What follows belongs to an exercise in optimizing a design on an open flow for small area; a production flow would make more cautious choices.
Only simulation tests tie the RTL to the original design; equivalence was not proved.
Some runs may be left out. An edit can pass the tests and still lose a function that they never use.
Power and IR drop assume default switching activity.

## flow/config.mk

```make
export PLATFORM = sky130hd
export DESIGN_NAME = cbc_dig
export DESIGN_NICKNAME = cbc_dig
export VERILOG_FILES = /design/flow/design.v
export SDC_FILE = /design/flow/constraint.sdc
export NUM_CORES = 4
export LEC_CHECK = 0
export CAP_MARGIN = 20
export CORE_MARGIN = 2
export CORE_UTILIZATION = 40
export SLEW_MARGIN = 20
```

## flow/constraint.sdc

```tcl
create_clock -name core_clock -period 10.0 [get_ports {clk}]
set_input_delay 2.0000 -clock core_clock [delete_from_list [all_inputs] [get_ports {clk}]]
set_output_delay 2.0000 -clock core_clock [all_outputs]
set_load 0.01 [all_outputs]
```

## flow/design.v

```verilog
module UART_tx(clk,rst_n,TX,tx_data,trmt,tx_done);
input [7:0] tx_data;
input clk,rst_n,trmt;
output TX,tx_done;
typedef enum reg { IDLE, TXS } state_t;
state_t state, nxt_state;
logic tx_done;
logic [3:0] bit_cntr;			 
logic [8:0] shft_reg;
logic [9:0] baud_cntr;			 
logic shft, set_tx_done, rst_bit_cntr, transmitting;
wire baud_full;
always_ff @(posedge clk,negedge rst_n)
    if (!rst_n)
      state <= IDLE;
    else
      state <= nxt_state;
always_ff @(posedge clk,negedge rst_n)
    if (!rst_n)
      tx_done <= 1'b0;
    else if (set_tx_done)
      tx_done <= 1'b1;
    else if (trmt)
      tx_done <= 1'b0;
always_ff @(posedge clk, negedge rst_n)
    if (!rst_n)
      baud_cntr <= 10'h000;
    else if (baud_full)
      baud_cntr <= 10'h000;
    else if (transmitting)
      baud_cntr <= baud_cntr + 1;
always_ff @(posedge clk, negedge rst_n)
    if (!rst_n)
      bit_cntr <= 4'b0;
    else if (rst_bit_cntr)
      bit_cntr <= 4'b0;
    else if (shft)
      bit_cntr <= bit_cntr + 1;
assign baud_full = (baud_cntr==10'h363) ? 1'b1 : 1'b0;
always_ff @(posedge clk,negedge rst_n)
    if (!rst_n)
      shft_reg <= 9'h1FF;
    else if (trmt)
      shft_reg <= {tx_data,1'b0};
    else if (shft)
      shft_reg <= {1'b1,shft_reg[8:1]};		 
assign TX = shft_reg[0];
always_comb
  begin
    shft = 0;
    set_tx_done = 0;
    rst_bit_cntr = 0;
    nxt_state = IDLE;
    transmitting = 0;
    case (state)
      IDLE : begin
        rst_bit_cntr = 1;
        if (trmt) 
	  nxt_state = TXS;
      end
      TXS : begin
        shft = baud_full;
	transmitting = 1;
	if (bit_cntr==4'hA)
          begin
            nxt_state = IDLE;
	    set_tx_done = 1;
	  end
	else
	  nxt_state = TXS;
      end
    endcase
  end
endmodule
module UART_rx(clk,rst_n,RX, rx_data,rdy,clr_rdy);
  output [7:0] rx_data;
  input clk, rst_n, RX, clr_rdy;
  output rdy;
  reg A,data,B,transmitting,rst_bit_cntr,state,nxt_state;
  reg [7:0] rx_data;
  reg rdy;
  reg [3:0] bit_cntr;
  reg [9:0] baud_cntr;
  wire shift, RX_active;
  reg rx_done;
  localparam IDLE = 2'b00;
  localparam RXS = 2'b01;
  localparam DONE = 2'b10;
  always @(posedge clk or negedge rst_n)begin  
    if(!rst_n)begin                            
      A <= 0;                                  
      data <= 0;
      B <= 0;end
    else begin
      A<= RX;
      data <= A ;
      B<= data;end
    end
  assign RX_active = (!data) & B;              
  always @(posedge clk, negedge rst_n)         
    if (!rst_n)
      baud_cntr <= 10'h000;
    else if (shift)
      baud_cntr <= 10'h000;
    else if (transmitting)
      baud_cntr <= baud_cntr + 1;
  assign shift = (baud_cntr== 868) ? 1'b1 : 1'b0;   
  always @(posedge clk, negedge rst_n)begin         
    if (!rst_n)
      bit_cntr <= 4'b0;
    else if (rst_bit_cntr)
      bit_cntr <= 4'b0;
    else if (shift)
      bit_cntr <= bit_cntr + 1; end
  always @(posedge clk,negedge rst_n)               
    if (!rst_n)
      rx_data <= 8'h00;
    else if (shift)
      rx_data <= {data,rx_data[7:1]};
    else
      rx_data<=rx_data;   
  always @(posedge clk,negedge rst_n)                 
    if (!rst_n)
      state <= IDLE;
    else
      state <= nxt_state;  
  always @(*)                                  
    begin
      nxt_state = IDLE;                        
      rst_bit_cntr = 0;
      transmitting = 0;
      rdy = 0;
      case (state)
        IDLE : begin                           
        rdy = 0;                                
        rst_bit_cntr = 1;                      
        transmitting = 0;
        if(RX_active)
          nxt_state = RXS;
        else
          nxt_state = IDLE;
        end
        RXS : begin                            
        transmitting = 1;
        if(bit_cntr == 4'b1000) begin          
           rdy = 1;
          nxt_state = DONE;
         end
        else
        nxt_state = RXS;
      end
      DONE : begin                             
        rdy = 1;                               
        if(clr_rdy)
          nxt_state = IDLE;
        end
     default : begin
          nxt_state = IDLE;                        
      rst_bit_cntr = 0;
      transmitting = 0;
      rdy = 0;
    end
    endcase
  end
endmodule    
module UART(clk, rst_n, trmt, clr_rdy, tx_done, rdy, tx_data, rx_data, TX_C, RX_C);
input clk, rst_n, trmt, clr_rdy;
output tx_done, rdy;
input [7:0] tx_data;
output [7:0] rx_data;
output TX_C;
input RX_C;
UART_tx transmitter(
          .clk(clk),
          .rst_n(rst_n),
          .TX(TX_C),
          .tx_data(tx_data),
          .trmt(trmt),
          .tx_done(tx_done)
                    );
UART_rx receiver(
          .RX(RX_C),
          .clk(clk),
          .rst_n(rst_n),
          .clr_rdy(clr_rdy),
          .rdy(rdy),
          .rx_data(rx_data)
                );
endmodule
module cfg_UART(clk, rst_n, RX_C, TX_C, clr_frm_rdy, snd_rsp, frm_rdy, cfg_data, rsp_data);
input clk, rst_n, RX_C, clr_frm_rdy, snd_rsp;
output TX_C, frm_rdy;
output reg [23:0] cfg_data;
input [15:0] rsp_data;
reg [7:0] tx_data;
wire [7:0] rx_data;
wire rdy, tx_done;
reg trmt, clr_rdy, frm_rdy;
reg [2:0] state, nxt_state;
reg ENH, ENM, S, R, sel;
reg [7:0] rsp_data_low;
  localparam IDLE = 3'b000;
  localparam SENDH = 3'b001;
  localparam SENDM = 3'b010;
  localparam RSPH = 3'b011;
  localparam RSPL = 3'b100;
  localparam DONE = 3'b101;
UART UT(
         .clk(clk), 
         .rst_n(rst_n), 
         .trmt(trmt),
         .clr_rdy(clr_rdy),
         .tx_done(tx_done), 
         .rdy(rdy), 
         .tx_data(tx_data), 
         .rx_data(rx_data), 
         .TX_C(TX_C), 
         .RX_C(RX_C)
        );  
always @(posedge clk or negedge rst_n)     
 if(!rst_n)
  state <= IDLE;
 else
  state <= nxt_state;
 always @(*)
     begin nxt_state = IDLE;
       ENH = 0;                                  
       ENM = 0;                                  
       sel = 0;                                  
       trmt = 0;                                 
       clr_rdy = 0;
       R =0;                                     
       S = 0;                                    
   case(state)
    IDLE:begin                                   
      R = 1;                                     
      if(rdy) begin                              
        ENH = 1;
        nxt_state = SENDH;end
      else
        nxt_state = IDLE;
      end  
    SENDH:begin                                 
      clr_rdy = 1;                               
      if(rdy) begin                              
        ENM = 1;
        nxt_state = SENDM;end
      else
        nxt_state = SENDH;
      end
     SENDM:begin                                  
        clr_rdy = 1;               
        if(rdy)                    
          S = 1;
	if (clr_frm_rdy & ~rdy)
		R = 1'b1;
        if(snd_rsp)                    
          begin
          sel = 0; 
          nxt_state = RSPH;
          trmt = 1;
          end
        else
        nxt_state = SENDM;
      end
      RSPH:begin
	if (clr_frm_rdy)
		R = 1;
        if(tx_done)begin                         
          sel = 1;                                
          nxt_state = RSPL;
          trmt = 1;end
        else
          nxt_state = RSPH;
     end
     RSPL:begin                                  
     if(tx_done)
       nxt_state = DONE;
     else
        nxt_state = RSPL;  
       end
       default:begin                                
            nxt_state = IDLE;
        end
      endcase
    end
always @(posedge clk or negedge rst_n)     
 if(!rst_n)
  cfg_data[23:16] <= 8'b0;
 else
  if(ENH == 1)  
   cfg_data[23:16] <= rx_data[7:0];
  else  
   cfg_data[23:16] <= cfg_data[23:16];
always @(posedge clk or negedge rst_n)     
 if(!rst_n)
  cfg_data[15:8] <= 8'b0;
 else
  if(ENM == 1)  
   cfg_data[15:8] <= rx_data[7:0];
  else  
   cfg_data[15:8] <= cfg_data[15:8];
always @(posedge clk or negedge rst_n)     
 if(!rst_n)
  rsp_data_low <= 8'b0;
 else
  if(snd_rsp == 1)   
   rsp_data_low <= rsp_data[7:0];
  else  
   rsp_data_low <= rsp_data_low;
always @(posedge clk or negedge rst_n)
 if(!rst_n)  
  frm_rdy <= 0;
 else if(S)  
  frm_rdy <= 1;
 else if(R)  
  frm_rdy <= 0;
always @(*)
 begin
 cfg_data[7:0] = rx_data[7:0];
 if(sel == 0)  
  tx_data = rsp_data[15:8];
 else  
  tx_data = rsp_data_low;
 end
endmodule
module accel_UART (RX_A, clk, rst_n, accel_vld, Xmeas);
	input RX_A, clk, rst_n;
	output accel_vld;
	output [13:0] Xmeas;
	wire		rdy;			 
	wire [7:0]	rx_data;		 
	reg		clr_rdy;		 
	reg [5:0] high_byte;
	wire [5:0] high_byte_slct_in;
	reg [7:0] low_byte;
	wire [7:0] low_byte_slct_in;
	reg accel_vld, setA, clrA, rd_high, rd_low;
	reg [1:0] currState, nextState;
	UART_rx receiver ( 
			  .rdy			(rdy),
			  .rx_data		(rx_data[7:0]),
			  .RX			(RX_A),
			  .clr_rdy		(clr_rdy),
			  .clk			(clk),
			  .rst_n		(rst_n));
	localparam IDLE = 2'b00;
	localparam TLOW = 2'b01;
	localparam ACCL = 2'b10;
	assign high_byte_slct_in = rd_high ? rx_data[5:0] : high_byte;
	assign low_byte_slct_in = rd_low ? rx_data : low_byte;
	assign Xmeas = {high_byte, low_byte};
always @(posedge clk, negedge rst_n)
	if (!rst_n)
		high_byte <= 6'h0;
	else
		high_byte <= high_byte_slct_in;
always @(posedge clk, negedge rst_n)
	if (!rst_n)
		low_byte <= 8'h0;
	else
		low_byte <= low_byte_slct_in;
always @(posedge clk, negedge rst_n)
	if (!rst_n)
		accel_vld <= 1'b0;
	else if (setA)
		accel_vld <= 1'b1;
	else if (clrA & ~setA)
		accel_vld <= 1'b0;
	else
		accel_vld <= accel_vld;
always @(posedge clk, negedge rst_n)
	if (!rst_n)
		currState = IDLE;
	else
		currState = nextState;
always @(*)
begin
	setA = 1'b0;
	clrA = 1'b0;
	rd_high = 1'b0;
	rd_low = 1'b0;
	clr_rdy = 1'b0;
	nextState = IDLE;
	case (currState)
		IDLE :
		if (rdy)
		begin
			nextState = TLOW;
			rd_high = 1'b1;
			clr_rdy = 1'b1;
		end
		TLOW :
		if (rdy)
		begin
			nextState = ACCL;
			rd_low = 1'b1;
			clr_rdy = 1'b1;
			clrA = 1'b1;
		end
		else
			nextState = TLOW;
		ACCL :
		if (rdy)
		begin
			nextState = TLOW;
			rd_high = 1'b1;
			clr_rdy = 1'b1;
			clrA = 1'b1;
		end
		else
		begin
			nextState = ACCL;
			setA = 1'b1;
		end
		default :
			nextState = 2'bxx;
	endcase
end  
endmodule
module mathSM(accel_vld, clk, rst_n, Duty_en, Err_en, frm_rdy, PreErr_en, Xset_en, SumErr_en, mans_en, counter_rst, sel, cmplmnt, src1_sel, src0_sel, finish, eep_addr, eep_cs_n, eep_r_w_n, init, SumErr_rst, PreErr_rst, chrg_pmp_en,cfg_data,snd_rsp,clr_rdy, wrt_duty, XsetEEPrd);
input accel_vld, clk, rst_n, finish, frm_rdy;
input [1:0] sel;
output reg Duty_en, Err_en, PreErr_en, Xset_en, SumErr_en, mans_en, counter_rst, cmplmnt, init,snd_rsp,clr_rdy;
output reg [2:0] src1_sel, src0_sel;
reg check_accel;
wire accel_became_vld;
reg [3:0] state, nxt_state;
output reg eep_cs_n, eep_r_w_n,chrg_pmp_en; 
output reg [1:0] eep_addr;
output reg SumErr_rst, PreErr_rst;
output reg wrt_duty;
output reg XsetEEPrd;
input [23:0] cfg_data;
localparam [9:0] WRT_EEP = 10'b000010xx00;
localparam [9:0] READ_EEP = 10'b000001xx00;
localparam [9:0] START_CM = 10'b0000001100;
localparam [9:0] NEW_XSET = 10'b0000110000;
wire counte3ms;
reg[20:0] cntr;
reg in_CM;
reg in_CMS;
reg toCount;
localparam LD_Xset = 4'b0000;
localparam Wait_accel_vld = 4'b0001;
localparam Calc_err = 4'b0010;
localparam Pmult = 4'b0011;
localparam SumErr = 4'b0100;
localparam Imult = 4'b0101;
localparam DmultPrep = 4'b0110;
localparam Dmult = 4'b0111;
localparam PrevErr = 4'b1000;
localparam XSET = 4'b1001;
localparam Clear_PWM = 4'b1010;
localparam CMDINTR = 4'b1011;
localparam Write_EEPROM = 4'b1100;
localparam CMDloop = 4'b1101;
localparam Iadd = 4'b1110;
localparam Dadd = 4'b1111;
assign accel_became_vld = (~check_accel) & accel_vld;
always@(posedge clk, negedge rst_n)
	if(!rst_n)
		check_accel <= 0;
 	else 
  	check_accel <= accel_vld;
always@(posedge clk, negedge rst_n)
	if(!rst_n)
	 	state <= LD_Xset;
	else 
  	state <= nxt_state;
always@(*)
	begin
		Duty_en = 1'b0; 
		Err_en = 1'b0;
		PreErr_en = 1'b0;
		Xset_en = 1'b0;
		snd_rsp = 1'b0;
		src0_sel = 3'b101;
		src1_sel = 3'b110;
		SumErr_en = 1'b0;
		wrt_duty = 1'b0;
		cmplmnt = 1'b0;
		clr_rdy = 1'b0;
		init = 1'b1;
		counter_rst = 1'b1;
		SumErr_rst = 1'b0;
		XsetEEPrd = 1'b0;  
		PreErr_rst = 1'b0;
		eep_cs_n = 1'b1;  
		in_CM = 1'b0;
		eep_r_w_n = 1'b0;  
		eep_addr = 2'b00;  
		nxt_state = LD_Xset;
		chrg_pmp_en = 1'b0;
		mans_en = 1'b0;
		toCount = 1'b0;
case(state)
	LD_Xset:
  		begin
		src1_sel = 3'b110;  
		SumErr_rst = 1'b1;  
		PreErr_rst = 1'b1;  
		src0_sel = 3'b011;  
		eep_cs_n = 1'b0;
        eep_r_w_n = 1'b1;
		cmplmnt = 0;    
		Xset_en = 1;  
		XsetEEPrd = 1'b1;  
		nxt_state = Wait_accel_vld;  
  		end
	Wait_accel_vld:
		begin
		Xset_en = 0; 
		if(accel_became_vld)
			nxt_state = Calc_err;
		else
			nxt_state = Wait_accel_vld;
 		 end
	Calc_err:
		begin
		nxt_state = Pmult; 
		src1_sel = 3'b001; 
		src0_sel = 3'b001; 
		cmplmnt = 1'b1;  
		Err_en = 1'b1;  
		end
	Pmult:
	begin
        eep_cs_n = 0;  
		eep_r_w_n = 1;   
		eep_addr = 2'b01; 
		init = 1'b0; 
		counter_rst = 1'b0;  
		if(!finish)  
		begin
			src1_sel = 3'b010; 
			if(sel == 2'b00 || sel == 2'b11)  
				src0_sel = 3'b101;
				else if(sel == 2'b10) 
				begin
					cmplmnt = 1'b1;  
					src0_sel = 3'b011;  
				end
				else
					src0_sel = 3'b011;  
					nxt_state = Pmult;  
		end
		else
   		begin
			src1_sel = 3'b011;  
			src0_sel = 3'b101;  
			nxt_state = SumErr;  
			Duty_en = 1'b1;  
		end
	end
	SumErr:
	begin
		nxt_state = Imult;  
		SumErr_en = 1'b1;  
		src1_sel = 3'b101;  
		src0_sel = 3'b010;  
	end
	Imult:
	begin
		eep_cs_n = 0; 
		eep_r_w_n = 1;  
		eep_addr = 2'b10;  
		init = 1'b0; 
		counter_rst = 1'b0; 
		if(!finish)
			begin
			src1_sel = 3'b010; 
			if(sel == 2'b00 || sel == 2'b11)  
				src0_sel = 3'b101;
			else if(sel == 2'b10)
				begin
				cmplmnt = 1'b1; 
				src0_sel = 3'b011; 
				end
			else
			src0_sel = 3'b011; 
			nxt_state = Imult; 
			end
		else
			begin
			src1_sel = 3'b011; 
			nxt_state = Iadd; 
            mans_en = 1'b1;
			end
	end
    Iadd: 
			begin
			src1_sel = 3'b100; 
			src0_sel = 3'b111; 
			nxt_state = DmultPrep; 
			Duty_en = 1'b1; 
			end
	DmultPrep:
		begin
		nxt_state = Dmult;  
		src1_sel = 3'b101;  
		src0_sel = 3'b000; 
		cmplmnt = 1'b1;  
		end
	Dmult: 
		begin
		eep_cs_n = 0; 
		eep_r_w_n = 1; 
		eep_addr = 2'b11; 
		init = 1'b0; 
		counter_rst = 1'b0; 
		if(!finish)
			begin
			src1_sel = 3'b010; 
			if(sel == 2'b00 || sel == 2'b11)
 				src0_sel = 3'b101;
			else if(sel == 2'b10) 
				begin
				cmplmnt = 1'b1;  
				src0_sel = 3'b011;  
				end
			else
     			src0_sel = 3'b011;  
			nxt_state = Dmult;  
			end
		else
			begin
			src1_sel = 3'b011;  
			nxt_state = Dadd;  
			mans_en = 1'b1;
			end   
		end
    Dadd: 
			begin
			src1_sel = 3'b100; 
			src0_sel = 3'b111; 
			nxt_state = PrevErr; 
			Duty_en = 1'b1; 
            wrt_duty = 1'b1;
			end
	PrevErr:
		begin
		src1_sel = 3'b101;  
		src0_sel = 3'b101;  
		PreErr_en = 1'b1;  
		if(frm_rdy)
			if(cfg_data[23:14] == NEW_XSET) 
				nxt_state = XSET;
			else 
				nxt_state = Clear_PWM;
		else
			nxt_state = Wait_accel_vld;  
		end 
	XSET:
		begin
		src1_sel = 3'b000;
		Xset_en = 1;
		snd_rsp = 1;	
		clr_rdy = 1;
		nxt_state = Wait_accel_vld;
  		end
 	Clear_PWM:
		begin
		src1_sel = 3'b110;
		src0_sel = 3'b101;
		wrt_duty = 1'b1;
		nxt_state = CMDINTR;
		end
	CMDINTR:
		begin 
		clr_rdy = 1;       
		src1_sel = 3'b110;
		if (cfg_data[23:14] == START_CM) begin
					in_CM = 1;
					src1_sel = 3'b110;
					src0_sel = 3'b100;
					snd_rsp = 1;
					nxt_state = CMDloop;
		end
		else if (in_CMS)
			casex(cfg_data[23:14])
				WRT_EEP :
					begin
					eep_r_w_n = 0;
					eep_cs_n = 0;
					eep_addr = cfg_data[17:16];
				 	src1_sel = 3'b000;
					nxt_state = Write_EEPROM;
					end	
				READ_EEP :
					begin
					eep_addr = cfg_data[17:16];
					src1_sel = 3'b110;
					src0_sel = 3'b011;
					eep_r_w_n = 1;
					eep_cs_n = 0;
					chrg_pmp_en = 1;
					snd_rsp = 1;	
					nxt_state = CMDloop;
					end	
			default:
				begin
					src1_sel = 3'b110;
					src0_sel = 3'b100;
					snd_rsp = 1;
					cmplmnt = 1;
					nxt_state = CMDloop;
				end
  			endcase
		else  
			begin
			src1_sel = 3'b110;
			src0_sel = 3'b100;
			snd_rsp = 1;
			cmplmnt = 1;
			nxt_state = CMDloop;
		end
  	end  
	Write_EEPROM:
		begin
		chrg_pmp_en = 1;
		toCount = 1;
		if(counte3ms) 
			begin
			src1_sel = 3'b110;
			src0_sel = 3'b100;
			snd_rsp = 1;
			nxt_state = CMDloop;
			end
		else
			nxt_state = Write_EEPROM;
		end
	CMDloop:
		if(frm_rdy)
			nxt_state = CMDINTR;
		else
			nxt_state = CMDloop;
	endcase
	end
always@(posedge clk, negedge rst_n)
	if(!rst_n)
		cntr <= 0;
	else if(counte3ms)
		cntr <= 0;
	else if(toCount)
		cntr <= cntr + 1;
assign counte3ms = (cntr == 21'h155cc0)? 1:0;
always@(posedge clk, negedge rst_n)
	if(!rst_n)
		in_CMS <= 0;	
	else if(in_CM)
		in_CMS <= 1;
	else
		in_CMS <= in_CMS;
endmodule
module datapath(EEP_rd_data, dst, clk, rst_n, Xmeas, cfg_data, src0_sel, src1_sel, cmplmnt, counter_rst, finish, Duty_en, Err_en, PreErr_en, Xset_en, SumErr_en, mans_en, sel, init, SumErr_rst, PreErr_rst, XsetEEPrd);
input [2:0] src0_sel;
input cmplmnt; 
input XsetEEPrd;
input [2:0] src1_sel;
input counter_rst;
input Duty_en, Err_en, PreErr_en, Xset_en, SumErr_en, mans_en;
input SumErr_rst, PreErr_rst;
output finish;
input [13:0] Xmeas, cfg_data;
input clk, rst_n;
output reg [13:0] dst;
input [13:0] EEP_rd_data;  
reg [28:0] Preg;
input init;  
reg [3:0] counter;
reg [13:0] Duty, Err, PreErr, Xset, SumErr, mans;
wire [28:0] preShift;
reg [13:0] src1, presrc0;
wire [13:0] src0, preSat;  
output [1:0] sel;
always@(posedge clk, negedge rst_n)  
  if(!rst_n)
      Duty <= 0;
  else
      if(Duty_en) 
          Duty <= dst;
      else
          Duty <= Duty;
always@(posedge clk, negedge rst_n)  
  if(!rst_n)
      Err <= 0;
  else
      if(Err_en) 
          Err <= dst;
      else
          Err <= Err;
always@(posedge clk, negedge rst_n)  
  if(!rst_n)
      PreErr <= 0;
  else if(PreErr_rst)
      PreErr <= 0;
  else
      if(PreErr_en) 
          PreErr <= dst;
      else
          PreErr <= PreErr;
always@(posedge clk, negedge rst_n)  
  if(!rst_n)
      Xset <= 0;
  else
      if (XsetEEPrd)
	 Xset <= EEP_rd_data;
      else if (Xset_en) 
         Xset <= dst;
      else
         Xset <= Xset;
always@(posedge clk, negedge rst_n)  
  if(!rst_n)
      SumErr <= 0;
  else if(SumErr_rst)
      SumErr <= 0;
  else 
      if(SumErr_en)
         SumErr <= dst;
      else
         SumErr <= SumErr;
always@(posedge clk, negedge rst_n)  
  if(!rst_n)
      mans <= 0;
  else
      if(mans_en) 
         mans <= dst;
      else
         mans <= mans;
always@(posedge clk, negedge rst_n)  
  if(!rst_n)
      Preg <= 0;
  else 
  begin
      if(init == 1)
         Preg <={14'h000, dst, 1'b0};  
      else 
         Preg <= {preShift[28], preShift[28:1]}; 
  end
always@(*)  
begin
  case(src1_sel)  
    3'b000: src1 = cfg_data[13:0];  
    3'b001: src1 = Xmeas;  
    3'b010: src1 = Preg[28:15];  
    3'b011: src1 = Preg[25:12];  
    3'b100: src1 = Duty; 
    3'b101: src1 = Err;
    3'b110: src1 = 14'h0;
    default: src1 = 14'bx;
  endcase
  case(src0_sel)  
    3'b000: presrc0 = PreErr;
    3'b001: presrc0 = Xset;
    3'b010: presrc0 = SumErr;
    3'b011: presrc0 = EEP_rd_data;  
    3'b100: presrc0 = 14'hA5A;  
    3'b101: presrc0 = 14'h0;
    3'b110: presrc0 = Duty;  
    3'b111: presrc0 = mans;
  endcase
end
assign sel[1:0] = Preg[1:0];  
assign src0 = (cmplmnt)? ~presrc0 : presrc0;  
assign preShift = {dst, Preg[14:0]};  
assign{co ,preSat} = src1+src0 +cmplmnt;  
assign sat_pos = (src1_sel == 3'b011)?((Preg[28]==0 && Preg[27:25]!= 3'b000)? 1:0):
				((!src1[13] && !src0[13] && preSat[13])? 1:0);  
assign sat_neg = (src1_sel == 3'b011)?((Preg[28]==1 && Preg[27:25]!= 3'b111)? 1:0):
				((src1[13] && src0[13] && !preSat[13])? 1:0);   
assign finish = (counter == 14)? 1 : 0;  
always @(*)  
 case({sat_pos, sat_neg})      
   2'b00: dst = preSat;
   2'b10: dst = 14'h1FFF;
   2'b01: dst = 14'h2000;
   default : dst = 14'hx;
 endcase
always@(posedge clk, negedge rst_n)  
  if(!rst_n)
      counter <= 0;
  else if(counter_rst)  
      counter <= 0;
  else
      counter <= counter + 1;  
endmodule
module dig_cor(clk, rst_n, Xmeas, accel_vld, cfg_data, frm_rdy, clr_rdy,
               eep_rd_data, eep_cs_n, eep_r_w_n, eep_addr, chrg_pmp_en, dst,
               wrt_duty, snd_rsp);
	wire		Duty_en;		 
	wire		mans_en;			 
	wire		Err_en;			 
	wire		PreErr_en;		 
	wire		PreErr_rst;		 
        wire		XsetEEPrd;
	wire		SumErr_en;		 
	wire		SumErr_rst;		 
	wire		Xset_en;		 
	output		chrg_pmp_en;		 
	output		clr_rdy;		 
        output		wrt_duty;
	wire		cmplmnt;		 
	wire		counter_rst;		 
	output [13:0]	dst;			 
	output [1:0]	eep_addr;		 
	output		eep_cs_n;		 
	output		eep_r_w_n;		 
	wire		finish;			 
	wire		init;			 
	wire [1:0]	sel;			 
	output		snd_rsp;		 
	wire [2:0]	src0_sel;		 
	wire [2:0]	src1_sel;		 
	input [13:0]	eep_rd_data;		 
	input	[13:0]	Xmeas;			 
	input		accel_vld;		 
	input [23:0]	cfg_data;		 
	input		clk;			 
	input		frm_rdy;		 
	input		rst_n;			 
	mathSM DUT0( 
		    .Duty_en		(Duty_en),
		    .Err_en		(Err_en),
		    .PreErr_en		(PreErr_en),
		    .Xset_en		(Xset_en),
		    .SumErr_en		(SumErr_en),
		    .mans_en		(mans_en),
		    .counter_rst	(counter_rst),
		    .cmplmnt		(cmplmnt),
		    .init		(init),
		    .snd_rsp		(snd_rsp),
		    .clr_rdy		(clr_rdy),
		    .src1_sel		(src1_sel[2:0]),
		    .src0_sel		(src0_sel[2:0]),
		    .eep_cs_n		(eep_cs_n),
		    .eep_r_w_n		(eep_r_w_n),
		    .XsetEEPrd		(XsetEEPrd),
		    .chrg_pmp_en	(chrg_pmp_en),
		    .eep_addr		(eep_addr[1:0]),
		    .wrt_duty		(wrt_duty),
		    .SumErr_rst		(SumErr_rst),
		    .PreErr_rst		(PreErr_rst),
		    .accel_vld		(accel_vld),
		    .clk		(clk),
		    .rst_n		(rst_n),
		    .finish		(finish),
		    .frm_rdy		(frm_rdy),
		    .sel		(sel[1:0]),
		    .cfg_data		(cfg_data[23:0]));
	datapath DUT1( 
		      .finish		(finish),
		      .dst		(dst[13:0]),
		      .sel		(sel[1:0]),
		      .src0_sel		(src0_sel),
		      .cmplmnt		(cmplmnt),
		      .src1_sel		(src1_sel),
		      .counter_rst	(counter_rst),
		      .Duty_en		(Duty_en),
		      .Err_en		(Err_en),
		      .PreErr_en	(PreErr_en),
		      .Xset_en		(Xset_en),
		      .SumErr_en	(SumErr_en),
		      .mans_en		(mans_en),
		      .XsetEEPrd	(XsetEEPrd),
		      .SumErr_rst	(SumErr_rst),
		      .PreErr_rst	(PreErr_rst),
		      .Xmeas		(Xmeas),
		      .cfg_data		(cfg_data[13:0]),
		      .clk		(clk),
		      .rst_n		(rst_n),
		      .EEP_rd_data	(eep_rd_data[13:0]),
		      .init		(init));
endmodule
module pwm(clk,rst_n,duty,wrt_duty,CH_A,CH_B);
input clk,rst_n;	 
input [13:0] duty;	 
input wrt_duty;		 
output reg CH_A, CH_B;	 
reg [12:0] magnitude,cntr;
reg sign;
wire [12:0] mag;	 
wire set_pwm,clr_pwm;
assign mag = (duty[13]) ? ((duty[12:0]^13'h1FFF)+1) : duty[12:0];
always_ff @(posedge clk, negedge rst_n)
    if (!rst_n) 
      begin
        magnitude <= 13'h0000;
	sign <= 1'b0;
      end
    else if (wrt_duty)
      begin
        magnitude <= mag;
	sign <= duty[13];
      end
always_ff @(posedge clk, negedge rst_n)
    if (!rst_n)
      begin
        CH_A <= 1'b0;
	CH_B <= 1'b0;
      end
    else if (clr_pwm || wrt_duty)
      begin
        CH_A <= 1'b0;
	CH_B <= 1'b0;
      end
    else if (set_pwm)
      if (sign)
        begin
	  CH_B <= 1'b1;
	  CH_A <= 1'b0;
	end
      else
        begin
	  CH_A <= 1'b1;
	  CH_B <= 1'b0;
	end
always_ff @(posedge clk, negedge rst_n)
    if (!rst_n)
      cntr <= 13'h00000;
    else if (wrt_duty)
      cntr <= 13'h00000;
    else
      cntr <= cntr + 1;
assign clr_pwm = (magnitude==cntr) ? 1'b1 : 1'b0;
assign set_pwm = ((!(|cntr)) && (|magnitude)) ? 1'b1 : 1'b0;
endmodule
module cbc_dig(clk,rst_n,RX_A,RX_C,TX_C,CH_A,CH_B,dst,eep_rd_data,eep_addr,eep_cs_n,eep_r_w_n,chrg_pmp_en);
input clk,rst_n;		 
input RX_A;			 
input RX_C;			 
output TX_C;			 
output CH_A;			 
output CH_B;			 
output [13:0] dst;		 
input [13:0] eep_rd_data;	 
output [1:0] eep_addr;
output eep_cs_n;		 
output eep_r_w_n;		 
output chrg_pmp_en;		 
wire [23:0] cfg_data;
wire [13:0] Xmeas;
wire [13:0] dst;
wire accel_vld;
wire frm_rdy,clr_rdy;
dig_cor iDIG(.clk(clk), .rst_n(rst_n), .Xmeas(Xmeas), .accel_vld(accel_vld),
	.cfg_data(cfg_data), .frm_rdy(frm_rdy), .clr_rdy(clr_rdy),
	.eep_rd_data(eep_rd_data), .eep_cs_n(eep_cs_n), .eep_r_w_n(eep_r_w_n),
	.eep_addr(eep_addr), .chrg_pmp_en(chrg_pmp_en), .dst(dst),
	.wrt_duty(wrt_duty), .snd_rsp(snd_rsp));
cfg_UART iCFG(.clk(clk), .rst_n(rst_n), .RX_C(RX_C), .TX_C(TX_C),
	.frm_rdy(frm_rdy), .clr_frm_rdy(clr_rdy), .cfg_data(cfg_data),
	.rsp_data({2'b00,dst}), .snd_rsp(snd_rsp));
accel_UART iACCEL(.clk(clk), .rst_n(rst_n), .RX_A(RX_A), .Xmeas(Xmeas),
	          .accel_vld(accel_vld));
pwm iPWM(.clk(clk), .rst_n(rst_n), .duty(dst), .wrt_duty(wrt_duty), .CH_A(CH_A),
	.CH_B(CH_B));
endmodule
```

## flow/run.sh

```bash
#!/bin/bash
# synth_recipe.tcl (not shown) runs the flow's synth.tcl, then flattens the netlist and writes it again
# the make line also repeats each setting of config.mk as NAME=value (left out here)
make -C /OpenROAD-flow-scripts/flow DESIGN_CONFIG=/design/flow/config.mk WORK_HOME=/design/flow/orfs CLKGATE_MAP_FILE= SYNTH_SCRIPT=/design/flow/synth_recipe.tcl finish
```

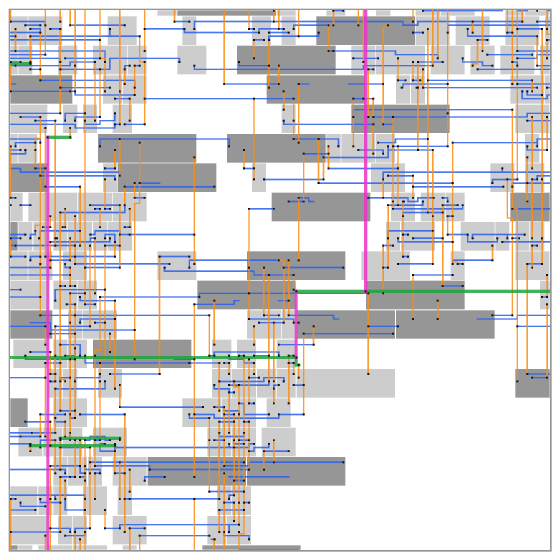
Figure 1: run 1, a small window of the routed layout.
Window x 123 to 173, y 24 to 74 µm. Cells in gray, sequential cells in the stronger gray; small squares are vias.
magenta -> met4
blue -> met1
green -> met3
orange -> met2
most frequent = nor2_1 (18), dfrtp_1 (17), nand2_1 (12)
netlist names of flops here include = iDIG.DUT0.cntr (8), iPWM.cntr (6), iPWM.magnitude (2)
cells with their middle in the window = 132
sequential cells in the window = 17

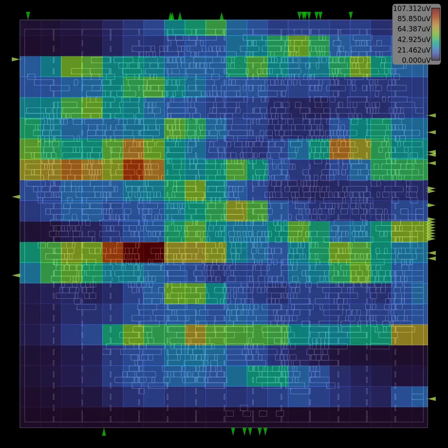
Figure 2: run 1, static IR drop.
switching power: 596 µW
Int Power: 1.98 mW
Final Power: 2.58 mW
Pwr Density: 151 nW/µm²

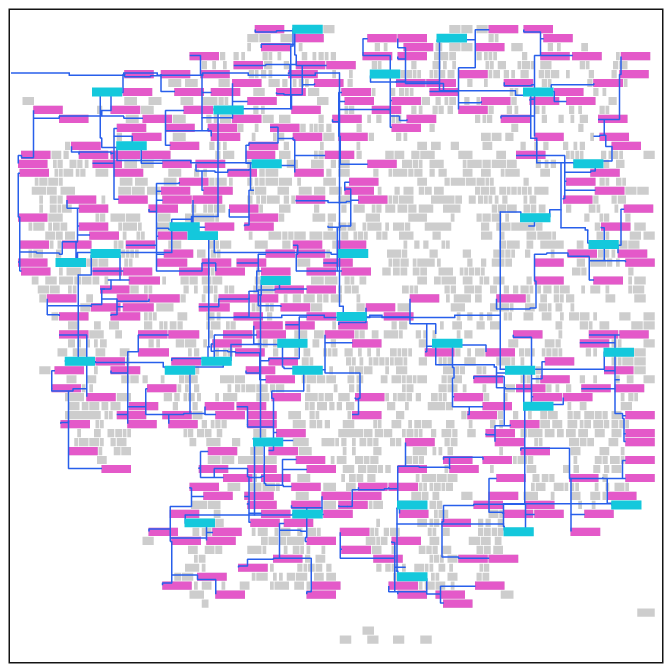
Figure 3: run 1, clock network drawn from the DEF.
magenta -> flip-flops  # count 294
blue -> clock wires  # length 3880 µm
cyan -> cells driving clock nets  # count 34
flops lie = spread over the die
routed clock nets = 35
clock insertion delay at the later pin of the skew report: 0.53 ns
power of the clock network: 1.20 mW

==> reports/qor.yml, run 1 <==
die_width_um: 198
floorplan.die_area_um2: 39000
crit_path_start: "iDIG.DUT0.state[3]$_DFF_PN0_"
setup_repair_after_global_routing_missed_its_margin: "false"
avgSynthCellArea_um2: 9.67
sw_frac_of_total: 0.231
post_synth_inst_count: 1550
final_cells: 2078
source_of_the_worst_hold_timing_path: "iCFG.UT.receiver.A$_DFF_PN0_"
placementRows: 70
clock_tree.htree_level_count: 2
p_leak_nw: 7.75
tritoncts: "built"
critical_path.top_delay_family: "compound AO/OA/AOI/OAI gates"
synth_seq_cells: 294
placed_instances: 2019
port-buffer-count: 39
finalClockSkew_ns: 0.0240
globalplace.congestion: 0.947
synth_flop_cell: "dfrtp_1"
post_synth_net_total: 1607
synth.area.top_cells: "dfrtp_1 (48%), o21ai_0 (5.2%), nand2_1 (5.2%)"
critical_path.max_fanout: 16
timing.setup.tns_ns: 0
timing.critical_path.required_ns: 8.00
clk_root_buffer_cell: "clkbuf_16"
asyncSetResetFlopFracSynth: 1.00
regMostFlops: "iDIG.DUT1.Preg"
wl_mm: 39.4
start_util: 0.407
share_comb_of_total_power: 0.045
antenna-diode-count: 0
drt-wirelength-per-cell_um: 19.0
arrival_time_at_the_worst_endpoint_ns: 7.47
globalRouteOverflowTotal: 0
synthesis.area_um2: 15000
drive_gt1_frac: 0.122
worst-path-buf-inv: 6
yosys_warns: 12
timing.final.setup_violations: 0
seq_power_share: 0.490
grt_pass1_vias: 11278
postCtsResizedCells: 0
area_delta_synth_final_pct: 13.8
nNetsFinal: 1644
routed-via-count: 11481
grt_start_max_net_pins: 81
drc_errors: 0
max-vdd-ir-drop_mv: 0.136
drt.antenna.violating_nets: 0
timing_worst_slew_pin_value_ns: 1.07
drt_pre_antenna_iters: 7
edff_count_synth: 0
worst_path_largest_cell_delay_ns: 0.65
yosys.area.top_type_share: 0.476
cts.sinks: 294
hold_violation_total_from_the_final_report: 0
dp_hpwl_mm: 27.3
core_area_um2: 36800
post-cts-setup-buffer-count: 0
tritoncts.num_buffers: 34
synth.distinct_cells: 80
ios: 40
cap_viol_max_count: 0
placed_area_um2: 16000
worst_hold_slack_ns: 0.351
grt_first_pass_wirelength_mm: 63.3
antenna_found_initial: 0
timing.slew.headroom: 0.283
starting_drc_count_in_detailed_routing: 877
finalCriticalPeriod_ns: 9.47
r2r_start: "iDIG.DUT0.state[3]$_DFF_PN0_"
drt-vias-per-instance: 5.53
clock_path_buffers: 3
largest_registers: "iDIG.DUT1.Preg: 28 flops, iDIG.DUT0.cntr: 21 flops, iCFG.cfg_data: 16 flops"
post-route-period-util: 0.947
clkSlewWorstSetupHoldPaths_ns: 0.06
outcome: "finished clean"
start_kind: "flop"
timing.setup.critical_path_class: "reg -> out"
slowest_cell_on_crit_path: "dfrtp_1"
cts_hold_buffers: 0
finish.instance_area_um2: 17100
share_clk_of_total_power: 0.465
synth_seq_area_share: 0.492
maxSlewViolCount: 0
timing.critical_path.to_type: "output port"
hold_path.class: "reg -> reg"
die-height_um: 198
grt_usage: 0.207
largest_register_ffs: 28
fmax_mhz: 106
netlist.top_cell.by_area: "dfrtp_1"
-- run 1: worst register-to-register path: cells and delay by family, from the launching register on --
family / cells / cell delay [ns]
xor gates and xnor gates: 1 / 0.17
and+or+nand+nor: 6 / 0.88
adders and majority gates: 3 / 1.09
muxes: 2 / 0.51
AOI/OAI and AO/OA: 13 / 3.22
buffers and inverters: 4 / 0.95
DFF: 1 / 0.65
-- run 1: power by group through the flow --
stage,sequential (mW),clock [mW],combinational [mW]
5_1_grt,1.27,1.29,0.138
4_1_cts,1.26,1.23,0.120
3_3_place_gp,1.28,0,0.116
2_1_floorplan,1.27,0,0.0727
3_5_place_dp,1.28,0,0.120
6_report,1.26,1.20,0.117
-- run 1: per-layer routing --
| metal | track usage | up-vias | share of wire |
|---|---|---|---|
| li1 | - | 5441 | - |
| met1 | 0.291 | 5688 | 0.46 |
| met2 | 0.326 | 287 | 0.46 |
| met3 | 0.0379 | 65 | 0.056 |
| met4 | 0.0607 | 0 | 0.025 |
| met5 | 0 | - | 0 |
-- run 1: Yosys cell counts, drive strengths merged, types with 10 or more instances --
| cell type | number |
|---|---|
| mux2i | 28 |
| a22oi | 15 |
| mux2 | 62 |
| a21oi | 77 |
| o21ai | 161 |
| nor4 | 10 |
| nand4 | 31 |
| nor3 | 10 |
| nand2b | 10 |
| clkbuf | 69 |
| nand2 | 207 |
| nor2b | 13 |
| buf | 12 |
| dfrtp | 285 |
| ha | 38 |
| xor2 | 43 |
| nor2 | 147 |
| o21a | 12 |
| xnor2 | 67 |
| and3 | 13 |
| a222oi | 13 |
| or3 | 11 |
| and2 | 22 |
| nand3 | 40 |
| inv | 51 |
-- run 1: cell families after synthesis --
| family | Yosys count | synth area share |
|---|---|---|
| buffers and inverters | 134 | 0.0362 |
| AO/OA/AOI/OAI | 344 | 0.140 |
| adder cells (fa/ha/maj) | 39 | 0.0331 |
| multiplexers | 90 | 0.0666 |
| flip-flops | 294 | 0.492 |
| AND/OR/NAND/NOR | 539 | 0.167 |
| XOR/XNOR | 110 | 0.0648 |
-- run 1: final timing paths --
path	depth (start not counted)	slack [ns]	endpoint
worst max-delay path	26	0.53	dst[7]
worst min-delay path	0	0.35	iCFG.UT.receiver.data$_DFF_PN0_
worst max register to register	29	2.41	iPWM.magnitude[12]$_DFFE_PN0N_
worst min register to register	0	0.35	iCFG.UT.receiver.data$_DFF_PN0_
max in group asynchronous	3	6.30	iACCEL.receiver.bit_cntr[0]$_DFFE_PN0P_
min in group asynchronous	1	1.43	iPWM.cntr[11]$_DFF_PN0_
-- run 1: final cells by class --
type	count	area, µm²
Clock buffer	49	978
Multi-Input combinational cell	1122	7110
Tap cell	468	586
Clock inverter	10	93.8
Fill cell	3457	19700
Sequential cell	294	7370
Timing Repair Buffer	82	722
Inverter	53	199
-- run 1: stage by stage --
| stage | worst slack [ns] | power (mW) | utilization |
|---|---|---|---|
| 6_report | 0.529 | 2.58 | 0.464 |
| 5_1_grt | 0.0859 | 2.69 | 0.464 |
| 4_1_cts | 0.602 | 2.61 | 0.463 |
| 3_5_place_dp | 0.811 | 1.40 | 0.434 |
| 3_3_place_gp | 0.861 | 1.40 | 0.434 |
| 2_1_floorplan | 2.23 | 1.35 | - |
-- run 1: placed cells by master, fill, tap and decap left out, drive strengths merged, types with 31 or more instances in the layout --
cell type / n
nor2: 147
ha: 38
xor2: 43
mux2: 62
xnor2: 67
a21oi: 77
nand2: 207
clkbuf: 49
inv: 53
dfrtp: 285
buf: 44
nand4: 31
o21ai: 161
clkdlybuf4s50: 38
nand3: 40
--- run 2 (changed files replaced; the others as in run 1) ---
==> flow/design.v <==
module cbc_dig(clk,rst_n,RX_A,RX_C,TX_C,CH_A,CH_B,dst,eep_rd_data,eep_addr,eep_cs_n,eep_r_w_n,chrg_pmp_en);
input clk,rst_n;
input RX_A;
input RX_C;
output TX_C;
output CH_A;
output CH_B;
output [13:0] dst;
input [13:0] eep_rd_data;
output [1:0] eep_addr;
output eep_cs_n;
output eep_r_w_n;
output chrg_pmp_en;
wire rdyA, rdyC;
wire [7:0] rxA, rxC;
cbc_rx iRXA(.clk(clk), .rst_n(rst_n), .RX(RX_A), .rdy(rdyA), .rx_data(rxA));
cbc_rx iRXC(.clk(clk), .rst_n(rst_n), .RX(RX_C), .rdy(rdyC), .rx_data(rxC));
reg tlow;             
reg [5:0] high_byte;
reg vld1, vld2;       
always @(posedge clk, negedge rst_n)
  if (!rst_n) tlow <= 1'b0;
  else tlow <= tlow ^ rdyA;
always @(posedge clk)
  if (rdyA & ~tlow) high_byte <= rxA[5:0];
always @(posedge clk, negedge rst_n)
  if (!rst_n) vld1 <= 1'b0;
  else vld1 <= rdyA & tlow;
always @(posedge clk)
  vld2 <= vld1;
wire [13:0] Xmeas = {high_byte, rxA};
localparam C_IDLE  = 3'd0;
localparam C_SENDH = 3'd1;
localparam C_SENDM = 3'd2;
localparam C_RSPHB = 3'd3;    
localparam C_RSPHI = 3'd4;    
localparam C_RSPLB = 3'd5;    
localparam C_RSPLI = 3'd6;    
localparam C_DONE  = 3'd7;
reg [2:0] cst;
reg frm_rdy;
reg cok;             
reg [3:0] ch;        
reg [5:0] cmid;      
wire snd_rsp, clr_rdy;
wire [13:0] rsp_val;
wire [13:0] Xset;
wire txbusy = (cst == C_RSPHB) | (cst == C_RSPLB);
reg [9:0] tbaud;
reg [3:0] tbit;
reg [8:0] tsr;
wire tbaud_full = tbaud[9] & tbaud[8] & tbaud[6] & tbaud[5] & tbaud[1] & tbaud[0];  
wire tshft = txbusy & tbaud_full;
wire tx_end = txbusy & tbit[3] & tbit[1];     
wire trmt_h = (cst == C_SENDM) & snd_rsp;
wire trmt_l = (cst == C_RSPHI);
always @(posedge clk, negedge rst_n)
  if (!rst_n) cst <= C_IDLE;
  else case (cst)
    C_IDLE:  if (rdyC) cst <= C_SENDH;
    C_SENDH: if (rdyC) cst <= C_SENDM;
    C_SENDM: if (snd_rsp) cst <= C_RSPHB;
    C_RSPHB: if (tx_end) cst <= C_RSPHI;
    C_RSPHI: cst <= C_RSPLB;
    C_RSPLB: if (tx_end) cst <= C_RSPLI;
    C_RSPLI: cst <= C_DONE;
    default: cst <= C_IDLE;
  endcase
always @(posedge clk, negedge rst_n)
  if (!rst_n) frm_rdy <= 1'b0;
  else if ((cst == C_SENDM) & rdyC) frm_rdy <= 1'b1;
  else if ((cst == C_IDLE) | ((cst == C_SENDM) & clr_rdy) |
           (((cst == C_RSPHB) | (cst == C_RSPHI)) & clr_rdy)) frm_rdy <= 1'b0;
always @(posedge clk)
  if ((cst == C_IDLE) & rdyC) begin
    ch <= rxC[3:0];
    cok <= ~|rxC[7:4];
  end else if ((cst == C_SENDH) & rdyC) begin
    cmid <= rxC[5:0];
    cok <= cok & ~|rxC[7:6];
  end
wire c_newx  = cok & (ch == 4'b1100);
wire c_start = cok & (ch == 4'b0011);
wire c_wrt   = cok & (ch[3:2] == 2'b10);
wire c_read  = cok & (ch[3:2] == 2'b01);
wire [13:0] cfg = {cmid, rxC};
always @(posedge clk, negedge rst_n)
  if (!rst_n) tbaud <= 10'd0;
  else if (tbaud_full) tbaud <= 10'd0;
  else if (txbusy) tbaud <= tbaud + 10'd1;
always @(posedge clk)
  if (!txbusy) tbit <= 4'd0;
  else if (tshft) tbit <= tbit + 4'd1;
always @(posedge clk, negedge rst_n)
  if (!rst_n) tsr[0] <= 1'b1;
  else if (trmt_h) tsr[0] <= 1'b0;
  else if (trmt_l) tsr[0] <= 1'b0;
  else if (tshft) tsr[0] <= tsr[1];
always @(posedge clk)
  if (trmt_h) tsr[8:1] <= {2'b00, rsp_val[13:8]};
  else if (trmt_l) tsr[8:1] <= Xset[7:0];
  else if (tshft) tsr[8:1] <= {1'b1, tsr[8:2]};
assign TX_C = tsr[0];
assign dst = cfg;
localparam LD_Xset   = 4'b0000;
localparam Pmult     = 4'b0001;
localparam Imult     = 4'b0010;
localparam Dmult     = 4'b0011;
localparam Wait_vld  = 4'b0100;
localparam Calc_err  = 4'b0101;
localparam SumErrS   = 4'b0110;
localparam Iadd      = 4'b0111;
localparam DmultPrep = 4'b1000;
localparam Dadd      = 4'b1001;
localparam PrevErr   = 4'b1010;
localparam XSET      = 4'b1011;
localparam Clear_PWM = 4'b1100;
localparam CMDINTR   = 4'b1101;
localparam Write_EEP = 4'b1110;
localparam CMDloop   = 4'b1111;
reg [3:0] st;
reg in_CMS;
reg [3:0] cnt;
wire fin = cnt[3] & cnt[2] & cnt[1];            
wire mult = (st[3:2] == 2'b00) & (st[1:0] != 2'b00);
wire step = mult & ~fin;
reg [12:0] pcnt;     
reg [13:0] Duty;
wire eep_done = Duty[7] & Duty[5] & Duty[3] & Duty[1] &
                pcnt[12] & pcnt[11] & pcnt[10] & pcnt[7] & pcnt[6];   
wire s_ld   = (st == LD_Xset);
wire s_calc = (st == Calc_err);
wire s_sum  = (st == SumErrS);
wire s_dprep= (st == DmultPrep);
wire s_dadd = (st == Dadd);
wire s_xset = (st == XSET);
wire s_clr  = (st == Clear_PWM);
wire s_cmd  = (st == CMDINTR);
wire s_wre  = (st == Write_EEP);
wire cmd_wrt  = s_cmd & in_CMS & c_wrt;
wire cmd_read = s_cmd & in_CMS & c_read;
assign snd_rsp = s_xset | (s_cmd & ~cmd_wrt) | (s_wre & eep_done);
assign clr_rdy = s_xset | s_cmd;
wire wrt_duty = s_dadd | s_clr;
assign eep_cs_n = ~((st[3:2] == 2'b00) | cmd_wrt | cmd_read);
assign eep_r_w_n = ~(st[3] & ch[3]);
assign eep_addr = st[3] ? ch[1:0] : st[1:0];
assign chrg_pmp_en = s_wre | cmd_read;
always @(posedge clk, negedge rst_n)
  if (!rst_n) st <= LD_Xset;
  else case (st)
    LD_Xset:   st <= Wait_vld;
    Wait_vld:  if (vld2) st <= Calc_err;
    Calc_err:  st <= Pmult;
    Pmult:     if (fin) st <= SumErrS;
    SumErrS:   st <= Imult;
    Imult:     if (fin) st <= Iadd;
    Iadd:      st <= DmultPrep;
    DmultPrep: st <= Dmult;
    Dmult:     if (fin) st <= Dadd;
    Dadd:      st <= PrevErr;
    PrevErr:   if (frm_rdy) st <= c_newx ? XSET : Clear_PWM;
               else st <= Wait_vld;
    XSET:      st <= Wait_vld;
    Clear_PWM: st <= CMDINTR;
    CMDINTR:   st <= cmd_wrt ? Write_EEP : CMDloop;
    Write_EEP: if (eep_done) st <= CMDloop;
    CMDloop:   if (frm_rdy) st <= CMDINTR;
  endcase
always @(posedge clk, negedge rst_n)
  if (!rst_n) in_CMS <= 1'b0;
  else if (s_cmd & c_start) in_CMS <= 1'b1;
always @(posedge clk)
  if (!mult) cnt <= 4'd0;
  else cnt <= cnt + 4'd1;
assign rsp_val = s_xset ? cfg :
                 cmd_read ? eep_rd_data :
                 (s_cmd & ~c_start) ? 14'h35A6 : 14'h0A5A;
reg [13:0] Xset_r, SumErr, PreErr, R, A;
reg [2:0] E;
assign Xset = Xset_r;
wire [13:0] mq = (st[1:0] == 2'b10) ? SumErr : R;
wire q0 = mq[0];
wire qm1 = mq[13] & (cnt != 4'd0);
wire bnz = q0 ^ qm1;
wire bsub = q0 & ~qm1;
wire s17_pos = ~A[13] & (A[12:10] != 3'b000);
wire s17_neg = A[13] & (A[12:10] != 3'b111);
wire [13:0] s17 = s17_pos ? 14'h1FFF : s17_neg ? 14'h2000 : {A[10:0], E};
reg [13:0] opa, opb;
reg sub;
always @(*) begin
  opa = 14'd0; opb = 14'd0; sub = 1'b0;
  if (mult) begin
    if (fin) begin
      opa = s17;
      if (st[1]) opb = Duty;
    end else begin
      opa = A;
      opb = bnz ? eep_rd_data : 14'd0;
      sub = bsub;
    end
  end
  if (s_calc) begin opa = Xmeas; opb = Xset_r; sub = 1'b1; end
  if (s_sum)  begin opa = R; opb = SumErr; end
  if (s_dprep) begin opa = R; opb = PreErr; sub = 1'b1; end
  if (s_dadd) begin opb = Duty; sub = Duty[13]; end
  if (s_wre)  opb = Duty;
end
wire cin = sub | (s_wre & (&pcnt));
wire [13:0] opb_x = opb ^ {14{sub}};
wire [13:0] sum = opa + opb_x + {13'd0, cin};
wire ovf = (opa[13] == opb_x[13]) & (sum[13] != opa[13]);
wire [13:0] res = ovf ? (opa[13] ? 14'h2000 : 14'h1FFF) : sum;
always @(posedge clk) begin
  A <= step ? {res[13], res[13:1]} : 14'd0;
  E <= {res[0], E[2:1]};
end
always @(posedge clk)
  if (s_calc | s_dprep) R <= res;
  else if (step & st[0]) R <= {R[0], R[13:1]};
always @(posedge clk)
  if (s_ld) SumErr <= 14'd0;
  else if (s_sum) SumErr <= res;
  else if (step & (st[1:0] == 2'b10)) SumErr <= {SumErr[0], SumErr[13:1]};
always @(posedge clk)
  if (s_ld) PreErr <= 14'd0;
  else if (s_dprep) PreErr <= R;
always @(posedge clk)
  if (s_ld) Xset_r <= eep_rd_data;
  else if (snd_rsp) Xset_r <= rsp_val;
always @(posedge clk)
  if ((mult & fin) | s_wre | s_cmd) Duty <= res;
reg [12:0] magnitude;
reg sign, pon;
always @(posedge clk, negedge rst_n)
  if (!rst_n) magnitude <= 13'd0;
  else if (wrt_duty) magnitude <= sum[12:0];
always @(posedge clk)
  if (wrt_duty) sign <= Duty[13];
always @(posedge clk, negedge rst_n)
  if (!rst_n) pcnt <= 13'd0;
  else if (wrt_duty | s_cmd) pcnt <= 13'd0;
  else pcnt <= pcnt + 13'd1;
always @(posedge clk, negedge rst_n)
  if (!rst_n) pon <= 1'b0;
  else if (wrt_duty | (magnitude == pcnt)) pon <= 1'b0;
  else if ((pcnt == 13'd0) & (magnitude != 13'd0)) pon <= 1'b1;
assign CH_A = pon & ~sign;
assign CH_B = pon & sign;
endmodule
module cbc_rx(clk, rst_n, RX, rdy, rx_data);
input clk, rst_n, RX;
output rdy;
output reg [7:0] rx_data;
reg A, d, B, busy;
reg [9:0] baud;
reg [3:0] bitc;
wire shift = baud[9] & baud[8] & baud[6] & baud[5] & baud[2];   
always @(posedge clk, negedge rst_n)
  if (!rst_n) begin A <= 1'b0; d <= 1'b0; B <= 1'b0; end
  else begin A <= RX; d <= A; B <= d; end
always @(posedge clk, negedge rst_n)
  if (!rst_n) baud <= 10'd0;
  else if (shift) baud <= 10'd0;
  else if (busy) baud <= baud + 10'd1;
always @(posedge clk, negedge rst_n)
  if (!rst_n) busy <= 1'b0;
  else if (busy) busy <= ~bitc[3];
  else busy <= ~d & B;
always @(posedge clk)
  if (!busy) bitc <= 4'd0;
  else if (shift) bitc <= bitc + 4'd1;
always @(posedge clk)
  if (shift) rx_data <= {d, rx_data[7:1]};
assign rdy = busy & bitc[3];
endmodule
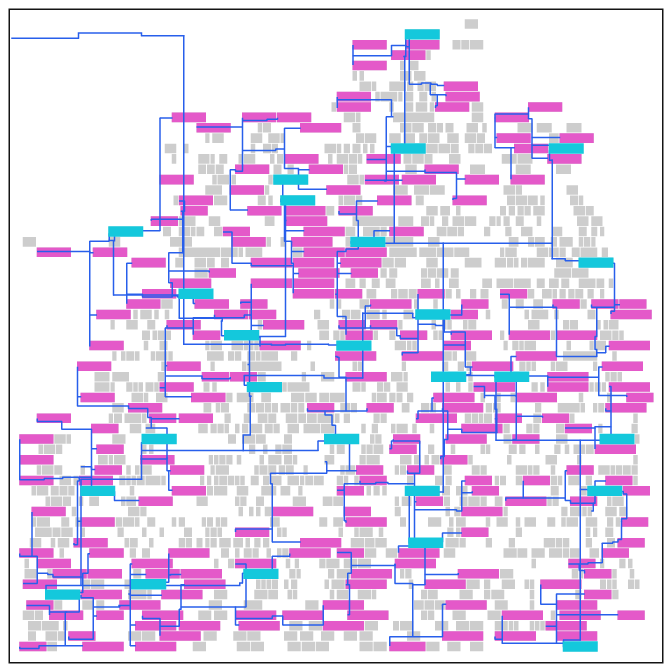
Figure 4: run 2, clock network drawn from the DEF.
cyan -> cells driving clock nets  # count 26
blue -> clock wires  # length 3020 µm
magenta -> flip-flops  # count 222
routed clock nets = 27
power of the clock network: 986 µW
clock power share: 0.476
Clock Skew: 0.0214 ns

==> reports/qor.yml, run 2 <==
arrival_time_at_the_worst_endpoint_ns: 6.72  # -0.75 ns
timing.setup.tns_ns: 0  # unchanged
routed-via-count: 8820  # -23%
edff_count_synth: 82  # +82
max-vdd-ir-drop_mv: 0.151  # +11%
synthMostInstantiatedCell: "nor2_1"
timing.reg2reg.worst_path_depth: 15  # -48%
fillers: 2675  # -23%
yosys.area.top_type_share: 0.221  # -0.255
drive_gt1_frac: 0.0838  # -0.0385
hold_path.class: "reg -> reg"
die_width_um: 171  # -13%
globalplace.congestion: 0.924  # -2.5%
clk_root_buffer_cell: "clkbuf_16"
drt_pre_antenna_iters: 6  # -1
worst_hold_path.num_cells: 0  # unchanged
area_delta_synth_final_pct: 14.4
cts.sinks: 222  # -24%
netlist.top_cell.by_area: "edfxtp_1"
finalCriticalPeriod_ns: 6.29  # -3.18 ns
timing.critical_path.required_ns: 10.43  # +2.43 ns
globalRouteOverflowTotal: 0  # unchanged
synth.distinct_cells: 72  # -10%
clkSlewWorstSetupHoldPaths_ns: 0.06  # about the same
critical_path.cell_chain: "nand2b_1 > mux2_2 > ha_1 > nor2_1 > a221oi_1 > o21ai_0 > xor2_1 > ha_1 > nand4_1 > o21ai_0 > or4_1 > o21ba_2 > and4_1 > nor2_2 > a221oi_1"
synth_seq_area_share: 0.507  # +0.0153
synth.area.top_cells: "edfxtp_1 (22%), dfrtp_1 (17%), dfxtp_1 (11%)"
nNetsFinal: 1207  # -27%
regToRegSetupSlack_ns: 3.71  # +1.30 ns
antenna-diode-count: 0  # unchanged
drt.antenna.violating_nets: 0  # unchanged
clock_tree.htree_level_count: 1  # -1
grt_pass1_vias: 8477  # -25%
placed_instances: 1511  # -25%
port-buffer-count: 39  # unchanged
setup_repair_after_global_routing_missed_its_margin: "false"
tritoncts.num_buffers: 26  # -24%
timing.final.setup_violations: 0  # unchanged
final_cells: 1559  # -25%
fin_ws_ns: 3.71  # +3.18 ns
clock_insertion_delay_worst_skew_ns: 0.53  # about the same
hold_path_end: "vld2$_DFF_P_"
placementRows: 61  # -13%
critical_path.max_fanout: 27  # +11
final_common_cell: "nor2_1"
cts_hold_buffers: 0  # unchanged
maxSlewViolCount: 0  # unchanged
floorplan.die_area_um2: 29200  # -25%
wl_mm: 30.3  # -23%
p_leak_nw: 5.14  # -34%
dp_hpwl_mm: 21.9  # -20%
antenna_found_initial: 0  # unchanged
starting_drc_count_in_detailed_routing: 859  # -2.1%
worst_path_largest_cell_delay_ns: 0.83  # +0.18 ns
timing_worst_slew_pin_value_ns: 1.02  # -0.0499 ns
avgSynthCellArea_um2: 9.79  # +1.2%
postCtsResizedCells: 0  # unchanged
hold_violation_total_from_the_final_report: 0  # unchanged
slowest_cell_on_crit_path: "dfrtp_1"
worst_hold_slack_ns: 0.341  # -0.00976 ns
drc_errors: 0  # unchanged
start_kind: "flop"
outcome: "finished clean"
die-height_um: 171  # -13%
synth_flop_cell: "edfxtp_1"
yosys_warns: 2  # -10
post-route-period-util: 0.629  # -0.318
drt-wirelength-per-cell_um: 19.5  # +2.7%
worst_r2r_endpoint: "SumErr[5]$_SDFFE_PP0P_"
layout.cells.most_common_list: "nor2_1 (140), nand2_1 (130), edfxtp_1 (82)"
grt_usage: 0.210  # +0.00333
clock_path_buffers: 3  # unchanged
post-cts-setup-buffer-count: 0  # unchanged
asyncSetResetFlopFracSynth: 0.347  # -0.653
synthesis.area_um2: 11100  # -26%
grt_start_max_net_pins: 58  # -28%
start_util: 0.403  # -0.00392
tritoncts: "built"
r2r_start: "st[0]$_DFFE_PN0P_"
fmax_mhz: 159  # +51%
ios: 40  # unchanged
synth_seq_cells: 222  # -24%
core_area_um2: 27600  # -25%
source_of_the_worst_hold_timing_path: "vld1$_DFF_PN0_"
synth_commonest_cells: "nor2_1 (141), nand2_1 (130), edfxtp_1 (82), dfrtp_1 (76), o21ai_0 (64)"
pre_cts_ws_ns: 3.82  # +3.01 ns
post_synth_net_total: 1185  # -26%
drt-vias-per-instance: 5.66  # +2.4%
grt_first_pass_wirelength_mm: 47.9  # -24%
timing.critical_path.to_type: "flop"
timing.slew.headroom: 0.315  # +0.0318
timing.setup.critical_path_class: "reg -> reg"
post_synth_inst_count: 1139  # -27%
cap_viol_max_count: 0  # unchanged
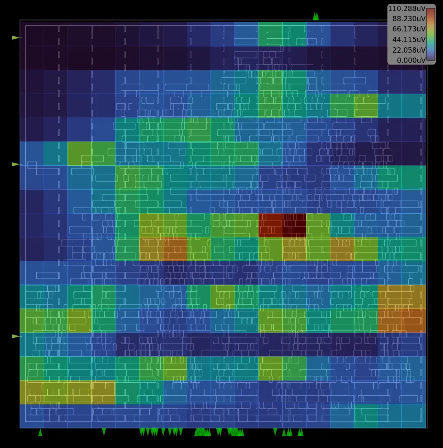
Figure 5: run 2, static IR drop.
Int Power: 1.61 mW
switching power: 459 µW
Final Power: 2.07 mW
Pwr Density: 162 nW/µm²

-- run 2: cell types whose count changed in the layout (fill, tap and decap cells not counted), sizes merged, moves of 41 or more --
| cell | before | now |
|---|---|---|
| xnor2 | 67 | 26 |
| nand2 | 207 | 134 |
| dfrtp | 285 | 76 |
| mux2 | 62 | 17 |
| dfxtp | 0 | 63 |
| o21ai | 161 | 77 |
| edfxtp | 0 | 82 |
-- run 2: per-stage QoR --
| step | area, µm² | utilization |
|---|---|---|
| after CTS | 12800 | 0.462 |
| final | 12800 | 0.462 |
| after detailed placement | 11900 | 0.429 |
| after global placement | 11900 | 0.429 |
| after floorplan | 11100 | - |
| after global routing | 12800 | 0.462 |
-- run 2: final cells by class --
class / count / area [µm²] / share of cell area
clock buffers: 35 / 747 / 0.0585
clock inverters: 13 / 151 / 0.0119
inverters: 24 / 90.1 / 0.00706
multi-input cells: 835 / 5160 / 0.404
flip-flops and latches: 222 / 5650 / 0.443
well taps: 378 / 473 / 0.0371
repair buffers: 52 / 485 / 0.0381
-- run 2: critical path, delay by kind of cell, from the launching register on --
family / cells / cell delay, ns
muxes: 1 / 0.38
xor gates and xnor gates: 1 / 0.15
AOI/OAI and AO/OA: 5 / 1.68
DFF: 1 / 0.83
and+or+nand+nor: 6 / 2.47
adders and majority gates: 2 / 0.69
-- run 2: cells by family after synthesis --
family          share of synthesized area
simple gates                        0.178
compound gates                      0.150
flops                               0.507
buf+inv                            0.0318
xor+xnor                           0.0621
mux                                0.0387
fa+ha+maj                          0.0328
-- run 2: routing by layer --
| layer | track usage | up-vias | part of all wire |
|---|---|---|---|
| met1 | 0.292 | 4293 | 0.44 |
| met5 | 0 | - | 0 |
| met3 | 0.0319 | 73 | 0.063 |
| met2 | 0.325 | 310 | 0.45 |
| li1 | - | 4144 | - |
| met4 | 0.0917 | 0 | 0.043 |
-- run 2: where the power goes --
group          switching (mW)  internal (mW)
Clock                   0.384          0.602
Combinational          0.0450         0.0416
Sequential             0.0305          0.967
Total                   0.459           1.61
-- run 2: how the worst max path moves through the flow --
stage                            from                endpoint  slack (ns)  cells after the start
floorplan             eep_rd_data[11]          R[9]$_DFFE_PP_        5.16                     12
global placement       eep_rd_data[7]  SumErr[5]$_SDFFE_PP0P_        4.01                     12
detailed placement  st[0]$_DFFE_PN0P_  SumErr[5]$_SDFFE_PP0P_        3.82                     15
CTS                 st[0]$_DFFE_PN0P_  SumErr[5]$_SDFFE_PP0P_        3.82                     15
global route        st[0]$_DFFE_PN0P_  SumErr[1]$_SDFFE_PP0P_        3.35                     15
finish              st[0]$_DFFE_PN0P_  SumErr[5]$_SDFFE_PP0P_        3.71                     15
--- run 3 (changed files replaced; the others as in run 2) ---
==> flow/design.v <==
module cbc_dig(clk,rst_n,RX_A,RX_C,TX_C,CH_A,CH_B,dst,eep_rd_data,eep_addr,eep_cs_n,eep_r_w_n,chrg_pmp_en);
input clk,rst_n;
input RX_A;
input RX_C;
output TX_C;
output CH_A;
output CH_B;
output [13:0] dst;
input [13:0] eep_rd_data;
output [1:0] eep_addr;
output eep_cs_n;
output eep_r_w_n;
output chrg_pmp_en;
wire rdyA, rdyC;
wire [7:0] rxA, rxC;
cbc_rx iRXA(.clk(clk), .rst_n(rst_n), .RX(RX_A), .rdy(rdyA), .rx_data(rxA));
cbc_rx iRXC(.clk(clk), .rst_n(rst_n), .RX(RX_C), .rdy(rdyC), .rx_data(rxC));
reg tlow;             
reg [5:0] high_byte;
reg vld1, vld2;       
always @(posedge clk, negedge rst_n)
  if (!rst_n) tlow <= 1'b0;
  else tlow <= tlow ^ rdyA;
always @(posedge clk)
  if (rdyA & ~tlow) high_byte <= rxA[5:0];
always @(posedge clk, negedge rst_n)
  if (!rst_n) vld1 <= 1'b0;
  else vld1 <= rdyA & tlow;
always @(posedge clk)
  vld2 <= vld1;
wire [13:0] Xmeas = {high_byte, rxA};
localparam C_IDLE  = 3'd0;
localparam C_SENDH = 3'd1;
localparam C_SENDM = 3'd2;
localparam C_RSPHB = 3'd3;    
localparam C_RSPHI = 3'd4;    
localparam C_RSPLB = 3'd5;    
localparam C_RSPLI = 3'd6;    
localparam C_DONE  = 3'd7;
reg [2:0] cst;
reg frm_rdy;
reg cok;             
reg [3:0] ch;        
reg [5:0] cmid;      
wire snd_rsp, clr_rdy;
wire [13:0] Xset;
wire txbusy = (cst == C_RSPHB) | (cst == C_RSPLB);
reg [9:0] tbaud;
reg [3:0] tbit;
reg [8:0] tsr;
wire tbaud_full = ~tbaud[0] & tbaud[2] & ~tbaud[3] & ~tbaud[4] & tbaud[5] & tbaud[6] &
                  ~tbaud[7] & tbaud[8] & ~tbaud[9];
wire tshft = txbusy & tbaud_full;
wire tx_end = txbusy & ~tbit[2] & tbit[1] & ~tbit[0];     
wire trmt_h = (cst == C_SENDM) & snd_rsp;
wire trmt_l = (cst == C_RSPHI);
always @(posedge clk, negedge rst_n)
  if (!rst_n) cst <= C_IDLE;
  else case (cst)
    C_IDLE:  if (rdyC) cst <= C_SENDH;
    C_SENDH: if (rdyC) cst <= C_SENDM;
    C_SENDM: if (snd_rsp) cst <= C_RSPHB;
    C_RSPHB: if (tx_end) cst <= C_RSPHI;
    C_RSPHI: cst <= C_RSPLB;
    C_RSPLB: if (tx_end) cst <= C_RSPLI;
    C_RSPLI: cst <= C_DONE;
    default: cst <= C_IDLE;
  endcase
always @(posedge clk, negedge rst_n)
  if (!rst_n) frm_rdy <= 1'b0;
  else if ((cst == C_SENDM) & rdyC) frm_rdy <= 1'b1;
  else if ((cst == C_IDLE) | ((cst == C_SENDM) & clr_rdy) |
           (((cst == C_RSPHB) | (cst == C_RSPHI)) & clr_rdy)) frm_rdy <= 1'b0;
always @(posedge clk)
  if ((cst == C_IDLE) & rdyC) begin
    ch <= rxC[3:0];
    cok <= ~|rxC[7:4];
  end else if ((cst == C_SENDH) & rdyC) begin
    cmid <= rxC[5:0];
    cok <= cok & ~|rxC[7:6];
  end
wire c_newx  = cok & (ch == 4'b1100);
wire c_start = cok & (ch == 4'b0011);
wire c_wrt   = cok & (ch[3:2] == 2'b10);
wire c_read  = cok & (ch[3:2] == 2'b01);
wire [13:0] cfg = {cmid, rxC};
always @(posedge clk, negedge rst_n)
  if (!rst_n) tbaud <= 10'd0;
  else if (tbaud_full) tbaud <= 10'd0;
  else if (txbusy) tbaud <= {tbaud[8:0], ~(tbaud[9] ^ tbaud[6])};
always @(posedge clk)
  if (!txbusy) tbit <= 4'd0;
  else if (tshft) tbit <= {tbit[2:0], ~(tbit[3] ^ tbit[2])};
always @(posedge clk, negedge rst_n)
  if (!rst_n) tsr[0] <= 1'b1;
  else if (trmt_h) tsr[0] <= 1'b0;
  else if (trmt_l) tsr[0] <= 1'b0;
  else if (tshft) tsr[0] <= tsr[1];
always @(posedge clk)
  if (trmt_h) tsr[8:1] <= {2'b00, res[13:8]};
  else if (trmt_l) tsr[8:1] <= Xset[7:0];
  else if (tshft) tsr[8:1] <= {1'b1, tsr[8:2]};
assign TX_C = tsr[0];
assign dst = cfg;
localparam LD_Xset   = 4'b0000;
localparam Pmult     = 4'b0001;
localparam Imult     = 4'b0010;
localparam Dmult     = 4'b0011;
localparam Wait_vld  = 4'b0100;
localparam Calc_err  = 4'b0101;
localparam SumErrS   = 4'b0110;
localparam Iadd      = 4'b0111;
localparam DmultPrep = 4'b1000;
localparam Dadd      = 4'b1001;
localparam PrevErr   = 4'b1010;
localparam XSET      = 4'b1011;
localparam Clear_PWM = 4'b1100;
localparam CMDINTR   = 4'b1101;
localparam Write_EEP = 4'b1110;
localparam CMDloop   = 4'b1111;
reg [3:0] st;
reg in_CMS;
reg [3:0] cnt;
wire fin = cnt[3] & ~cnt[2] & ~cnt[1] & ~cnt[0];
wire cnt0 = ~|cnt;
wire mult = (st[3:2] == 2'b00) & (st[1:0] != 2'b00);
wire step = mult & ~fin;
reg [12:0] pcnt;     
wire [13:0] pcy;     
assign pcy[0] = 1'b1;
genvar gp;
generate for (gp = 0; gp < 13; gp = gp + 1) begin : g_pinc
  assign pcy[gp+1] = pcy[gp] & pcnt[gp];
end endgenerate
reg [13:0] Duty;
wire eep_done = Duty[7] & Duty[5] & Duty[3] & Duty[1] &
                pcnt[12] & pcnt[11] & pcnt[10] & pcnt[7] & pcnt[6];   
wire s_ld   = (st == LD_Xset);
wire s_calc = (st == Calc_err);
wire s_sum  = (st == SumErrS);
wire s_dprep= (st == DmultPrep);
wire s_dadd = (st == Dadd);
wire s_xset = (st == XSET);
wire s_clr  = (st == Clear_PWM);
wire s_cmd  = (st == CMDINTR);
wire s_wre  = (st == Write_EEP);
wire cmd_wrt  = s_cmd & in_CMS & c_wrt;
wire cmd_read = s_cmd & in_CMS & c_read;
assign snd_rsp = s_xset | (s_cmd & ~cmd_wrt) | (s_wre & eep_done);
assign clr_rdy = s_xset | s_cmd;
wire wrt_duty = s_dadd | s_clr;
assign eep_cs_n = ~((st[3:2] == 2'b00) | cmd_wrt | cmd_read);
assign eep_r_w_n = ~(st[3] & ch[3]);
assign eep_addr = st[3] ? ch[1:0] : st[1:0];
assign chrg_pmp_en = s_wre | cmd_read;
always @(posedge clk, negedge rst_n)
  if (!rst_n) st <= LD_Xset;
  else case (st)
    LD_Xset:   st <= Wait_vld;
    Wait_vld:  if (vld2) st <= Calc_err;
    Calc_err:  st <= Pmult;
    Pmult:     if (fin) st <= SumErrS;
    SumErrS:   st <= Imult;
    Imult:     if (fin) st <= Iadd;
    Iadd:      st <= DmultPrep;
    DmultPrep: st <= Dmult;
    Dmult:     if (fin) st <= Dadd;
    Dadd:      st <= PrevErr;
    PrevErr:   if (frm_rdy) st <= c_newx ? XSET : Clear_PWM;
               else st <= Wait_vld;
    XSET:      st <= Wait_vld;
    Clear_PWM: st <= CMDINTR;
    CMDINTR:   st <= cmd_wrt ? Write_EEP : CMDloop;
    Write_EEP: if (eep_done) st <= CMDloop;
    CMDloop:   if (frm_rdy) st <= CMDINTR;
  endcase
always @(posedge clk, negedge rst_n)
  if (!rst_n) in_CMS <= 1'b0;
  else if (s_cmd & c_start) in_CMS <= 1'b1;
always @(posedge clk)
  if (!mult) cnt <= 4'd0;
  else cnt <= {cnt[2:0], ~(cnt[3] ^ cnt[2])};
reg [13:0] Xset_r, SumErr, PreErr, R, A;
reg [2:0] E;
assign Xset = Xset_r;
wire [13:0] mq = (st[1:0] == 2'b10) ? SumErr : R;
wire q0 = mq[0];
wire qm1 = mq[13] & ~cnt0;
wire bnz = q0 ^ qm1;
wire bsub = q0 & ~qm1;
wire s17_pos = ~A[13] & (A[12:10] != 3'b000);
wire s17_neg = A[13] & (A[12:10] != 3'b111);
wire [13:0] s17 = s17_pos ? 14'h1FFF : s17_neg ? 14'h2000 : {A[10:0], E};
wire stp0  = step & cnt0;
wire a_A   = step & ~cnt0;
wire a_s17 = mult & fin;
wire a_xm  = s_calc;
wire a_R   = s_sum | s_dprep;
wire a_cfg = s_xset;
wire b_eep = (step & bnz) | s_ld | cmd_read;
wire b_xs  = s_calc;
wire b_se  = s_sum;
wire b_pe  = s_dprep;
wire b_du  = (mult & fin & st[1]) | s_dadd | (s_wre & ~eep_done);
wire b_k   = (s_cmd & ~cmd_read & ~cmd_wrt) | (s_wre & eep_done);
wire sub   = (step & bsub) | s_calc | s_dprep | (s_dadd & Duty[13]) |
             (s_cmd & ~cmd_read & ~cmd_wrt & ~c_start);
wire [13:0] opa = ({14{a_A}} & A) | ({14{a_s17}} & s17) | ({14{a_xm}} & Xmeas) |
                  ({14{a_R}} & R) | ({14{a_cfg}} & cfg);
wire [13:0] opb = ({14{b_eep}} & eep_rd_data) | ({14{b_xs}} & Xset_r) |
                  ({14{b_se}} & SumErr) | ({14{b_pe}} & PreErr) |
                  ({14{b_du}} & Duty) | ({14{b_k}} & 14'h0A5A);
wire cin = sub | (s_wre & pcy[13]);
wire [13:0] opb_x = opb ^ {14{sub}};
wire [14:0] cy;
assign cy[0] = cin;
genvar gi;
generate for (gi = 0; gi < 14; gi = gi + 1) begin : g_add
  assign cy[gi+1] = (opa[gi] & opb_x[gi]) | (cy[gi] & (opa[gi] ^ opb_x[gi]));
end endgenerate
wire [13:0] sum = opa ^ opb_x ^ cy[13:0];
wire ovf = cy[14] ^ cy[13];
wire [13:0] res = ovf ? {opa[13], {13{~opa[13]}}} : sum;
always @(posedge clk) begin
  A <= {res[13], res[13:1]};
  E <= {res[0], E[2:1]};
end
always @(posedge clk)
  if (s_calc | s_dprep) R <= res;
  else if (step & st[0]) R <= {R[0], R[13:1]};
always @(posedge clk)
  if (s_ld) SumErr <= 14'd0;
  else if (s_sum) SumErr <= res;
  else if (step & (st[1:0] == 2'b10)) SumErr <= {SumErr[0], SumErr[13:1]};
always @(posedge clk)
  if (s_ld) PreErr <= 14'd0;
  else if (s_dprep) PreErr <= R;
always @(posedge clk)
  if (s_ld | snd_rsp) Xset_r <= res;
always @(posedge clk)
  if ((mult & fin) | s_wre | cmd_wrt) Duty <= res;
reg [12:0] magnitude;
reg sign, pon;
always @(posedge clk, negedge rst_n)
  if (!rst_n) magnitude <= 13'd0;
  else if (wrt_duty) magnitude <= sum[12:0];
always @(posedge clk)
  if (wrt_duty) sign <= Duty[13];
always @(posedge clk, negedge rst_n)
  if (!rst_n) pcnt <= 13'd0;
  else if (wrt_duty | s_cmd) pcnt <= 13'd0;
  else pcnt <= pcnt ^ pcy[12:0];
always @(posedge clk, negedge rst_n)
  if (!rst_n) pon <= 1'b0;
  else if (wrt_duty | (magnitude == pcnt)) pon <= 1'b0;
  else if ((pcnt == 13'd0) & (magnitude != 13'd0)) pon <= 1'b1;
assign CH_A = pon & ~sign;
assign CH_B = pon & sign;
endmodule
module cbc_rx(clk, rst_n, RX, rdy, rx_data);
input clk, rst_n, RX;
output rdy;
output reg [7:0] rx_data;
reg A, d, B, busy;
reg [9:0] baud;
reg [3:0] bitc;
wire shift = ~baud[0] & ~baud[1] & baud[3] & ~baud[4] & ~baud[5] & baud[6] &
             baud[7] & ~baud[8] & baud[9];    
wire bit8 = bitc[2] & ~bitc[1] & ~bitc[0];     
always @(posedge clk, negedge rst_n)
  if (!rst_n) begin A <= 1'b0; d <= 1'b0; B <= 1'b0; end
  else begin A <= RX; d <= A; B <= d; end
always @(posedge clk, negedge rst_n)
  if (!rst_n) baud <= 10'd0;
  else if (shift) baud <= 10'd0;
  else if (busy) baud <= {baud[8:0], ~(baud[9] ^ baud[6])};
always @(posedge clk, negedge rst_n)
  if (!rst_n) busy <= 1'b0;
  else if (busy) busy <= ~bit8;
  else busy <= ~d & B;
always @(posedge clk)
  if (!busy) bitc <= 4'd0;
  else if (shift) bitc <= {bitc[2:0], ~(bitc[3] ^ bitc[2])};
always @(posedge clk)
  if (shift) rx_data <= {d, rx_data[7:1]};
assign rdy = busy & bit8;
endmodule
==> flow/config.mk <==
export PLATFORM = sky130hd
export DESIGN_NAME = cbc_dig
export DESIGN_NICKNAME = cbc_dig
export VERILOG_FILES = /design/flow/design.v
export SDC_FILE = /design/flow/constraint.sdc
export NUM_CORES = 4
export LEC_CHECK = 0
export CAP_MARGIN = 20
export CORE_MARGIN = 2
export CORE_UTILIZATION = 40
export CTS_BUF_LIST = sky130_fd_sc_hd__clkbuf_4
export SLEW_MARGIN = 20
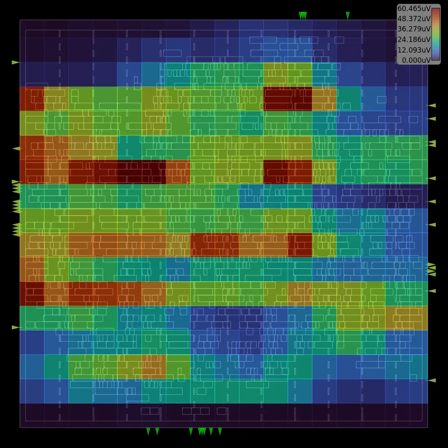
Figure 6: run 3, static IR drop.
Final Power: 1.90 mW
Int Power: 1.45 mW
Pwr Density: 155 nW/µm²
switching power: 448 µW

==> reports/qor.yml, run 3 <==
timing.reg2reg.worst_path_depth: 34  # +19
setup_repair_after_global_routing_missed_its_margin: "true"
start_kind: "flop"
synth_commonest_cells: "nand2_1 (136), edfxtp_1 (82), dfrtp_1 (76), nor2_1 (66), dfxtp_1 (63)"
dp_hpwl_mm: 20.2  # -8.1%
share_comb_of_total_power: 0.041  # about the same
synthMostInstantiatedCell: "nand2_1"
sw_frac_of_total: 0.236  # +0.0136
clkSlewWorstSetupHoldPaths_ns: 0.06  # about the same
critical_path.max_fanout: 10  # -63%
start_util: 0.409  # +0.00501
seq_power_share: 0.537  # +0.055
fmax_mhz: 105  # -34%
max-vdd-ir-drop_mv: 0.127  # -16%
asyncSetResetFlopFracSynth: 0.347  # unchanged
drc_errors: 0  # unchanged
layout.cells.most_common_list: "nand2_1 (136), clkbuf_4 (94), edfxtp_1 (82)"
hold_violation_total_from_the_final_report: 0  # unchanged
netlist.top_cell.by_area: "edfxtp_1"
floorplan.die_area_um2: 28000  # -4.1%
ios: 40  # unchanged
grt_pass1_vias: 7654  # -9.7%
timing.slew.headroom: 0.250  # -0.0646
port-buffer-count: 39  # unchanged
synth_flop_cell: "edfxtp_1"
finalCriticalPeriod_ns: 9.50  # +3.21 ns
cp-endpoint: "Xset_r[11]$_DFFE_PP_"
timing.setup.critical_path_class: "reg -> reg"
p_leak_nw: 4.74  # -7.8%
arrival_time_at_the_worst_endpoint_ns: 9.86  # +3.14 ns
clock_path_buffers: 3  # unchanged
maxSlewViolCount: 0  # unchanged
timing.critical_path.to_type: "flop"
final_common_cell: "nand2_1"
timing.final.setup_violations: 0  # unchanged
die-height_um: 167  # -2.1%
synth.area.top_cells: "edfxtp_1 (23%), dfrtp_1 (18%), dfxtp_1 (12%)"
globalRouteOverflowTotal: 0  # unchanged
share_clk_of_total_power: 0.422  # -0.054
wl_mm: 28.0  # -7.8%
nNetsFinal: 1086  # -10%
worst_path_largest_cell_delay_ns: 0.48  # -0.35 ns
clock_tree.htree_level_count: 2  # +1
timing.critical_path.required_ns: 10.36  # -0.07 ns
clock_insertion_delay_worst_skew_ns: 0.70  # +0.17 ns
hold_path.class: "reg -> reg"
grt_usage: 0.201  # -0.00891
drt_pre_antenna_iters: 19  # +13
synth_seq_cells: 222  # unchanged
antenna_found_initial: 2  # +2
synth.distinct_cells: 88  # +22%
globalplace.congestion: 0.870  # -5.8%
yosys_warns: 2  # unchanged
outcome: "finished clean"
tritoncts: "built"
critical_path_cell_count: 34  # +19
grt_first_pass_wirelength_mm: 43.8  # -8.6%
edff_count_synth: 82  # unchanged
cts.sinks: 222  # unchanged
finalCoreUtilization: 0.468  # +0.00585
finalClockSkew_ns: 0.0749  # +0.0534 ns
post-route-period-util: 0.950  # +0.321
post_synth_inst_count: 964  # -15%
timing_worst_slew_pin_value_ns: 1.12  # +0.106 ns
core_area_um2: 26100  # -5.4%
regToRegSetupSlack_ns: 0.50  # -3.21 ns
post_synth_net_total: 1015  # -14%
worst_r2r_endpoint: "Xset_r[11]$_DFFE_PP_"
grt_start_max_net_pins: 55  # -5.2%
crit_path_start: "pcnt[1]$_DFF_PN0_"
routed-via-count: 7817  # -11%
critical_path.top_delay_family: "adder cells"
placementRows: 59  # -3.3%
drive_gt1_frac: 0.173  # +0.0896
area_delta_synth_final_pct: 14.5  # about the same
slowest_cell_on_crit_path: "fa_1"
synthesis.area_um2: 10700  # -4.2%
avgSynthCellArea_um2: 11.1  # +13%
worst-path-buf-inv: 4  # +4
clk_root_buffer_cell: "clkbuf_4"
cap_viol_max_count: 0  # unchanged
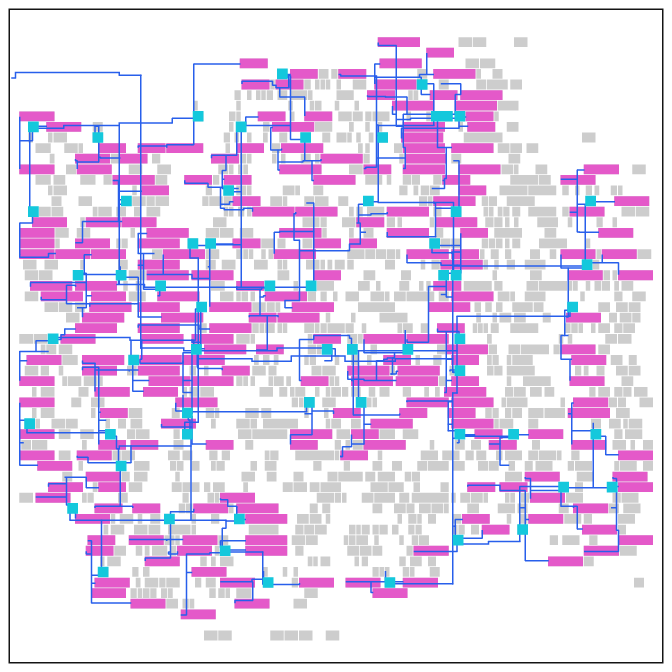
Figure 7: run 3, clock network drawn from the DEF.
cyan -> cells driving clock nets  # count 59
blue -> clock wires  # length 3200 µm
magenta -> flip-flops  # count 222
routed clock nets = 60

-- run 3: changes by cell type in the layout (fill, tap and decap cells not counted), sizes merged, moves of 13 or more --
cell    delta
nor2      -79
nor3      -16
nor2b     +23
xor2      -41
o21ai     -22
fa        +13
a222oi    +20
a21oi     -29
buf       +16
nand4     -13
clkbuf    +59
-- run 3: cell families (layout without fill, tap and decap cells) --
family                   count (synthesis)  after routing  synth area share
AO/OA/AOI/OAI                          202            202             0.149
other                                    0              1                 0
multiplexers                            40             40            0.0387
XOR/XNOR                                39             39            0.0327
adder cells (fa/ha/maj)                 33             33            0.0492
buffers and inverters                   84            203            0.0369
AND/OR/NAND/NOR                        344            345             0.164
flip-flops                             222            222             0.529
-- run 3: worst register-to-register path: cells and delay by family (launching register included) --
kind	cells	cell delay (ns)
compound gates	2	0.33
xor+xnor	1	0.14
fa+ha+maj	26	7.73
buf+inv	4	0.47
flops	1	0.41
simple gates	1	0.12
-- run 3: layout make-up --
type | count | area (µm²)
Antenna cell | 1 | 2.50
Clock buffer | 94 | 706
Clock inverter | 16 | 65.1
Fill cell | 2456 | 13900
Inverter | 25 | 93.8
Multi-Input combinational cell | 659 | 4680
Sequential cell | 222 | 5650
Tap cell | 335 | 419
Timing Repair Buffer | 68 | 606
-- run 3: per-stage QoR --
stage	setup TNS, ns	std cells	worst slack [ns]	cell area, µm²	hold WS, ns
2_1_floorplan	0	964	0.577	10700	0.324
3_3_place_gp	0	1306	0.171	11400	0.333
3_5_place_dp	0	1306	0.110	11400	0.335
4_1_cts	0	1416	0.412	12200	0.348
5_1_grt	-0.0170	1420	-0.00905	12200	0.358
6_report	0	1420	0.495	12200	0.346
-- run 3: timing repair --
item,in CTS,in global routing
setup endpoints to repair,0,4
buffers inserted,0,2
gates resized for setup,0,0
-- run 3: power groups by stage --
stage                     sequential (mW)  clock, mW  combinational [mW]
after global routing                 1.03      0.873              0.0897
after floorplan                      1.03          0              0.0578
after detailed placement             1.04          0              0.0807
after global placement               1.04          0              0.0782
after CTS                            1.02      0.823              0.0807
final                                1.02      0.802              0.0785
-- run 3: worst min-delay path by stage --
stage                     startpoint               end  slack (ns)  cells past startpoint
floorplan             vld1$_DFF_PN0_      vld2$_DFF_P_        0.32                      0
global placement        E[1]$_DFF_P_      E[0]$_DFF_P_        0.33                      0
detailed placement  iRXA.A$_DFF_PN0_  iRXA.d$_DFF_PN0_        0.33                      0
CTS                 iRXA.A$_DFF_PN0_  iRXA.d$_DFF_PN0_        0.35                      0
global route            E[2]$_DFF_P_      E[1]$_DFF_P_        0.36                      0
finish              iRXA.A$_DFF_PN0_  iRXA.d$_DFF_PN0_        0.35                      0
-- run 3: metal layers --
| metal | vias to the layer above | wire length, µm | GRT usage | part of all wire |
|---|---|---|---|---|
| met1 | 3765 | 12600 | 0.285 | 0.45 |
| met5 | - | 0 | 0 | 0 |
| met2 | 311 | 12300 | 0.301 | 0.44 |
| met4 | 0 | 735 | 0.0749 | 0.026 |
| li1 | 3691 | - | - | - |
| met3 | 50 | 2270 | 0.0473 | 0.081 |
==> run 4, diff against run 3 <==
--- a/flow/config.mk
+++ b/flow/config.mk
@@ -8,5 +8,4 @@
 export CAP_MARGIN = 20
 export CORE_MARGIN = 2
 export CORE_UTILIZATION = 40
-export CTS_BUF_LIST = sky130_fd_sc_hd__clkbuf_4
 export SLEW_MARGIN = 20
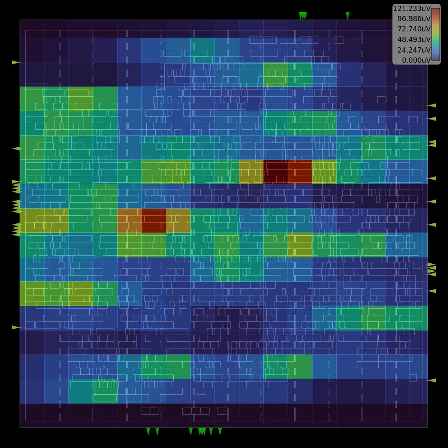
Figure 8: run 4, static IR drop.
Pwr Density: 163 nW/µm²
Int Power: 1.56 mW

==> reports/qor.yml, run 4 <==
synth.area.top_cells: "edfxtp_1 (23%), dfrtp_1 (18%), dfxtp_1 (12%)"
placementRows: 59  # unchanged
clock_insertion_delay_worst_skew_ns: 0.52  # -0.18 ns
post-route-period-util: 0.946  # -0.00425
worst_path_largest_cell_delay_ns: 0.48  # about the same
start_util: 0.409  # unchanged
source_of_the_worst_hold_timing_path: "iRXA.A$_DFF_PN0_"
fmax_mhz: 106  # +0.45%
clock_path_buffers: 3  # unchanged
setup_repair_after_global_routing_missed_its_margin: "false"
start_kind: "flop"
post_synth_inst_count: 964  # unchanged
hold_violation_total_from_the_final_report: 0  # unchanged
synth_seq_cells: 222  # unchanged
max-vdd-ir-drop_mv: 0.143  # +13%
clk_root_buffer_cell: "clkbuf_16"
finalCriticalPeriod_ns: 9.46  # -0.0425 ns
drt-wirelength-per-cell_um: 20.4
share_comb_of_total_power: 0.040  # about the same
timing.reg2reg.worst_path_depth: 34  # unchanged
antenna_found_initial: 1  # -1
clkSlewWorstSetupHoldPaths_ns: 0.06  # about the same
slowest_cell_on_crit_path: "fa_1"
worst_r2r_endpoint: "R[3]$_DFFE_PP_"
grt_first_pass_wirelength_mm: 43.0  # -1.7%
final_cells: 1352  # -4.8%
timing.final.setup_violations: 0  # unchanged
final_common_cell: "nand2_1"
floorplan.die_area_um2: 28000  # unchanged
core_area_um2: 26100  # unchanged
seq_power_share: 0.511  # -0.026
worst_hold_path.num_cells: 0  # unchanged
globalRouteOverflowTotal: 0  # unchanged
synthesis.area_um2: 10700  # unchanged
grt_start_max_net_pins: 55  # unchanged
drc_errors: 0  # unchanged
edff_count_synth: 82  # unchanged
clock_tree.htree_level_count: 1  # -1
netlist.top_cell.by_area: "edfxtp_1"
nNetsFinal: 1051  # -3.2%
cts.sinks: 222  # unchanged
synth_commonest_cells: "nand2_1 (136), edfxtp_1 (82), dfrtp_1 (76), nor2_1 (66), dfxtp_1 (63)"
routed-via-count: 7614  # -2.6%
dp_hpwl_mm: 20.2  # unchanged
timing.slew.headroom: 0.301  # +0.0510
critical_path.max_fanout: 8  # -2
worst_hold_slack_ns: 0.347  # +0.000589 ns
grt_usage: 0.196  # -0.00487
timing.critical_path.required_ns: 10.24  # -0.12 ns
hold_path_end: "iRXA.d$_DFF_PN0_"
finalCoreUtilization: 0.469  # +0.00120
cap_viol_max_count: 0  # unchanged
timing.critical_path.to_type: "flop"
placed_instances: 1306  # unchanged
maxSlewViolCount: 0  # unchanged
regToRegSetupSlack_ns: 0.54  # +0.04 ns
antenna-diode-count: 0  # -1
drive_gt1_frac: 0.126  # -0.0476
p_leak_nw: 4.66  # -1.7%
outcome: "finished clean"
layout.cells.most_common_list: "nand2_1 (136), edfxtp_1 (82), dfrtp_1 (76)"
timing.setup.critical_path_class: "reg -> reg"
arrival_time_at_the_worst_endpoint_ns: 9.70  # -0.16 ns
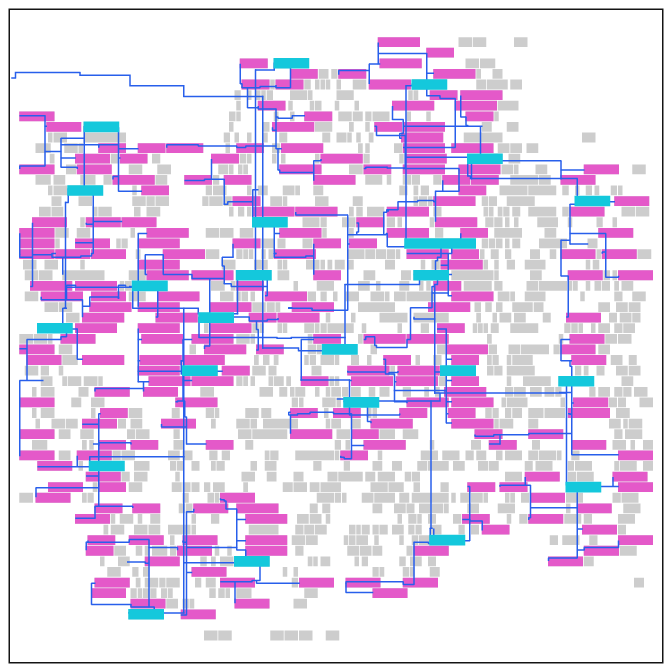
Figure 9: run 4, clock network drawn from the DEF.
magenta -> flip-flops  # count 222
blue -> clock wires  # length 2760 µm
cyan -> cells driving clock nets  # count 24
flops lie = spread over the die

[run 4: cell families (layout without fill, tap and decap cells)]
logic type	after synthesis	in the layout	synth area share
flip-flops	222	222	0.529
adder cells (fa/ha/maj)	33	33	0.0492
AO/OA/AOI/OAI	202	202	0.149
AND/OR/NAND/NOR	344	345	0.164
multiplexers	40	40	0.0387
buffers and inverters	84	136	0.0369
XOR/XNOR	39	39	0.0327
[run 4: critical path: cells and delay by family, from the launching register on]
kind / cells / cell delay, ns
AO/OA/AOI/OAI: 3 / 0.43
XOR/XNOR: 1 / 0.14
adder cells (fa/ha/maj): 26 / 7.73
buffers and inverters: 4 / 0.48
flip-flops: 1 / 0.40
[run 4: power groups by stage]
stage                     Combinational, mW  Sequential (mW)  Clock (mW)
after global routing                 0.0899             1.03       0.947
after CTS                            0.0809             1.02       0.913
after global placement               0.0782             1.04           0
after detailed placement             0.0807             1.04           0
final                                0.0789             1.02       0.897
after floorplan                      0.0578             1.03           0
[run 4: worst max path at each step]
stage | from | depth (start not counted) | to
CTS | pcnt[0]$_DFF_PN0_ | 34 | SumErr[1]$_SDFFE_PN0P_
floorplan | eep_rd_data[0] | 22 | Duty[10]$_DFFE_PP_
global route | pcnt[1]$_DFF_PN0_ | 34 | SumErr[1]$_SDFFE_PN0P_
finish | pcnt[1]$_DFF_PN0_ | 34 | R[3]$_DFFE_PP_
global placement | eep_rd_data[0] | 22 | tsr[4]$_DFFE_PP_
detailed placement | eep_rd_data[0] | 23 | SumErr[1]$_SDFFE_PN0P_
[run 4: final cells by class]
cell class                      instances  area, µm²
Multi-Input combinational cell        659       4680
Sequential cell                       222       5650
Timing Repair Buffer                   68        606
Clock inverter                         15        164
Clock buffer                           28        637
Tap cell                              335        419
Inverter                               25       93.8
Fill cell                            2427      13900
[run 4: per-stage QoR]
| stage | cell area [µm²] | setup WS (ns) |
|---|---|---|
| after global routing | 12300 | 0.0135 |
| final | 12300 | 0.538 |
| after global placement | 11400 | 0.171 |
| after CTS | 12200 | 0.447 |
| after floorplan | 10700 | 0.577 |
| after detailed placement | 11400 | 0.110 |
[run 4: repair_timing]
item | in CTS | in global routing
setup endpoints to repair | 0 | 2
setup buffers | 0 | 2
resized for setup | 0 | 0
[run 4: layer usage]
layer  global-route usage  share of wire
met1                0.286           0.46
met2                0.300           0.44
met5                    0              0
met3               0.0355          0.077
met4               0.0567          0.023
==> run 5, diff against run 4 <==
--- a/flow/design.v
+++ b/flow/design.v
@@ -66,9 +66,8 @@
     C_RSPLI: cst <= C_DONE;
     default: cst <= C_IDLE;
   endcase
-always @(posedge clk, negedge rst_n)
-  if (!rst_n) frm_rdy <= 1'b0;
-  else if ((cst == C_SENDM) & rdyC) frm_rdy <= 1'b1;
+always @(posedge clk)
+  if ((cst == C_SENDM) & rdyC) frm_rdy <= 1'b1;
   else if ((cst == C_IDLE) | ((cst == C_SENDM) & clr_rdy) |
            (((cst == C_RSPHB) | (cst == C_RSPHI)) & clr_rdy)) frm_rdy <= 1'b0;
 always @(posedge clk)
@@ -84,10 +83,13 @@
 wire c_wrt   = cok & (ch[3:2] == 2'b10);
 wire c_read  = cok & (ch[3:2] == 2'b01);
 wire [13:0] cfg = {cmid, rxC};
-always @(posedge clk, negedge rst_n)
-  if (!rst_n) tbaud <= 10'd0;
-  else if (tbaud_full) tbaud <= 10'd0;
-  else if (txbusy) tbaud <= {tbaud[8:0], ~(tbaud[9] ^ tbaud[6])};
+reg tfirst;
+always @(posedge clk, negedge rst_n)
+  if (!rst_n) tfirst <= 1'b1;
+  else if (tx_end) tfirst <= 1'b0;
+always @(posedge clk)
+  if (txbusy) tbaud <= tbaud_full ? 10'd0 : {tbaud[8:0], ~(tbaud[9] ^ tbaud[6])};
+  else tbaud <= {9'd0, ~tfirst};
 always @(posedge clk)
   if (!txbusy) tbit <= 4'd0;
   else if (tshft) tbit <= {tbit[2:0], ~(tbit[3] ^ tbit[2])};
@@ -126,18 +128,20 @@
 wire mult = (st[3:2] == 2'b00) & (st[1:0] != 2'b00);
 wire step = mult & ~fin;
 reg [12:0] pcnt;     
-wire [13:0] pcy;     
+wire [12:0] pcy;     
 assign pcy[0] = 1'b1;
 genvar gp;
-generate for (gp = 0; gp < 13; gp = gp + 1) begin : g_pinc
+generate for (gp = 0; gp < 12; gp = gp + 1) begin : g_pinc
   assign pcy[gp+1] = pcy[gp] & pcnt[gp];
 end endgenerate
 reg [13:0] Duty;
-wire eep_done = Duty[7] & Duty[5] & Duty[3] & Duty[1] &
-                pcnt[12] & pcnt[11] & pcnt[10] & pcnt[7] & pcnt[6];   
+wire pz = ~|pcnt;
+wire eep_done = Duty[7] & Duty[5] & Duty[3] & Duty[1] & Duty[0] &
+                pcnt[12] & pcnt[11] & pcnt[10] & pcnt[7] & pcnt[6];
 wire s_ld   = (st == LD_Xset);
 wire s_calc = (st == Calc_err);
 wire s_sum  = (st == SumErrS);
+wire s_iadd = (st == Iadd);
 wire s_dprep= (st == DmultPrep);
 wire s_dadd = (st == Dadd);
 wire s_xset = (st == XSET);
@@ -183,9 +187,8 @@
 reg [13:0] Xset_r, SumErr, PreErr, R, A;
 reg [2:0] E;
 assign Xset = Xset_r;
-wire [13:0] mq = (st[1:0] == 2'b10) ? SumErr : R;
-wire q0 = mq[0];
-wire qm1 = mq[13] & ~cnt0;
+wire q0 = R[0];
+wire qm1 = R[13] & ~cnt0;
 wire bnz = q0 ^ qm1;
 wire bsub = q0 & ~qm1;
 wire s17_pos = ~A[13] & (A[12:10] != 3'b000);
@@ -194,23 +197,23 @@
 wire stp0  = step & cnt0;
 wire a_A   = step & ~cnt0;
 wire a_s17 = mult & fin;
-wire a_xm  = s_calc;
+wire a_xm  = s_calc | s_iadd;
 wire a_R   = s_sum | s_dprep;
 wire a_cfg = s_xset;
 wire b_eep = (step & bnz) | s_ld | cmd_read;
-wire b_xs  = s_calc;
+wire b_xs  = s_calc | s_iadd;
 wire b_se  = s_sum;
 wire b_pe  = s_dprep;
 wire b_du  = (mult & fin & st[1]) | s_dadd | (s_wre & ~eep_done);
 wire b_k   = (s_cmd & ~cmd_read & ~cmd_wrt) | (s_wre & eep_done);
-wire sub   = (step & bsub) | s_calc | s_dprep | (s_dadd & Duty[13]) |
+wire sub   = (step & bsub) | s_calc | s_iadd | s_dprep | (s_dadd & Duty[13]) |
              (s_cmd & ~cmd_read & ~cmd_wrt & ~c_start);
 wire [13:0] opa = ({14{a_A}} & A) | ({14{a_s17}} & s17) | ({14{a_xm}} & Xmeas) |
                   ({14{a_R}} & R) | ({14{a_cfg}} & cfg);
 wire [13:0] opb = ({14{b_eep}} & eep_rd_data) | ({14{b_xs}} & Xset_r) |
                   ({14{b_se}} & SumErr) | ({14{b_pe}} & PreErr) |
                   ({14{b_du}} & Duty) | ({14{b_k}} & 14'h0A5A);
-wire cin = sub | (s_wre & pcy[13]);
+wire cin = sub | (s_wre & pz);
 wire [13:0] opb_x = opb ^ {14{sub}};
 wire [14:0] cy;
 assign cy[0] = cin;
@@ -226,12 +229,11 @@
   E <= {res[0], E[2:1]};
 end
 always @(posedge clk)
-  if (s_calc | s_dprep) R <= res;
-  else if (step & st[0]) R <= {R[0], R[13:1]};
+  if (s_calc | s_sum | s_iadd | s_dprep) R <= res;
+  else if (step) R <= {R[0], R[13:1]};
 always @(posedge clk)
   if (s_ld) SumErr <= 14'd0;
   else if (s_sum) SumErr <= res;
-  else if (step & (st[1:0] == 2'b10)) SumErr <= {SumErr[0], SumErr[13:1]};
 always @(posedge clk)
   if (s_ld) PreErr <= 14'd0;
   else if (s_dprep) PreErr <= R;
@@ -241,19 +243,21 @@
   if ((mult & fin) | s_wre | cmd_wrt) Duty <= res;
 reg [12:0] magnitude;
 reg sign, pon;
-always @(posedge clk, negedge rst_n)
-  if (!rst_n) magnitude <= 13'd0;
-  else if (wrt_duty) magnitude <= sum[12:0];
+reg mv;
+always @(posedge clk, negedge rst_n)
+  if (!rst_n) mv <= 1'b0;
+  else if (wrt_duty) mv <= 1'b1;
+always @(posedge clk)
+  if (wrt_duty) magnitude <= sum[12:0];
 always @(posedge clk)
   if (wrt_duty) sign <= Duty[13];
-always @(posedge clk, negedge rst_n)
-  if (!rst_n) pcnt <= 13'd0;
-  else if (wrt_duty | s_cmd) pcnt <= 13'd0;
+always @(posedge clk)
+  if (wrt_duty | s_cmd) pcnt <= 13'd0;
   else pcnt <= pcnt ^ pcy[12:0];
 always @(posedge clk, negedge rst_n)
   if (!rst_n) pon <= 1'b0;
   else if (wrt_duty | (magnitude == pcnt)) pon <= 1'b0;
-  else if ((pcnt == 13'd0) & (magnitude != 13'd0)) pon <= 1'b1;
+  else if (pz & (magnitude != 13'd0) & mv) pon <= 1'b1;
 assign CH_A = pon & ~sign;
 assign CH_B = pon & sign;
 endmodule
@@ -270,10 +274,13 @@
 always @(posedge clk, negedge rst_n)
   if (!rst_n) begin A <= 1'b0; d <= 1'b0; B <= 1'b0; end
   else begin A <= RX; d <= A; B <= d; end
-always @(posedge clk, negedge rst_n)
-  if (!rst_n) baud <= 10'd0;
-  else if (shift) baud <= 10'd0;
-  else if (busy) baud <= {baud[8:0], ~(baud[9] ^ baud[6])};
+reg first;
+always @(posedge clk, negedge rst_n)
+  if (!rst_n) first <= 1'b1;
+  else if (rdy) first <= 1'b0;
+always @(posedge clk)
+  if (busy) baud <= shift ? 10'd0 : {baud[8:0], ~(baud[9] ^ baud[6])};
+  else baud <= {9'd0, ~first};
 always @(posedge clk, negedge rst_n)
   if (!rst_n) busy <= 1'b0;
   else if (busy) busy <= ~bit8;
==> flow/flow/run.sh (new file) <==
#!/bin/bash
# Layout flow: the standard flow (standard.sh, synthesis unchanged) with
# single-drive port buffers and a clock tree without dummy loads.
export BUFFER_PORTS_ARGS="-buffer_cell sky130_fd_sc_hd__buf_1"
export CTS_ARGS="-sink_clustering_enable -repair_clock_nets -dont_use_dummy_load -buf_list sky130_fd_sc_hd__clkbuf_8 -sink_clustering_size 16 -sink_clustering_max_diameter 100"
bash standard.sh > standard.log 2>&1
status=$?
tail -40 standard.log
exit $status
==> flow/standard.sh (new file) <==
#!/bin/bash
# synth_recipe.tcl (not shown) runs the flow's synth.tcl, then flattens the netlist and writes it again
# the make line also repeats each setting of config.mk as NAME=value (left out here)
make -C /OpenROAD-flow-scripts/flow DESIGN_CONFIG=/design/flow/config.mk WORK_HOME=/design/flow/orfs CLKGATE_MAP_FILE= SYNTH_SCRIPT=/design/flow/synth_recipe.tcl "${@:-finish}"
--- a/flow/config.mk
+++ b/flow/config.mk
@@ -5,7 +5,7 @@
 export SDC_FILE = /design/flow/constraint.sdc
 export NUM_CORES = 4
 export LEC_CHECK = 0
-export CAP_MARGIN = 20
+export CAP_MARGIN = 0
 export CORE_MARGIN = 2
 export CORE_UTILIZATION = 40
-export SLEW_MARGIN = 20
+export SLEW_MARGIN = 0
removed: flow/run.sh
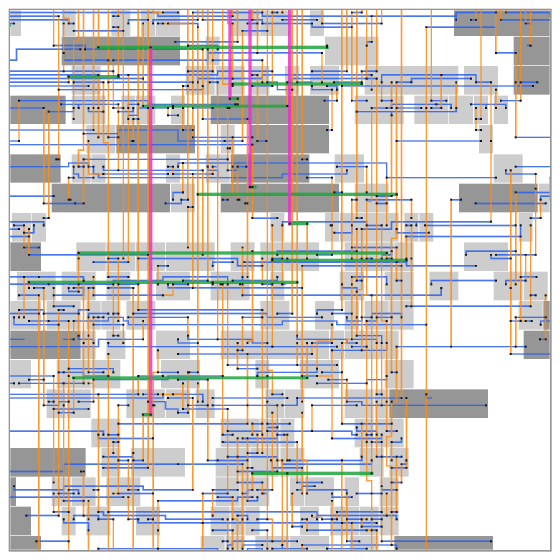
Figure 10: run 5, a small window of the routed layout.
Window x 96 to 146, y 15 to 65 µm. Cells in gray, sequential cells in the stronger gray; small squares are vias.
orange -> met2
magenta -> met4
green -> met3
blue -> met1
cells with their middle in the window = 143
netlist names of flops here include = Duty (2), PreErr (2)
sequential cells in the window = 12
most frequent = nand2_1 (16), buf_4 (15), nor2_1 (13)

==> reports/qor.yml, run 5 <==
outcome: "finished clean"
cts.sinks: 226  # +1.8%
grt_usage: 0.193  # -0.00307
fmax_mhz: 106  # +0.11%
core_area_um2: 24300  # -6.9%
timing.setup.critical_path_class: "reg -> reg"
fin_ws_ns: 0.548  # +0.0102 ns
netlist.top_cell.by_area: "edfxtp_1"
maxSlewViolCount: 0  # unchanged
avgSynthCellArea_um2: 11.2
fillers: 2261  # -6.8%
grt_start_max_net_pins: 38  # -31%
finalCriticalPeriod_ns: 9.45  # -0.0102 ns
pre_cts_ws_ns: 0.0385  # -0.0717 ns
drive_gt1_frac: 0.0803  # -0.0455
setup_repair_after_global_routing_missed_its_margin: "false"
arrival_time_at_the_worst_endpoint_ns: 9.70  # about the same
edff_count_synth: 95  # +16%
clock_tree.htree_level_count: 1  # unchanged
nNetsFinal: 973  # -7.4%
drt-vias-per-instance: 5.45
clkSlewWorstSetupHoldPaths_ns: 0.11  # +0.05 ns
clock_insertion_delay_worst_skew_ns: 0.54  # +0.02 ns
post-cts-setup-buffer-count: 0  # unchanged
hold_violation_total_from_the_final_report: 0  # unchanged
multi_input_logic_area_um2: 3910  # -16%
globalRouteOverflowTotal: 0  # unchanged
drc_errors: 0  # unchanged
final_cells: 1245  # -7.9%
synth_flop_cell: "dfxtp_1"
layout.cells.most_common_list: "dfxtp_1 (107), edfxtp_1 (95), nand2_1 (76)"
dp_hpwl_mm: 17.7  # -12%
timing.slew.headroom: 0.206  # -0.0951
antenna_found_initial: 0  # -1
postCtsResizedCells: 0  # unchanged
critical_path.max_fanout: 14  # +6
placementRows: 57  # -3.4%
grt_first_pass_wirelength_mm: 38.7  # -9.9%
post_synth_inst_count: 880  # -8.7%
synth_commonest_cells: "dfxtp_1 (107), edfxtp_1 (95), nand2_1 (76), a21oi_1 (56), nor2_1 (48)"
final_common_cell: "dfxtp_1"
timing.critical_path.to_type: "flop"
synth_seq_cells: 226  # +1.8%
sequential_cell_area_um2: 5600  # -0.91%
post-route-period-util: 0.945  # -0.00102
timing.final.setup_violations: 0  # unchanged
p_leak_nw: 4.15  # -11%
start_util: 0.407  # -0.00196
placed_instances: 1227  # -6.0%
drt-wirelength-per-cell_um: 19.9  # -2.4%
max-vdd-ir-drop_mv: 0.105  # -26%
synthesis.area_um2: 9890  # -7.4%
power_density_nw_per_um2: 145  # -11%
floorplan.die_area_um2: 26000  # -7.2%
synth.area.top_cells: "edfxtp_1 (29%), dfxtp_1 (22%), dfrtp_1 (5.1%)"
cap_viol_max_count: 0  # unchanged
clk_root_buffer_cell: "clkbuf_8"
start_kind: "flop"
routed-via-count: 6780  # -11%
antenna-diode-count: 0  # unchanged
timing.critical_path.required_ns: 10.24  # about the same
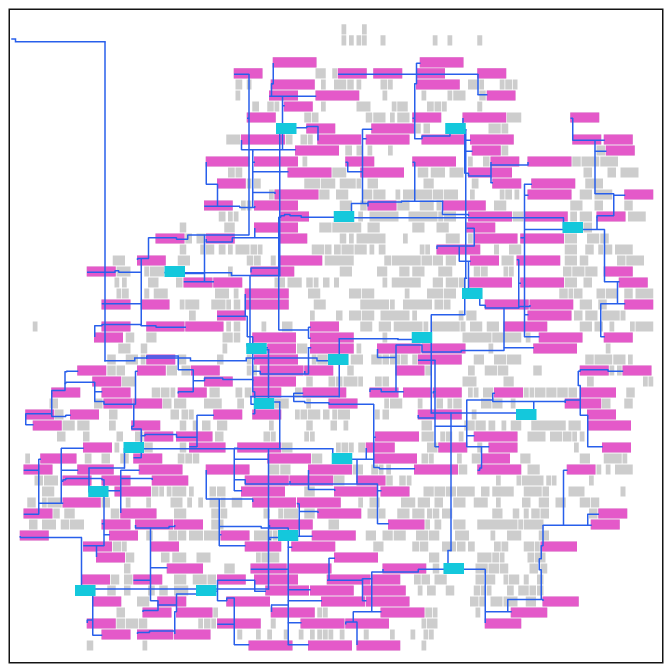
Figure 11: run 5, clock network drawn from the DEF.
blue -> clock wires  # length 2660 µm
magenta -> flip-flops  # count 226
cyan -> cells driving clock nets  # count 18
routed clock nets = 19
flops lie = spread over the die

[run 5: cell count changes in the layout (fill, tap and decap cells not counted), sizes merged, moves of 17 or more]
cell / delta
a21oi: +22
nand2: -61
nor2: -18
a221oi: +17
dfxtp: +44
dfrtp: -56
inv: +18
clkdlybuf4s50: -38
buf: +39
[run 5: layout make-up]
class / instances / area share
multi-input combinational: 564 / 0.365
timing repair buffer: 70 / 0.0355
sequential: 226 / 0.523
tap: 324 / 0.0379
clock buffer: 18 / 0.0231
inverter: 43 / 0.0151
[run 5: worst max-delay path, cell delays in order (launching register included)]
cell and delay [ns]:
dfrtp_1 0.55, buf_4 0.26, nor2_1 0.37, nand3_1 0.30
nor2_1 0.18, buf_4 0.23, a221oi_1 0.17, fa_1 0.42
fa_1 0.46, fa_1 0.46, fa_1 0.46, fa_1 0.46
fa_1 0.47, fa_1 0.47, fa_1 0.47, fa_1 0.48
fa_1 0.48, fa_1 0.46, fa_1 0.44, inv_1 0.09
fa_1 0.22, fa_1 0.21, xnor2_1 0.15, a2111o_1 0.24
buf_4 0.16, a21boi_0 0.38, inv_1 0.14
[run 5: stage by stage]
step | hold WS [ns] | util | instance area, µm²
finish | 0.353 | 0.440 | 10700
global route | 0.355 | 0.440 | 10700
CTS | 0.353 | 0.440 | 10700
detailed placement | 0.331 | 0.430 | 10500
global placement | 0.328 | 0.430 | 10500
floorplan | 0.324 | - | 9890
[run 5: power by group]
group / internal (mW) / switching, mW
Combinational: 0.0420 / 0.0342
Clock: 0.163 / 0.283
Sequential: 1.01 / 0.0258
[run 5: per-layer routing]
layer,vias up,routed length [µm],GRT usage
met5,-,0,0
met4,0,941,0.0726
met3,53,1220,0.0259
met2,177,11800,0.321
met1,3315,10900,0.258
li1,3235,-,-
[run 5: final timing paths]
| path | cells after the start | start | endpoint | slack [ns] |
|---|---|---|---|---|
| worst max-delay path | 26 | st[2]$_DFFE_PN0P_ | Xset_r[7]$_DFFE_PP_ | 0.55 |
| min in group asynchronous | 1 | rst_n | in_CMS$_DFFE_PN0P_ | 1.51 |
| worst max register to register | 26 | st[2]$_DFFE_PN0P_ | Xset_r[7]$_DFFE_PP_ | 0.55 |
| worst min register to register | 0 | E[1]$_DFF_P_ | E[0]$_DFF_P_ | 0.35 |
| worst min-delay path | 0 | E[1]$_DFF_P_ | E[0]$_DFF_P_ | 0.35 |
| max in group asynchronous | 1 | rst_n | mv$_DFFE_PN0P_ | 8.00 |
[run 5: cell families after synthesis]
group | share of synthesized area
mux | 0.0263
xor+xnor | 0.0345
flops | 0.566
compound gates | 0.133
fa+ha+maj | 0.0529
simple gates | 0.147
buf+inv | 0.0397
==> run 6, diff against run 5 <==
==> flow/flow/run.sh (replaced) <==
#!/bin/bash
# Layout flow: the standard flow (standard.sh, synthesis unchanged) with
# single-drive port buffers and a clock tree without dummy loads.
export BUFFER_PORTS_ARGS="-buffer_cell sky130_fd_sc_hd__buf_1"
export CTS_ARGS="-sink_clustering_enable -repair_clock_nets -dont_use_dummy_load -buf_list sky130_fd_sc_hd__clkbuf_4 -sink_clustering_size 10 -sink_clustering_max_diameter 60"
bash standard.sh > standard.log 2>&1
status=$?
tail -40 standard.log
exit $status
--- a/flow/config.mk
+++ b/flow/config.mk
@@ -7,5 +7,5 @@
 export LEC_CHECK = 0
 export CAP_MARGIN = 0
 export CORE_MARGIN = 2
-export CORE_UTILIZATION = 40
+export CORE_UTILIZATION = 65
 export SLEW_MARGIN = 0
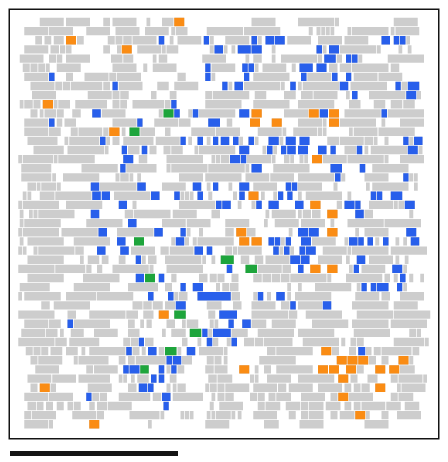
Figure 12: run 6, selected gate families.
The bar under the picture is 50 µm long.
orange -> XOR/XNOR gates  # cells 39, most used xnor2_1
blue -> inverting AOI/OAI gates  # cells 184, most used a21oi_1, where spread over the die
green -> AND-OR and OR-AND gates  # cells 10
commonest non-fill, non-tap cell in the layout: dfxtp_1
multi-input gate share of the layout cell area: 0.375
final std cells w/o fill: 1109

==> reports/qor.yml, run 6 <==
ios: 40
yosys.area.top_type_share: 0.289
die_width_um: 127
tritoncts.num_buffers: 26
port-buffer-count: 39
timing.reg2reg.worst_path_depth: 26  # unchanged
yosys_warns: 2
critical_path.max_fanout: 14  # unchanged
synth_top_family_by_area: "simple AND/OR/NAND/NOR gates"
slowest_cell_on_crit_path: "dfrtp_1"
critical_path_cell_count: 26  # unchanged
drt.antenna.violating_nets: 0
synth_compound_gate_area_share: 0.133  # unchanged
timing.setup.critical_path_class: "reg -> reg"
wl_mm: 24.6
clkSlewWorstSetupHoldPaths_ns: 0.11  # about the same
clock_tree.htree_level_count: 1  # unchanged
max-vdd-ir-drop_mv: 0.161  # +53%
fin_ws_ns: 0.484  # -0.0642 ns
regToRegSetupSlack_ns: 0.48  # -0.06 ns
drt_pre_antenna_iters: 8
sequential_cell_area_um2: 5600  # about the same
grt_start_max_net_pins: 30  # -21%
worst_hold_slack_ns: 0.352  # -0.000621 ns
synthAdderAreaFrac: 0.0529  # unchanged
dp_hpwl_mm: 17.0  # -3.7%
globalRouteOverflowTotal: 0  # unchanged
critical-path-top-cell-by-count: "fa_1"
tritoncts: "built"
fillers: 1147  # -49%
finalClockSkew_ns: 0.0303
source_of_the_worst_hold_timing_path: "vld1$_DFF_PN0_"
netlist.top_cell.by_area: "edfxtp_1"
cap_viol_max_count: 0  # unchanged
finalCriticalPeriod_ns: 9.52  # +0.0642 ns
antenna_found_initial: 1  # +1
synth_seq_area_share: 0.566
hold_violation_total_from_the_final_report: 0  # unchanged
timing.final.setup_violations: 0  # unchanged
layout.cells.most_common_list: "dfxtp_1 (107), edfxtp_1 (95), nand2_1 (76)"
synth.mux.area_fraction: 0.0263  # unchanged
fmax_mhz: 105  # -0.67%
drive_gt1_frac: 0.0783  # -0.00209
arrival_time_at_the_worst_endpoint_ns: 9.90  # +0.20 ns
cts_hold_buffers: 0
clock_path_buffers: 3
setup_repair_after_global_routing_missed_its_margin: "false"
area_delta_synth_final_pct: 5.34
start_util: 0.658  # +0.251
drt-wirelength-per-cell_um: 22.2  # +11%
die-height_um: 127
maxSlewViolCount: 0  # unchanged
nNetsFinal: 972  # -0.10%
worst_r2r_endpoint: "Duty[11]$_DFFE_PP_"
timing_worst_slew_pin_value_ns: 1.24
asyncSetResetFlopFracSynth: 0.106
globalplace.congestion: 0.968
synthMostInstantiatedCell: "dfxtp_1"
post-route-period-util: 0.952  # +0.00642
cp-endpoint: "Duty[11]$_DFFE_PP_"
edff_count_synth: 95  # unchanged
post_synth_inst_count: 880  # unchanged
core_area_um2: 15000  # -38%
multi_input_logic_area_um2: 3910  # about the same
starting_drc_count_in_detailed_routing: 659
worst_path_largest_cell_delay_ns: 0.69  # +0.14 ns
clock_insertion_delay_worst_skew_ns: 0.66  # +0.12 ns
synth.distinct_cells: 73
synthSimpleGateAreaFrac: 0.147  # unchanged
outcome: "finished clean"
synth_commonest_cells: "dfxtp_1 (107), edfxtp_1 (95), nand2_1 (76), a21oi_1 (56), nor2_1 (48)"
drc_errors: 0  # unchanged
routed-via-count: 7106  # +4.8%
crit_path_start: "st[1]$_DFFE_PN0P_"
timing.slew.headroom: 0.172  # -0.0345
start_kind: "flop"
worst-path-buf-inv: 4  # -1
p_leak_nw: 4.09  # -1.5%
synthesis.area_um2: 9890  # unchanged
grt_pass1_vias: 6754
synth_flop_cell: "dfxtp_1"
critical_path.top_delay_family: "adder cells"
synth_seq_cells: 226  # unchanged
hold_path.class: "reg -> reg"
grt_usage: 0.308  # +0.115
post_synth_net_total: 930
synthXorXnorAreaFrac: 0.0345  # unchanged
timing.critical_path.required_ns: 10.38  # +0.14 ns
power_density_nw_per_um2: 145  # about the same
timing.critical_path.to_type: "flop"
drt-vias-per-instance: 6.41  # +18%
clk_root_buffer_cell: "clkbuf_4"
avgSynthCellArea_um2: 11.2  # unchanged
floorplan.die_area_um2: 16200  # -38%
pre_cts_ws_ns: -0.0229  # -0.0614 ns
synth.area.top_cells: "edfxtp_1 (29%), dfxtp_1 (22%), dfrtp_1 (5.1%)"
placementRows: 45  # -21%
r2r_start: "st[1]$_DFFE_PN0P_"
grt_first_pass_wirelength_mm: 38.0  # -2.0%
cts.sinks: 226  # unchanged
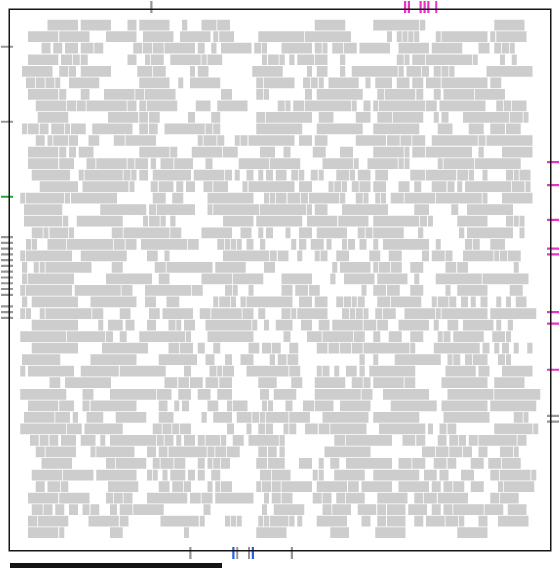
Figure 13: run 6, ports around the boundary.
The bar under the picture is 50 µm long. Pins as bars across the die edge, other pins in gray.
green -> RX_A  # pins 1, direction input, edge left
blue -> eep_addr  # pins 2, direction output, edge bottom
magenta -> eep_rd_data  # pins 14, direction input, edge 8 right, 6 top

run 6: worst register-to-register path: stages, from the launching register on:
cell and delay (ns):
dfrtp_1 0.69, buf_4 0.28, nor2b_1 0.09, a22oi_1 0.25
o21ai_1 0.17, a221oi_1 0.40, xnor2_1 0.14, fa_1 0.45
fa_1 0.46, fa_1 0.46, fa_1 0.46, fa_1 0.47
fa_1 0.47, fa_1 0.47, fa_1 0.48, fa_1 0.47
fa_1 0.46, fa_1 0.46, fa_1 0.43, inv_1 0.10
fa_1 0.24, fa_1 0.21, xnor2_1 0.15, a2111o_1 0.15
buf_4 0.20, a21boi_0 0.47, inv_1 0.17
run 6: repair_timing:
action	CTS	global route
buffers inserted	0	0
setup endpoints to repair	0	2
resized for setup	0	1
run 6: power by group:
part / total, mW / internal, mW / switching, mW
clock: 0.398 / 0.120 / 0.279
combinational: 0.0783 / 0.0419 / 0.0364
sequential: 1.04 / 1.01 / 0.0279
run 6: layout make-up:
class	instances	area share
diodes	1	0.000240
flip-flops and latches	226	0.538
clock buffers	26	0.0187
well taps	188	0.0226
multi-input cells	564	0.375
inverters	43	0.0155
repair buffers	61	0.0299
run 6: worst min-delay path by stage:
| stage | slack, ns | to | cells past startpoint |
|---|---|---|---|
| 2_1_floorplan | 0.32 | vld2$_DFF_P_ | 0 |
| 3_3_place_gp | 0.33 | E[0]$_DFF_P_ | 0 |
| 3_5_place_dp | 0.34 | E[0]$_DFF_P_ | 0 |
| 4_1_cts | 0.36 | vld2$_DFF_P_ | 0 |
| 5_1_grt | 0.36 | vld2$_DFF_P_ | 0 |
| 6_report | 0.35 | vld2$_DFF_P_ | 0 |
run 6: per-layer routing:
metal  global-route usage  vias to the layer above  part of all wire
met5                    0                        -                 0
met4                0.120                        0             0.039
met3               0.0687                       64             0.094
met2                0.487                      393              0.46
met1                0.420                     3407              0.41
li1                     -                     3242                 -
run 6: cells by family (layout without fill, tap and decap cells):
| logic type | after synthesis | count (layout) |
|---|---|---|
| xor+xnor | 39 | 39 |
| flops | 226 | 226 |
| other cells | 0 | 1 |
| simple gates | 272 | 272 |
| buf+inv | 90 | 130 |
| compound gates | 194 | 194 |
| fa+ha+maj | 33 | 33 |
| mux | 26 | 26 |
run 6: through the flow:
| stage | utilization | std cells | total power, mW | setup TNS, ns | instance area, µm² |
|---|---|---|---|---|---|
| after floorplan | - | 880 | 1.11 | 0 | 9890 |
| after global placement | 0.680 | 1082 | 1.13 | 0 | 10200 |
| after detailed placement | 0.680 | 1082 | 1.14 | -0.0743 | 10200 |
| after CTS | 0.693 | 1108 | 1.52 | 0 | 10400 |
| after global routing | 0.693 | 1109 | 1.57 | 0 | 10400 |
| final | 0.693 | 1109 | 1.51 | 0 | 10400 |
==> run 7, diff against run 6 <==
--- a/flow/config.mk
+++ b/flow/config.mk
@@ -7,5 +7,5 @@
 export LEC_CHECK = 0
 export CAP_MARGIN = 0
 export CORE_MARGIN = 2
-export CORE_UTILIZATION = 65
+export CORE_UTILIZATION = 40
 export SLEW_MARGIN = 0
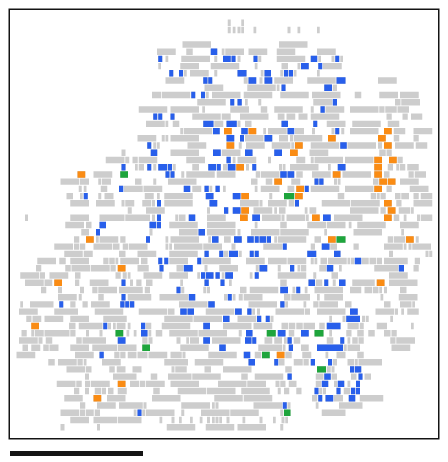
Figure 14: run 7, selected gate families.
The bar under the picture is 50 µm long.
blue -> inverting AOI/OAI gates  # cells 184, most used a21oi_1
green -> AND-OR and OR-AND gates  # cells 10
orange -> XOR/XNOR gates  # cells 39, most used xnor2_1
final std cells w/o fill: 1256
multi-input gate share of the layout cell area: 0.367

==> reports/qor.yml, run 7 <==
worst_path_largest_cell_delay_ns: 0.54  # -0.15 ns
clk_root_buffer_cell: "clkbuf_4"
critical_path.max_fanout: 14  # unchanged
drt-wirelength-per-cell_um: 19.8  # -11%
clkSlewWorstSetupHoldPaths_ns: 0.11  # about the same
globalRouteOverflowTotal: 0  # unchanged
drt.antenna.violating_nets: 0  # unchanged
start_util: 0.407  # -0.251
maxSlewViolCount: 0  # unchanged
r2r_start: "st[2]$_DFFE_PN0P_"
post_synth_net_total: 930  # unchanged
edff_count_synth: 95  # unchanged
timing.critical_path.to_type: "flop"
slowest_cell_on_crit_path: "dfrtp_1"
hold_path_end: "E[0]$_DFF_P_"
timing.reg2reg.worst_path_depth: 26  # unchanged
drt_pre_antenna_iters: 5  # -3
cts_hold_buffers: 0  # unchanged
antenna_found_initial: 1  # unchanged
post-route-period-util: 0.942  # -0.00987
fillers: 2274  # +98%
timing.final.setup_violations: 0  # unchanged
asyncSetResetFlopFracSynth: 0.106  # unchanged
max-vdd-ir-drop_mv: 0.106  # -34%
nNetsFinal: 983  # +1.1%
synth_flop_cell: "dfxtp_1"
grt_pass1_vias: 6761  # +0.10%
clock_insertion_delay_worst_skew_ns: 0.71  # +0.05 ns
timing_worst_slew_pin_value_ns: 1.20  # -0.0349 ns
finish.instance_area_um2: 10700  # +2.5%
synthesis.area_um2: 9890  # unchanged
netlist.top_cell.by_area: "edfxtp_1"
synth_seq_area_share: 0.566  # unchanged
routed-via-count: 6823  # -4.0%
p_leak_nw: 4.15  # +1.5%
start_kind: "flop"
drc_errors: 0  # unchanged
placed_area_um2: 10500  # +2.4%
avgSynthCellArea_um2: 11.2  # unchanged
final_common_cell: "dfxtp_1"
core_area_um2: 24300  # +62%
source_of_the_worst_hold_timing_path: "E[1]$_DFF_P_"
clock_tree.htree_level_count: 1  # unchanged
port-buffer-count: 39  # unchanged
synthMostInstantiatedCell: "dfxtp_1"
wl_mm: 24.9  # +1.1%
yosys_warns: 2  # unchanged
floorplan.die_area_um2: 26000  # +60%
post-cts-setup-buffer-count: 0  # unchanged
finalCoreUtilization: 0.439  # -0.254
timing.setup.critical_path_class: "reg -> reg"
tritoncts.num_buffers: 28  # +7.7%
arrival_time_at_the_worst_endpoint_ns: 9.77  # -0.13 ns
post_synth_inst_count: 880  # unchanged
timing.critical_path.required_ns: 10.36  # -0.02 ns
placementRows: 57  # +27%
worst_r2r_endpoint: "Duty[0]$_DFFE_PP_"
multi_input_logic_area_um2: 3910  # about the same
cts.sinks: 226  # unchanged
hold_path.class: "reg -> reg"
drt-vias-per-instance: 5.43  # -15%
outcome: "finished clean"
starting_drc_count_in_detailed_routing: 543  # -18%
grt_start_max_net_pins: 38  # +27%
regToRegSetupSlack_ns: 0.58  # +0.10 ns
fmax_mhz: 106  # +1.0%
timing.slew.headroom: 0.195  # +0.0234
timing.setup.tns_ns: 0  # unchanged
cap_viol_max_count: 0  # unchanged
grt_usage: 0.193  # -0.115
synth.area.top_cells: "edfxtp_1 (29%), dfxtp_1 (22%), dfrtp_1 (5.1%)"
die_width_um: 161  # +27%
worst_hold_slack_ns: 0.354  # +0.00165 ns
drive_gt1_frac: 0.0902  # +0.0120
power_density_nw_per_um2: 142  # -2.0%
finalCriticalPeriod_ns: 9.42  # -0.0987 ns
clock_path_buffers: 3  # unchanged
setup_repair_after_global_routing_missed_its_margin: "false"
layout.cells.most_common_list: "dfxtp_1 (107), edfxtp_1 (95), nand2_1 (76)"
critical-path-top-cell-by-count: "fa_1"
hold_violation_total_from_the_final_report: 0  # unchanged
sequential_cell_area_um2: 5600  # about the same
worst_hold_path.num_cells: 0  # unchanged
die-height_um: 161  # +27%
synth.distinct_cells: 73  # unchanged
dp_hpwl_mm: 17.7  # +3.8%
yosys.area.top_type_share: 0.289  # unchanged
postCtsResizedCells: 0  # unchanged
synth_commonest_cells: "dfxtp_1 (107), edfxtp_1 (95), nand2_1 (76), a21oi_1 (56), nor2_1 (48)"
tritoncts: "built"
globalplace.congestion: 0.922  # -4.7%
grt_first_pass_wirelength_mm: 38.8  # +2.2%
ios: 40  # unchanged
synth_seq_cells: 226  # unchanged
area_delta_synth_final_pct: 7.93
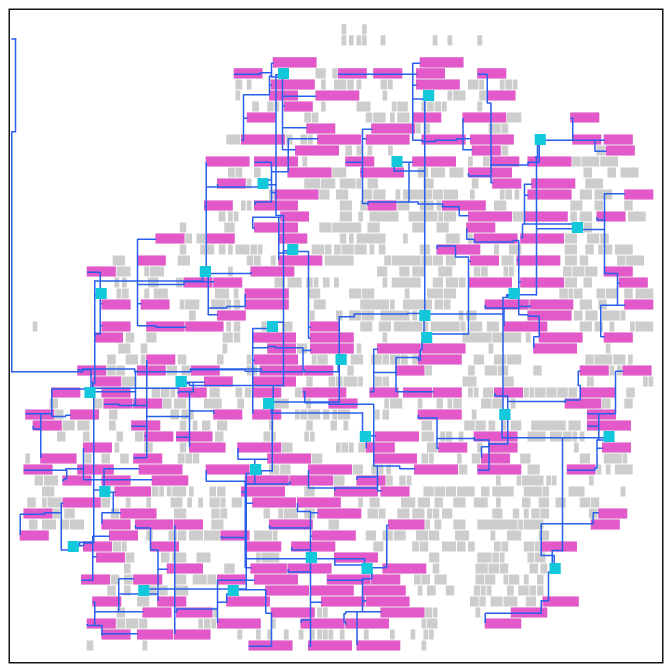
Figure 15: run 7, clock network drawn from the DEF.
magenta -> flip-flops  # count 226
blue -> clock wires  # length 2670 µm
cyan -> cells driving clock nets  # count 28
flops lie = spread over the die
routed clock nets = 29
power of the clock network: 408 µW
Clock Skew: 0.137 ns

==> run 7: cell counts after synthesis <==
No cell type changed its count.
==> run 7: worst max-delay path by stage <==
| stage | startpoint | endpoint | slack [ns] | cells after the start |
|---|---|---|---|---|
| floorplan | eep_rd_data[0] | R[0]$_DFFE_PP_ | 0.52 | 22 |
| global placement | eep_rd_data[0] | Xset_r[0]$_DFFE_PP_ | 0.18 | 23 |
| detailed placement | eep_rd_data[0] | R[4]$_DFFE_PP_ | 0.04 | 23 |
| CTS | st[2]$_DFFE_PN0P_ | Duty[0]$_DFFE_PP_ | 0.66 | 26 |
| global route | st[2]$_DFFE_PN0P_ | Duty[0]$_DFFE_PP_ | 0.09 | 26 |
| finish | st[2]$_DFFE_PN0P_ | Duty[0]$_DFFE_PP_ | 0.58 | 26 |
==> run 7: logic make-up (layout without fill, tap and decap cells) <==
logic type / count (synthesis) / after routing / share of synthesized area
adder cells (fa/ha/maj): 33 / 33 / 0.0529
multiplexers: 26 / 26 / 0.0263
buffers and inverters: 90 / 141 / 0.0397
XOR/XNOR: 39 / 39 / 0.0345
AND/OR/NAND/NOR: 272 / 272 / 0.147
AO/OA/AOI/OAI: 194 / 194 / 0.133
other: 0 / 1 / 0
flip-flops: 226 / 226 / 0.566
==> run 7: layer usage <==
metal	GRT usage	wire length, µm	vias to the layer above
li1	-	-	3266
met1	0.257	10800	3302
met2	0.324	11900	205
met3	0.0249	1220	50
met4	0.0739	875	0
met5	0	0	-
==> run 7: final cells by class <==
cell class,instances,share of cell area
diodes,1,0.000234
clock buffers,28,0.0197
inverters,43,0.0151
multi-input cells,564,0.367
flip-flops and latches,226,0.525
well taps,324,0.0380
repair buffers,70,0.0356
==> run 7: power by group <==
group / total [mW] / internal [mW] / switching (mW) / leakage (nW)
registers: 1.03 / 1.01 / 0.0260 / 1.97
clock network: 0.408 / 0.128 / 0.280 / 0.129
logic: 0.0764 / 0.0420 / 0.0343 / 2.05
==> run 7: stage by stage <==
stage / std cells / setup WS, ns / total power [mW]
after floorplan: 880 / 0.519 / 1.11
final: 1256 / 0.583 / 1.52
after detailed placement: 1227 / 0.0385 / 1.13
after global placement: 1227 / 0.180 / 1.13
after CTS: 1255 / 0.663 / 1.54
after global routing: 1256 / 0.0944 / 1.59
==> run 7: critical path, delay by kind of cell, from the launching register on <==
family	cells	cell delay (ns)
adders and majority gates	14	5.94
and+or+nand+nor	3	0.88
xor gates and xnor gates	1	0.14
DFF	1	0.54
buffers and inverters	5	0.91
AOI/OAI and AO/OA	3	0.74

## afterwards: timing with drivers on the ports
How much do the figures lean on ideal ports? The routed layouts below were timed once more, with nothing changed but the port constraints. Step 1 (the two cells are an assumption about what drives the block):
set clk [get_ports {clk}]
set_driving_cell -lib_cell sky130_fd_sc_hd__clkbuf_16 $clk
set_driving_cell -lib_cell sky130_fd_sc_hd__buf_2 [delete_from_list [all_inputs] $clk]
Step 2 times the ports against the registers' clock, not the clock port: input delays grow and output delays shrink by t, the midpoint of the rising clock arrivals with the driver on. a / b / c = ideal ports / drivers / drivers and shift; a / b = the first two.
run | t, ns | setup WS [ns] | worst register clock-pin slew, ns
run 1 | 0.575 | 0.529 / 0.474 / 0.756 | 0.06 / 0.06
run 2 | 0.573 | 3.710 / 3.710 / 3.710 | 0.06 / 0.06
run 3 | 0.711 | 0.495 / 0.495 / 0.040 | 0.09 / 0.09
run 4 | 0.562 | 0.538 / 0.538 / 0.075 | 0.07 / 0.07
run 5 | 0.552 | 0.548 / 0.548 / 0.027 | 0.11 / 0.11
run 6 | 0.681 | 0.484 / 0.484 / -0.084 | 0.12 / 0.12
run 7 | 0.683 | 0.583 / 0.583 / 0.037 | 0.11 / 0.11
With both steps, setup timing fails in run 6, where it was met with ideal ports. For run 6, which loses most, drivers alone change the setup slack by 0.000 ns; drivers and shift together by -0.568 ns.
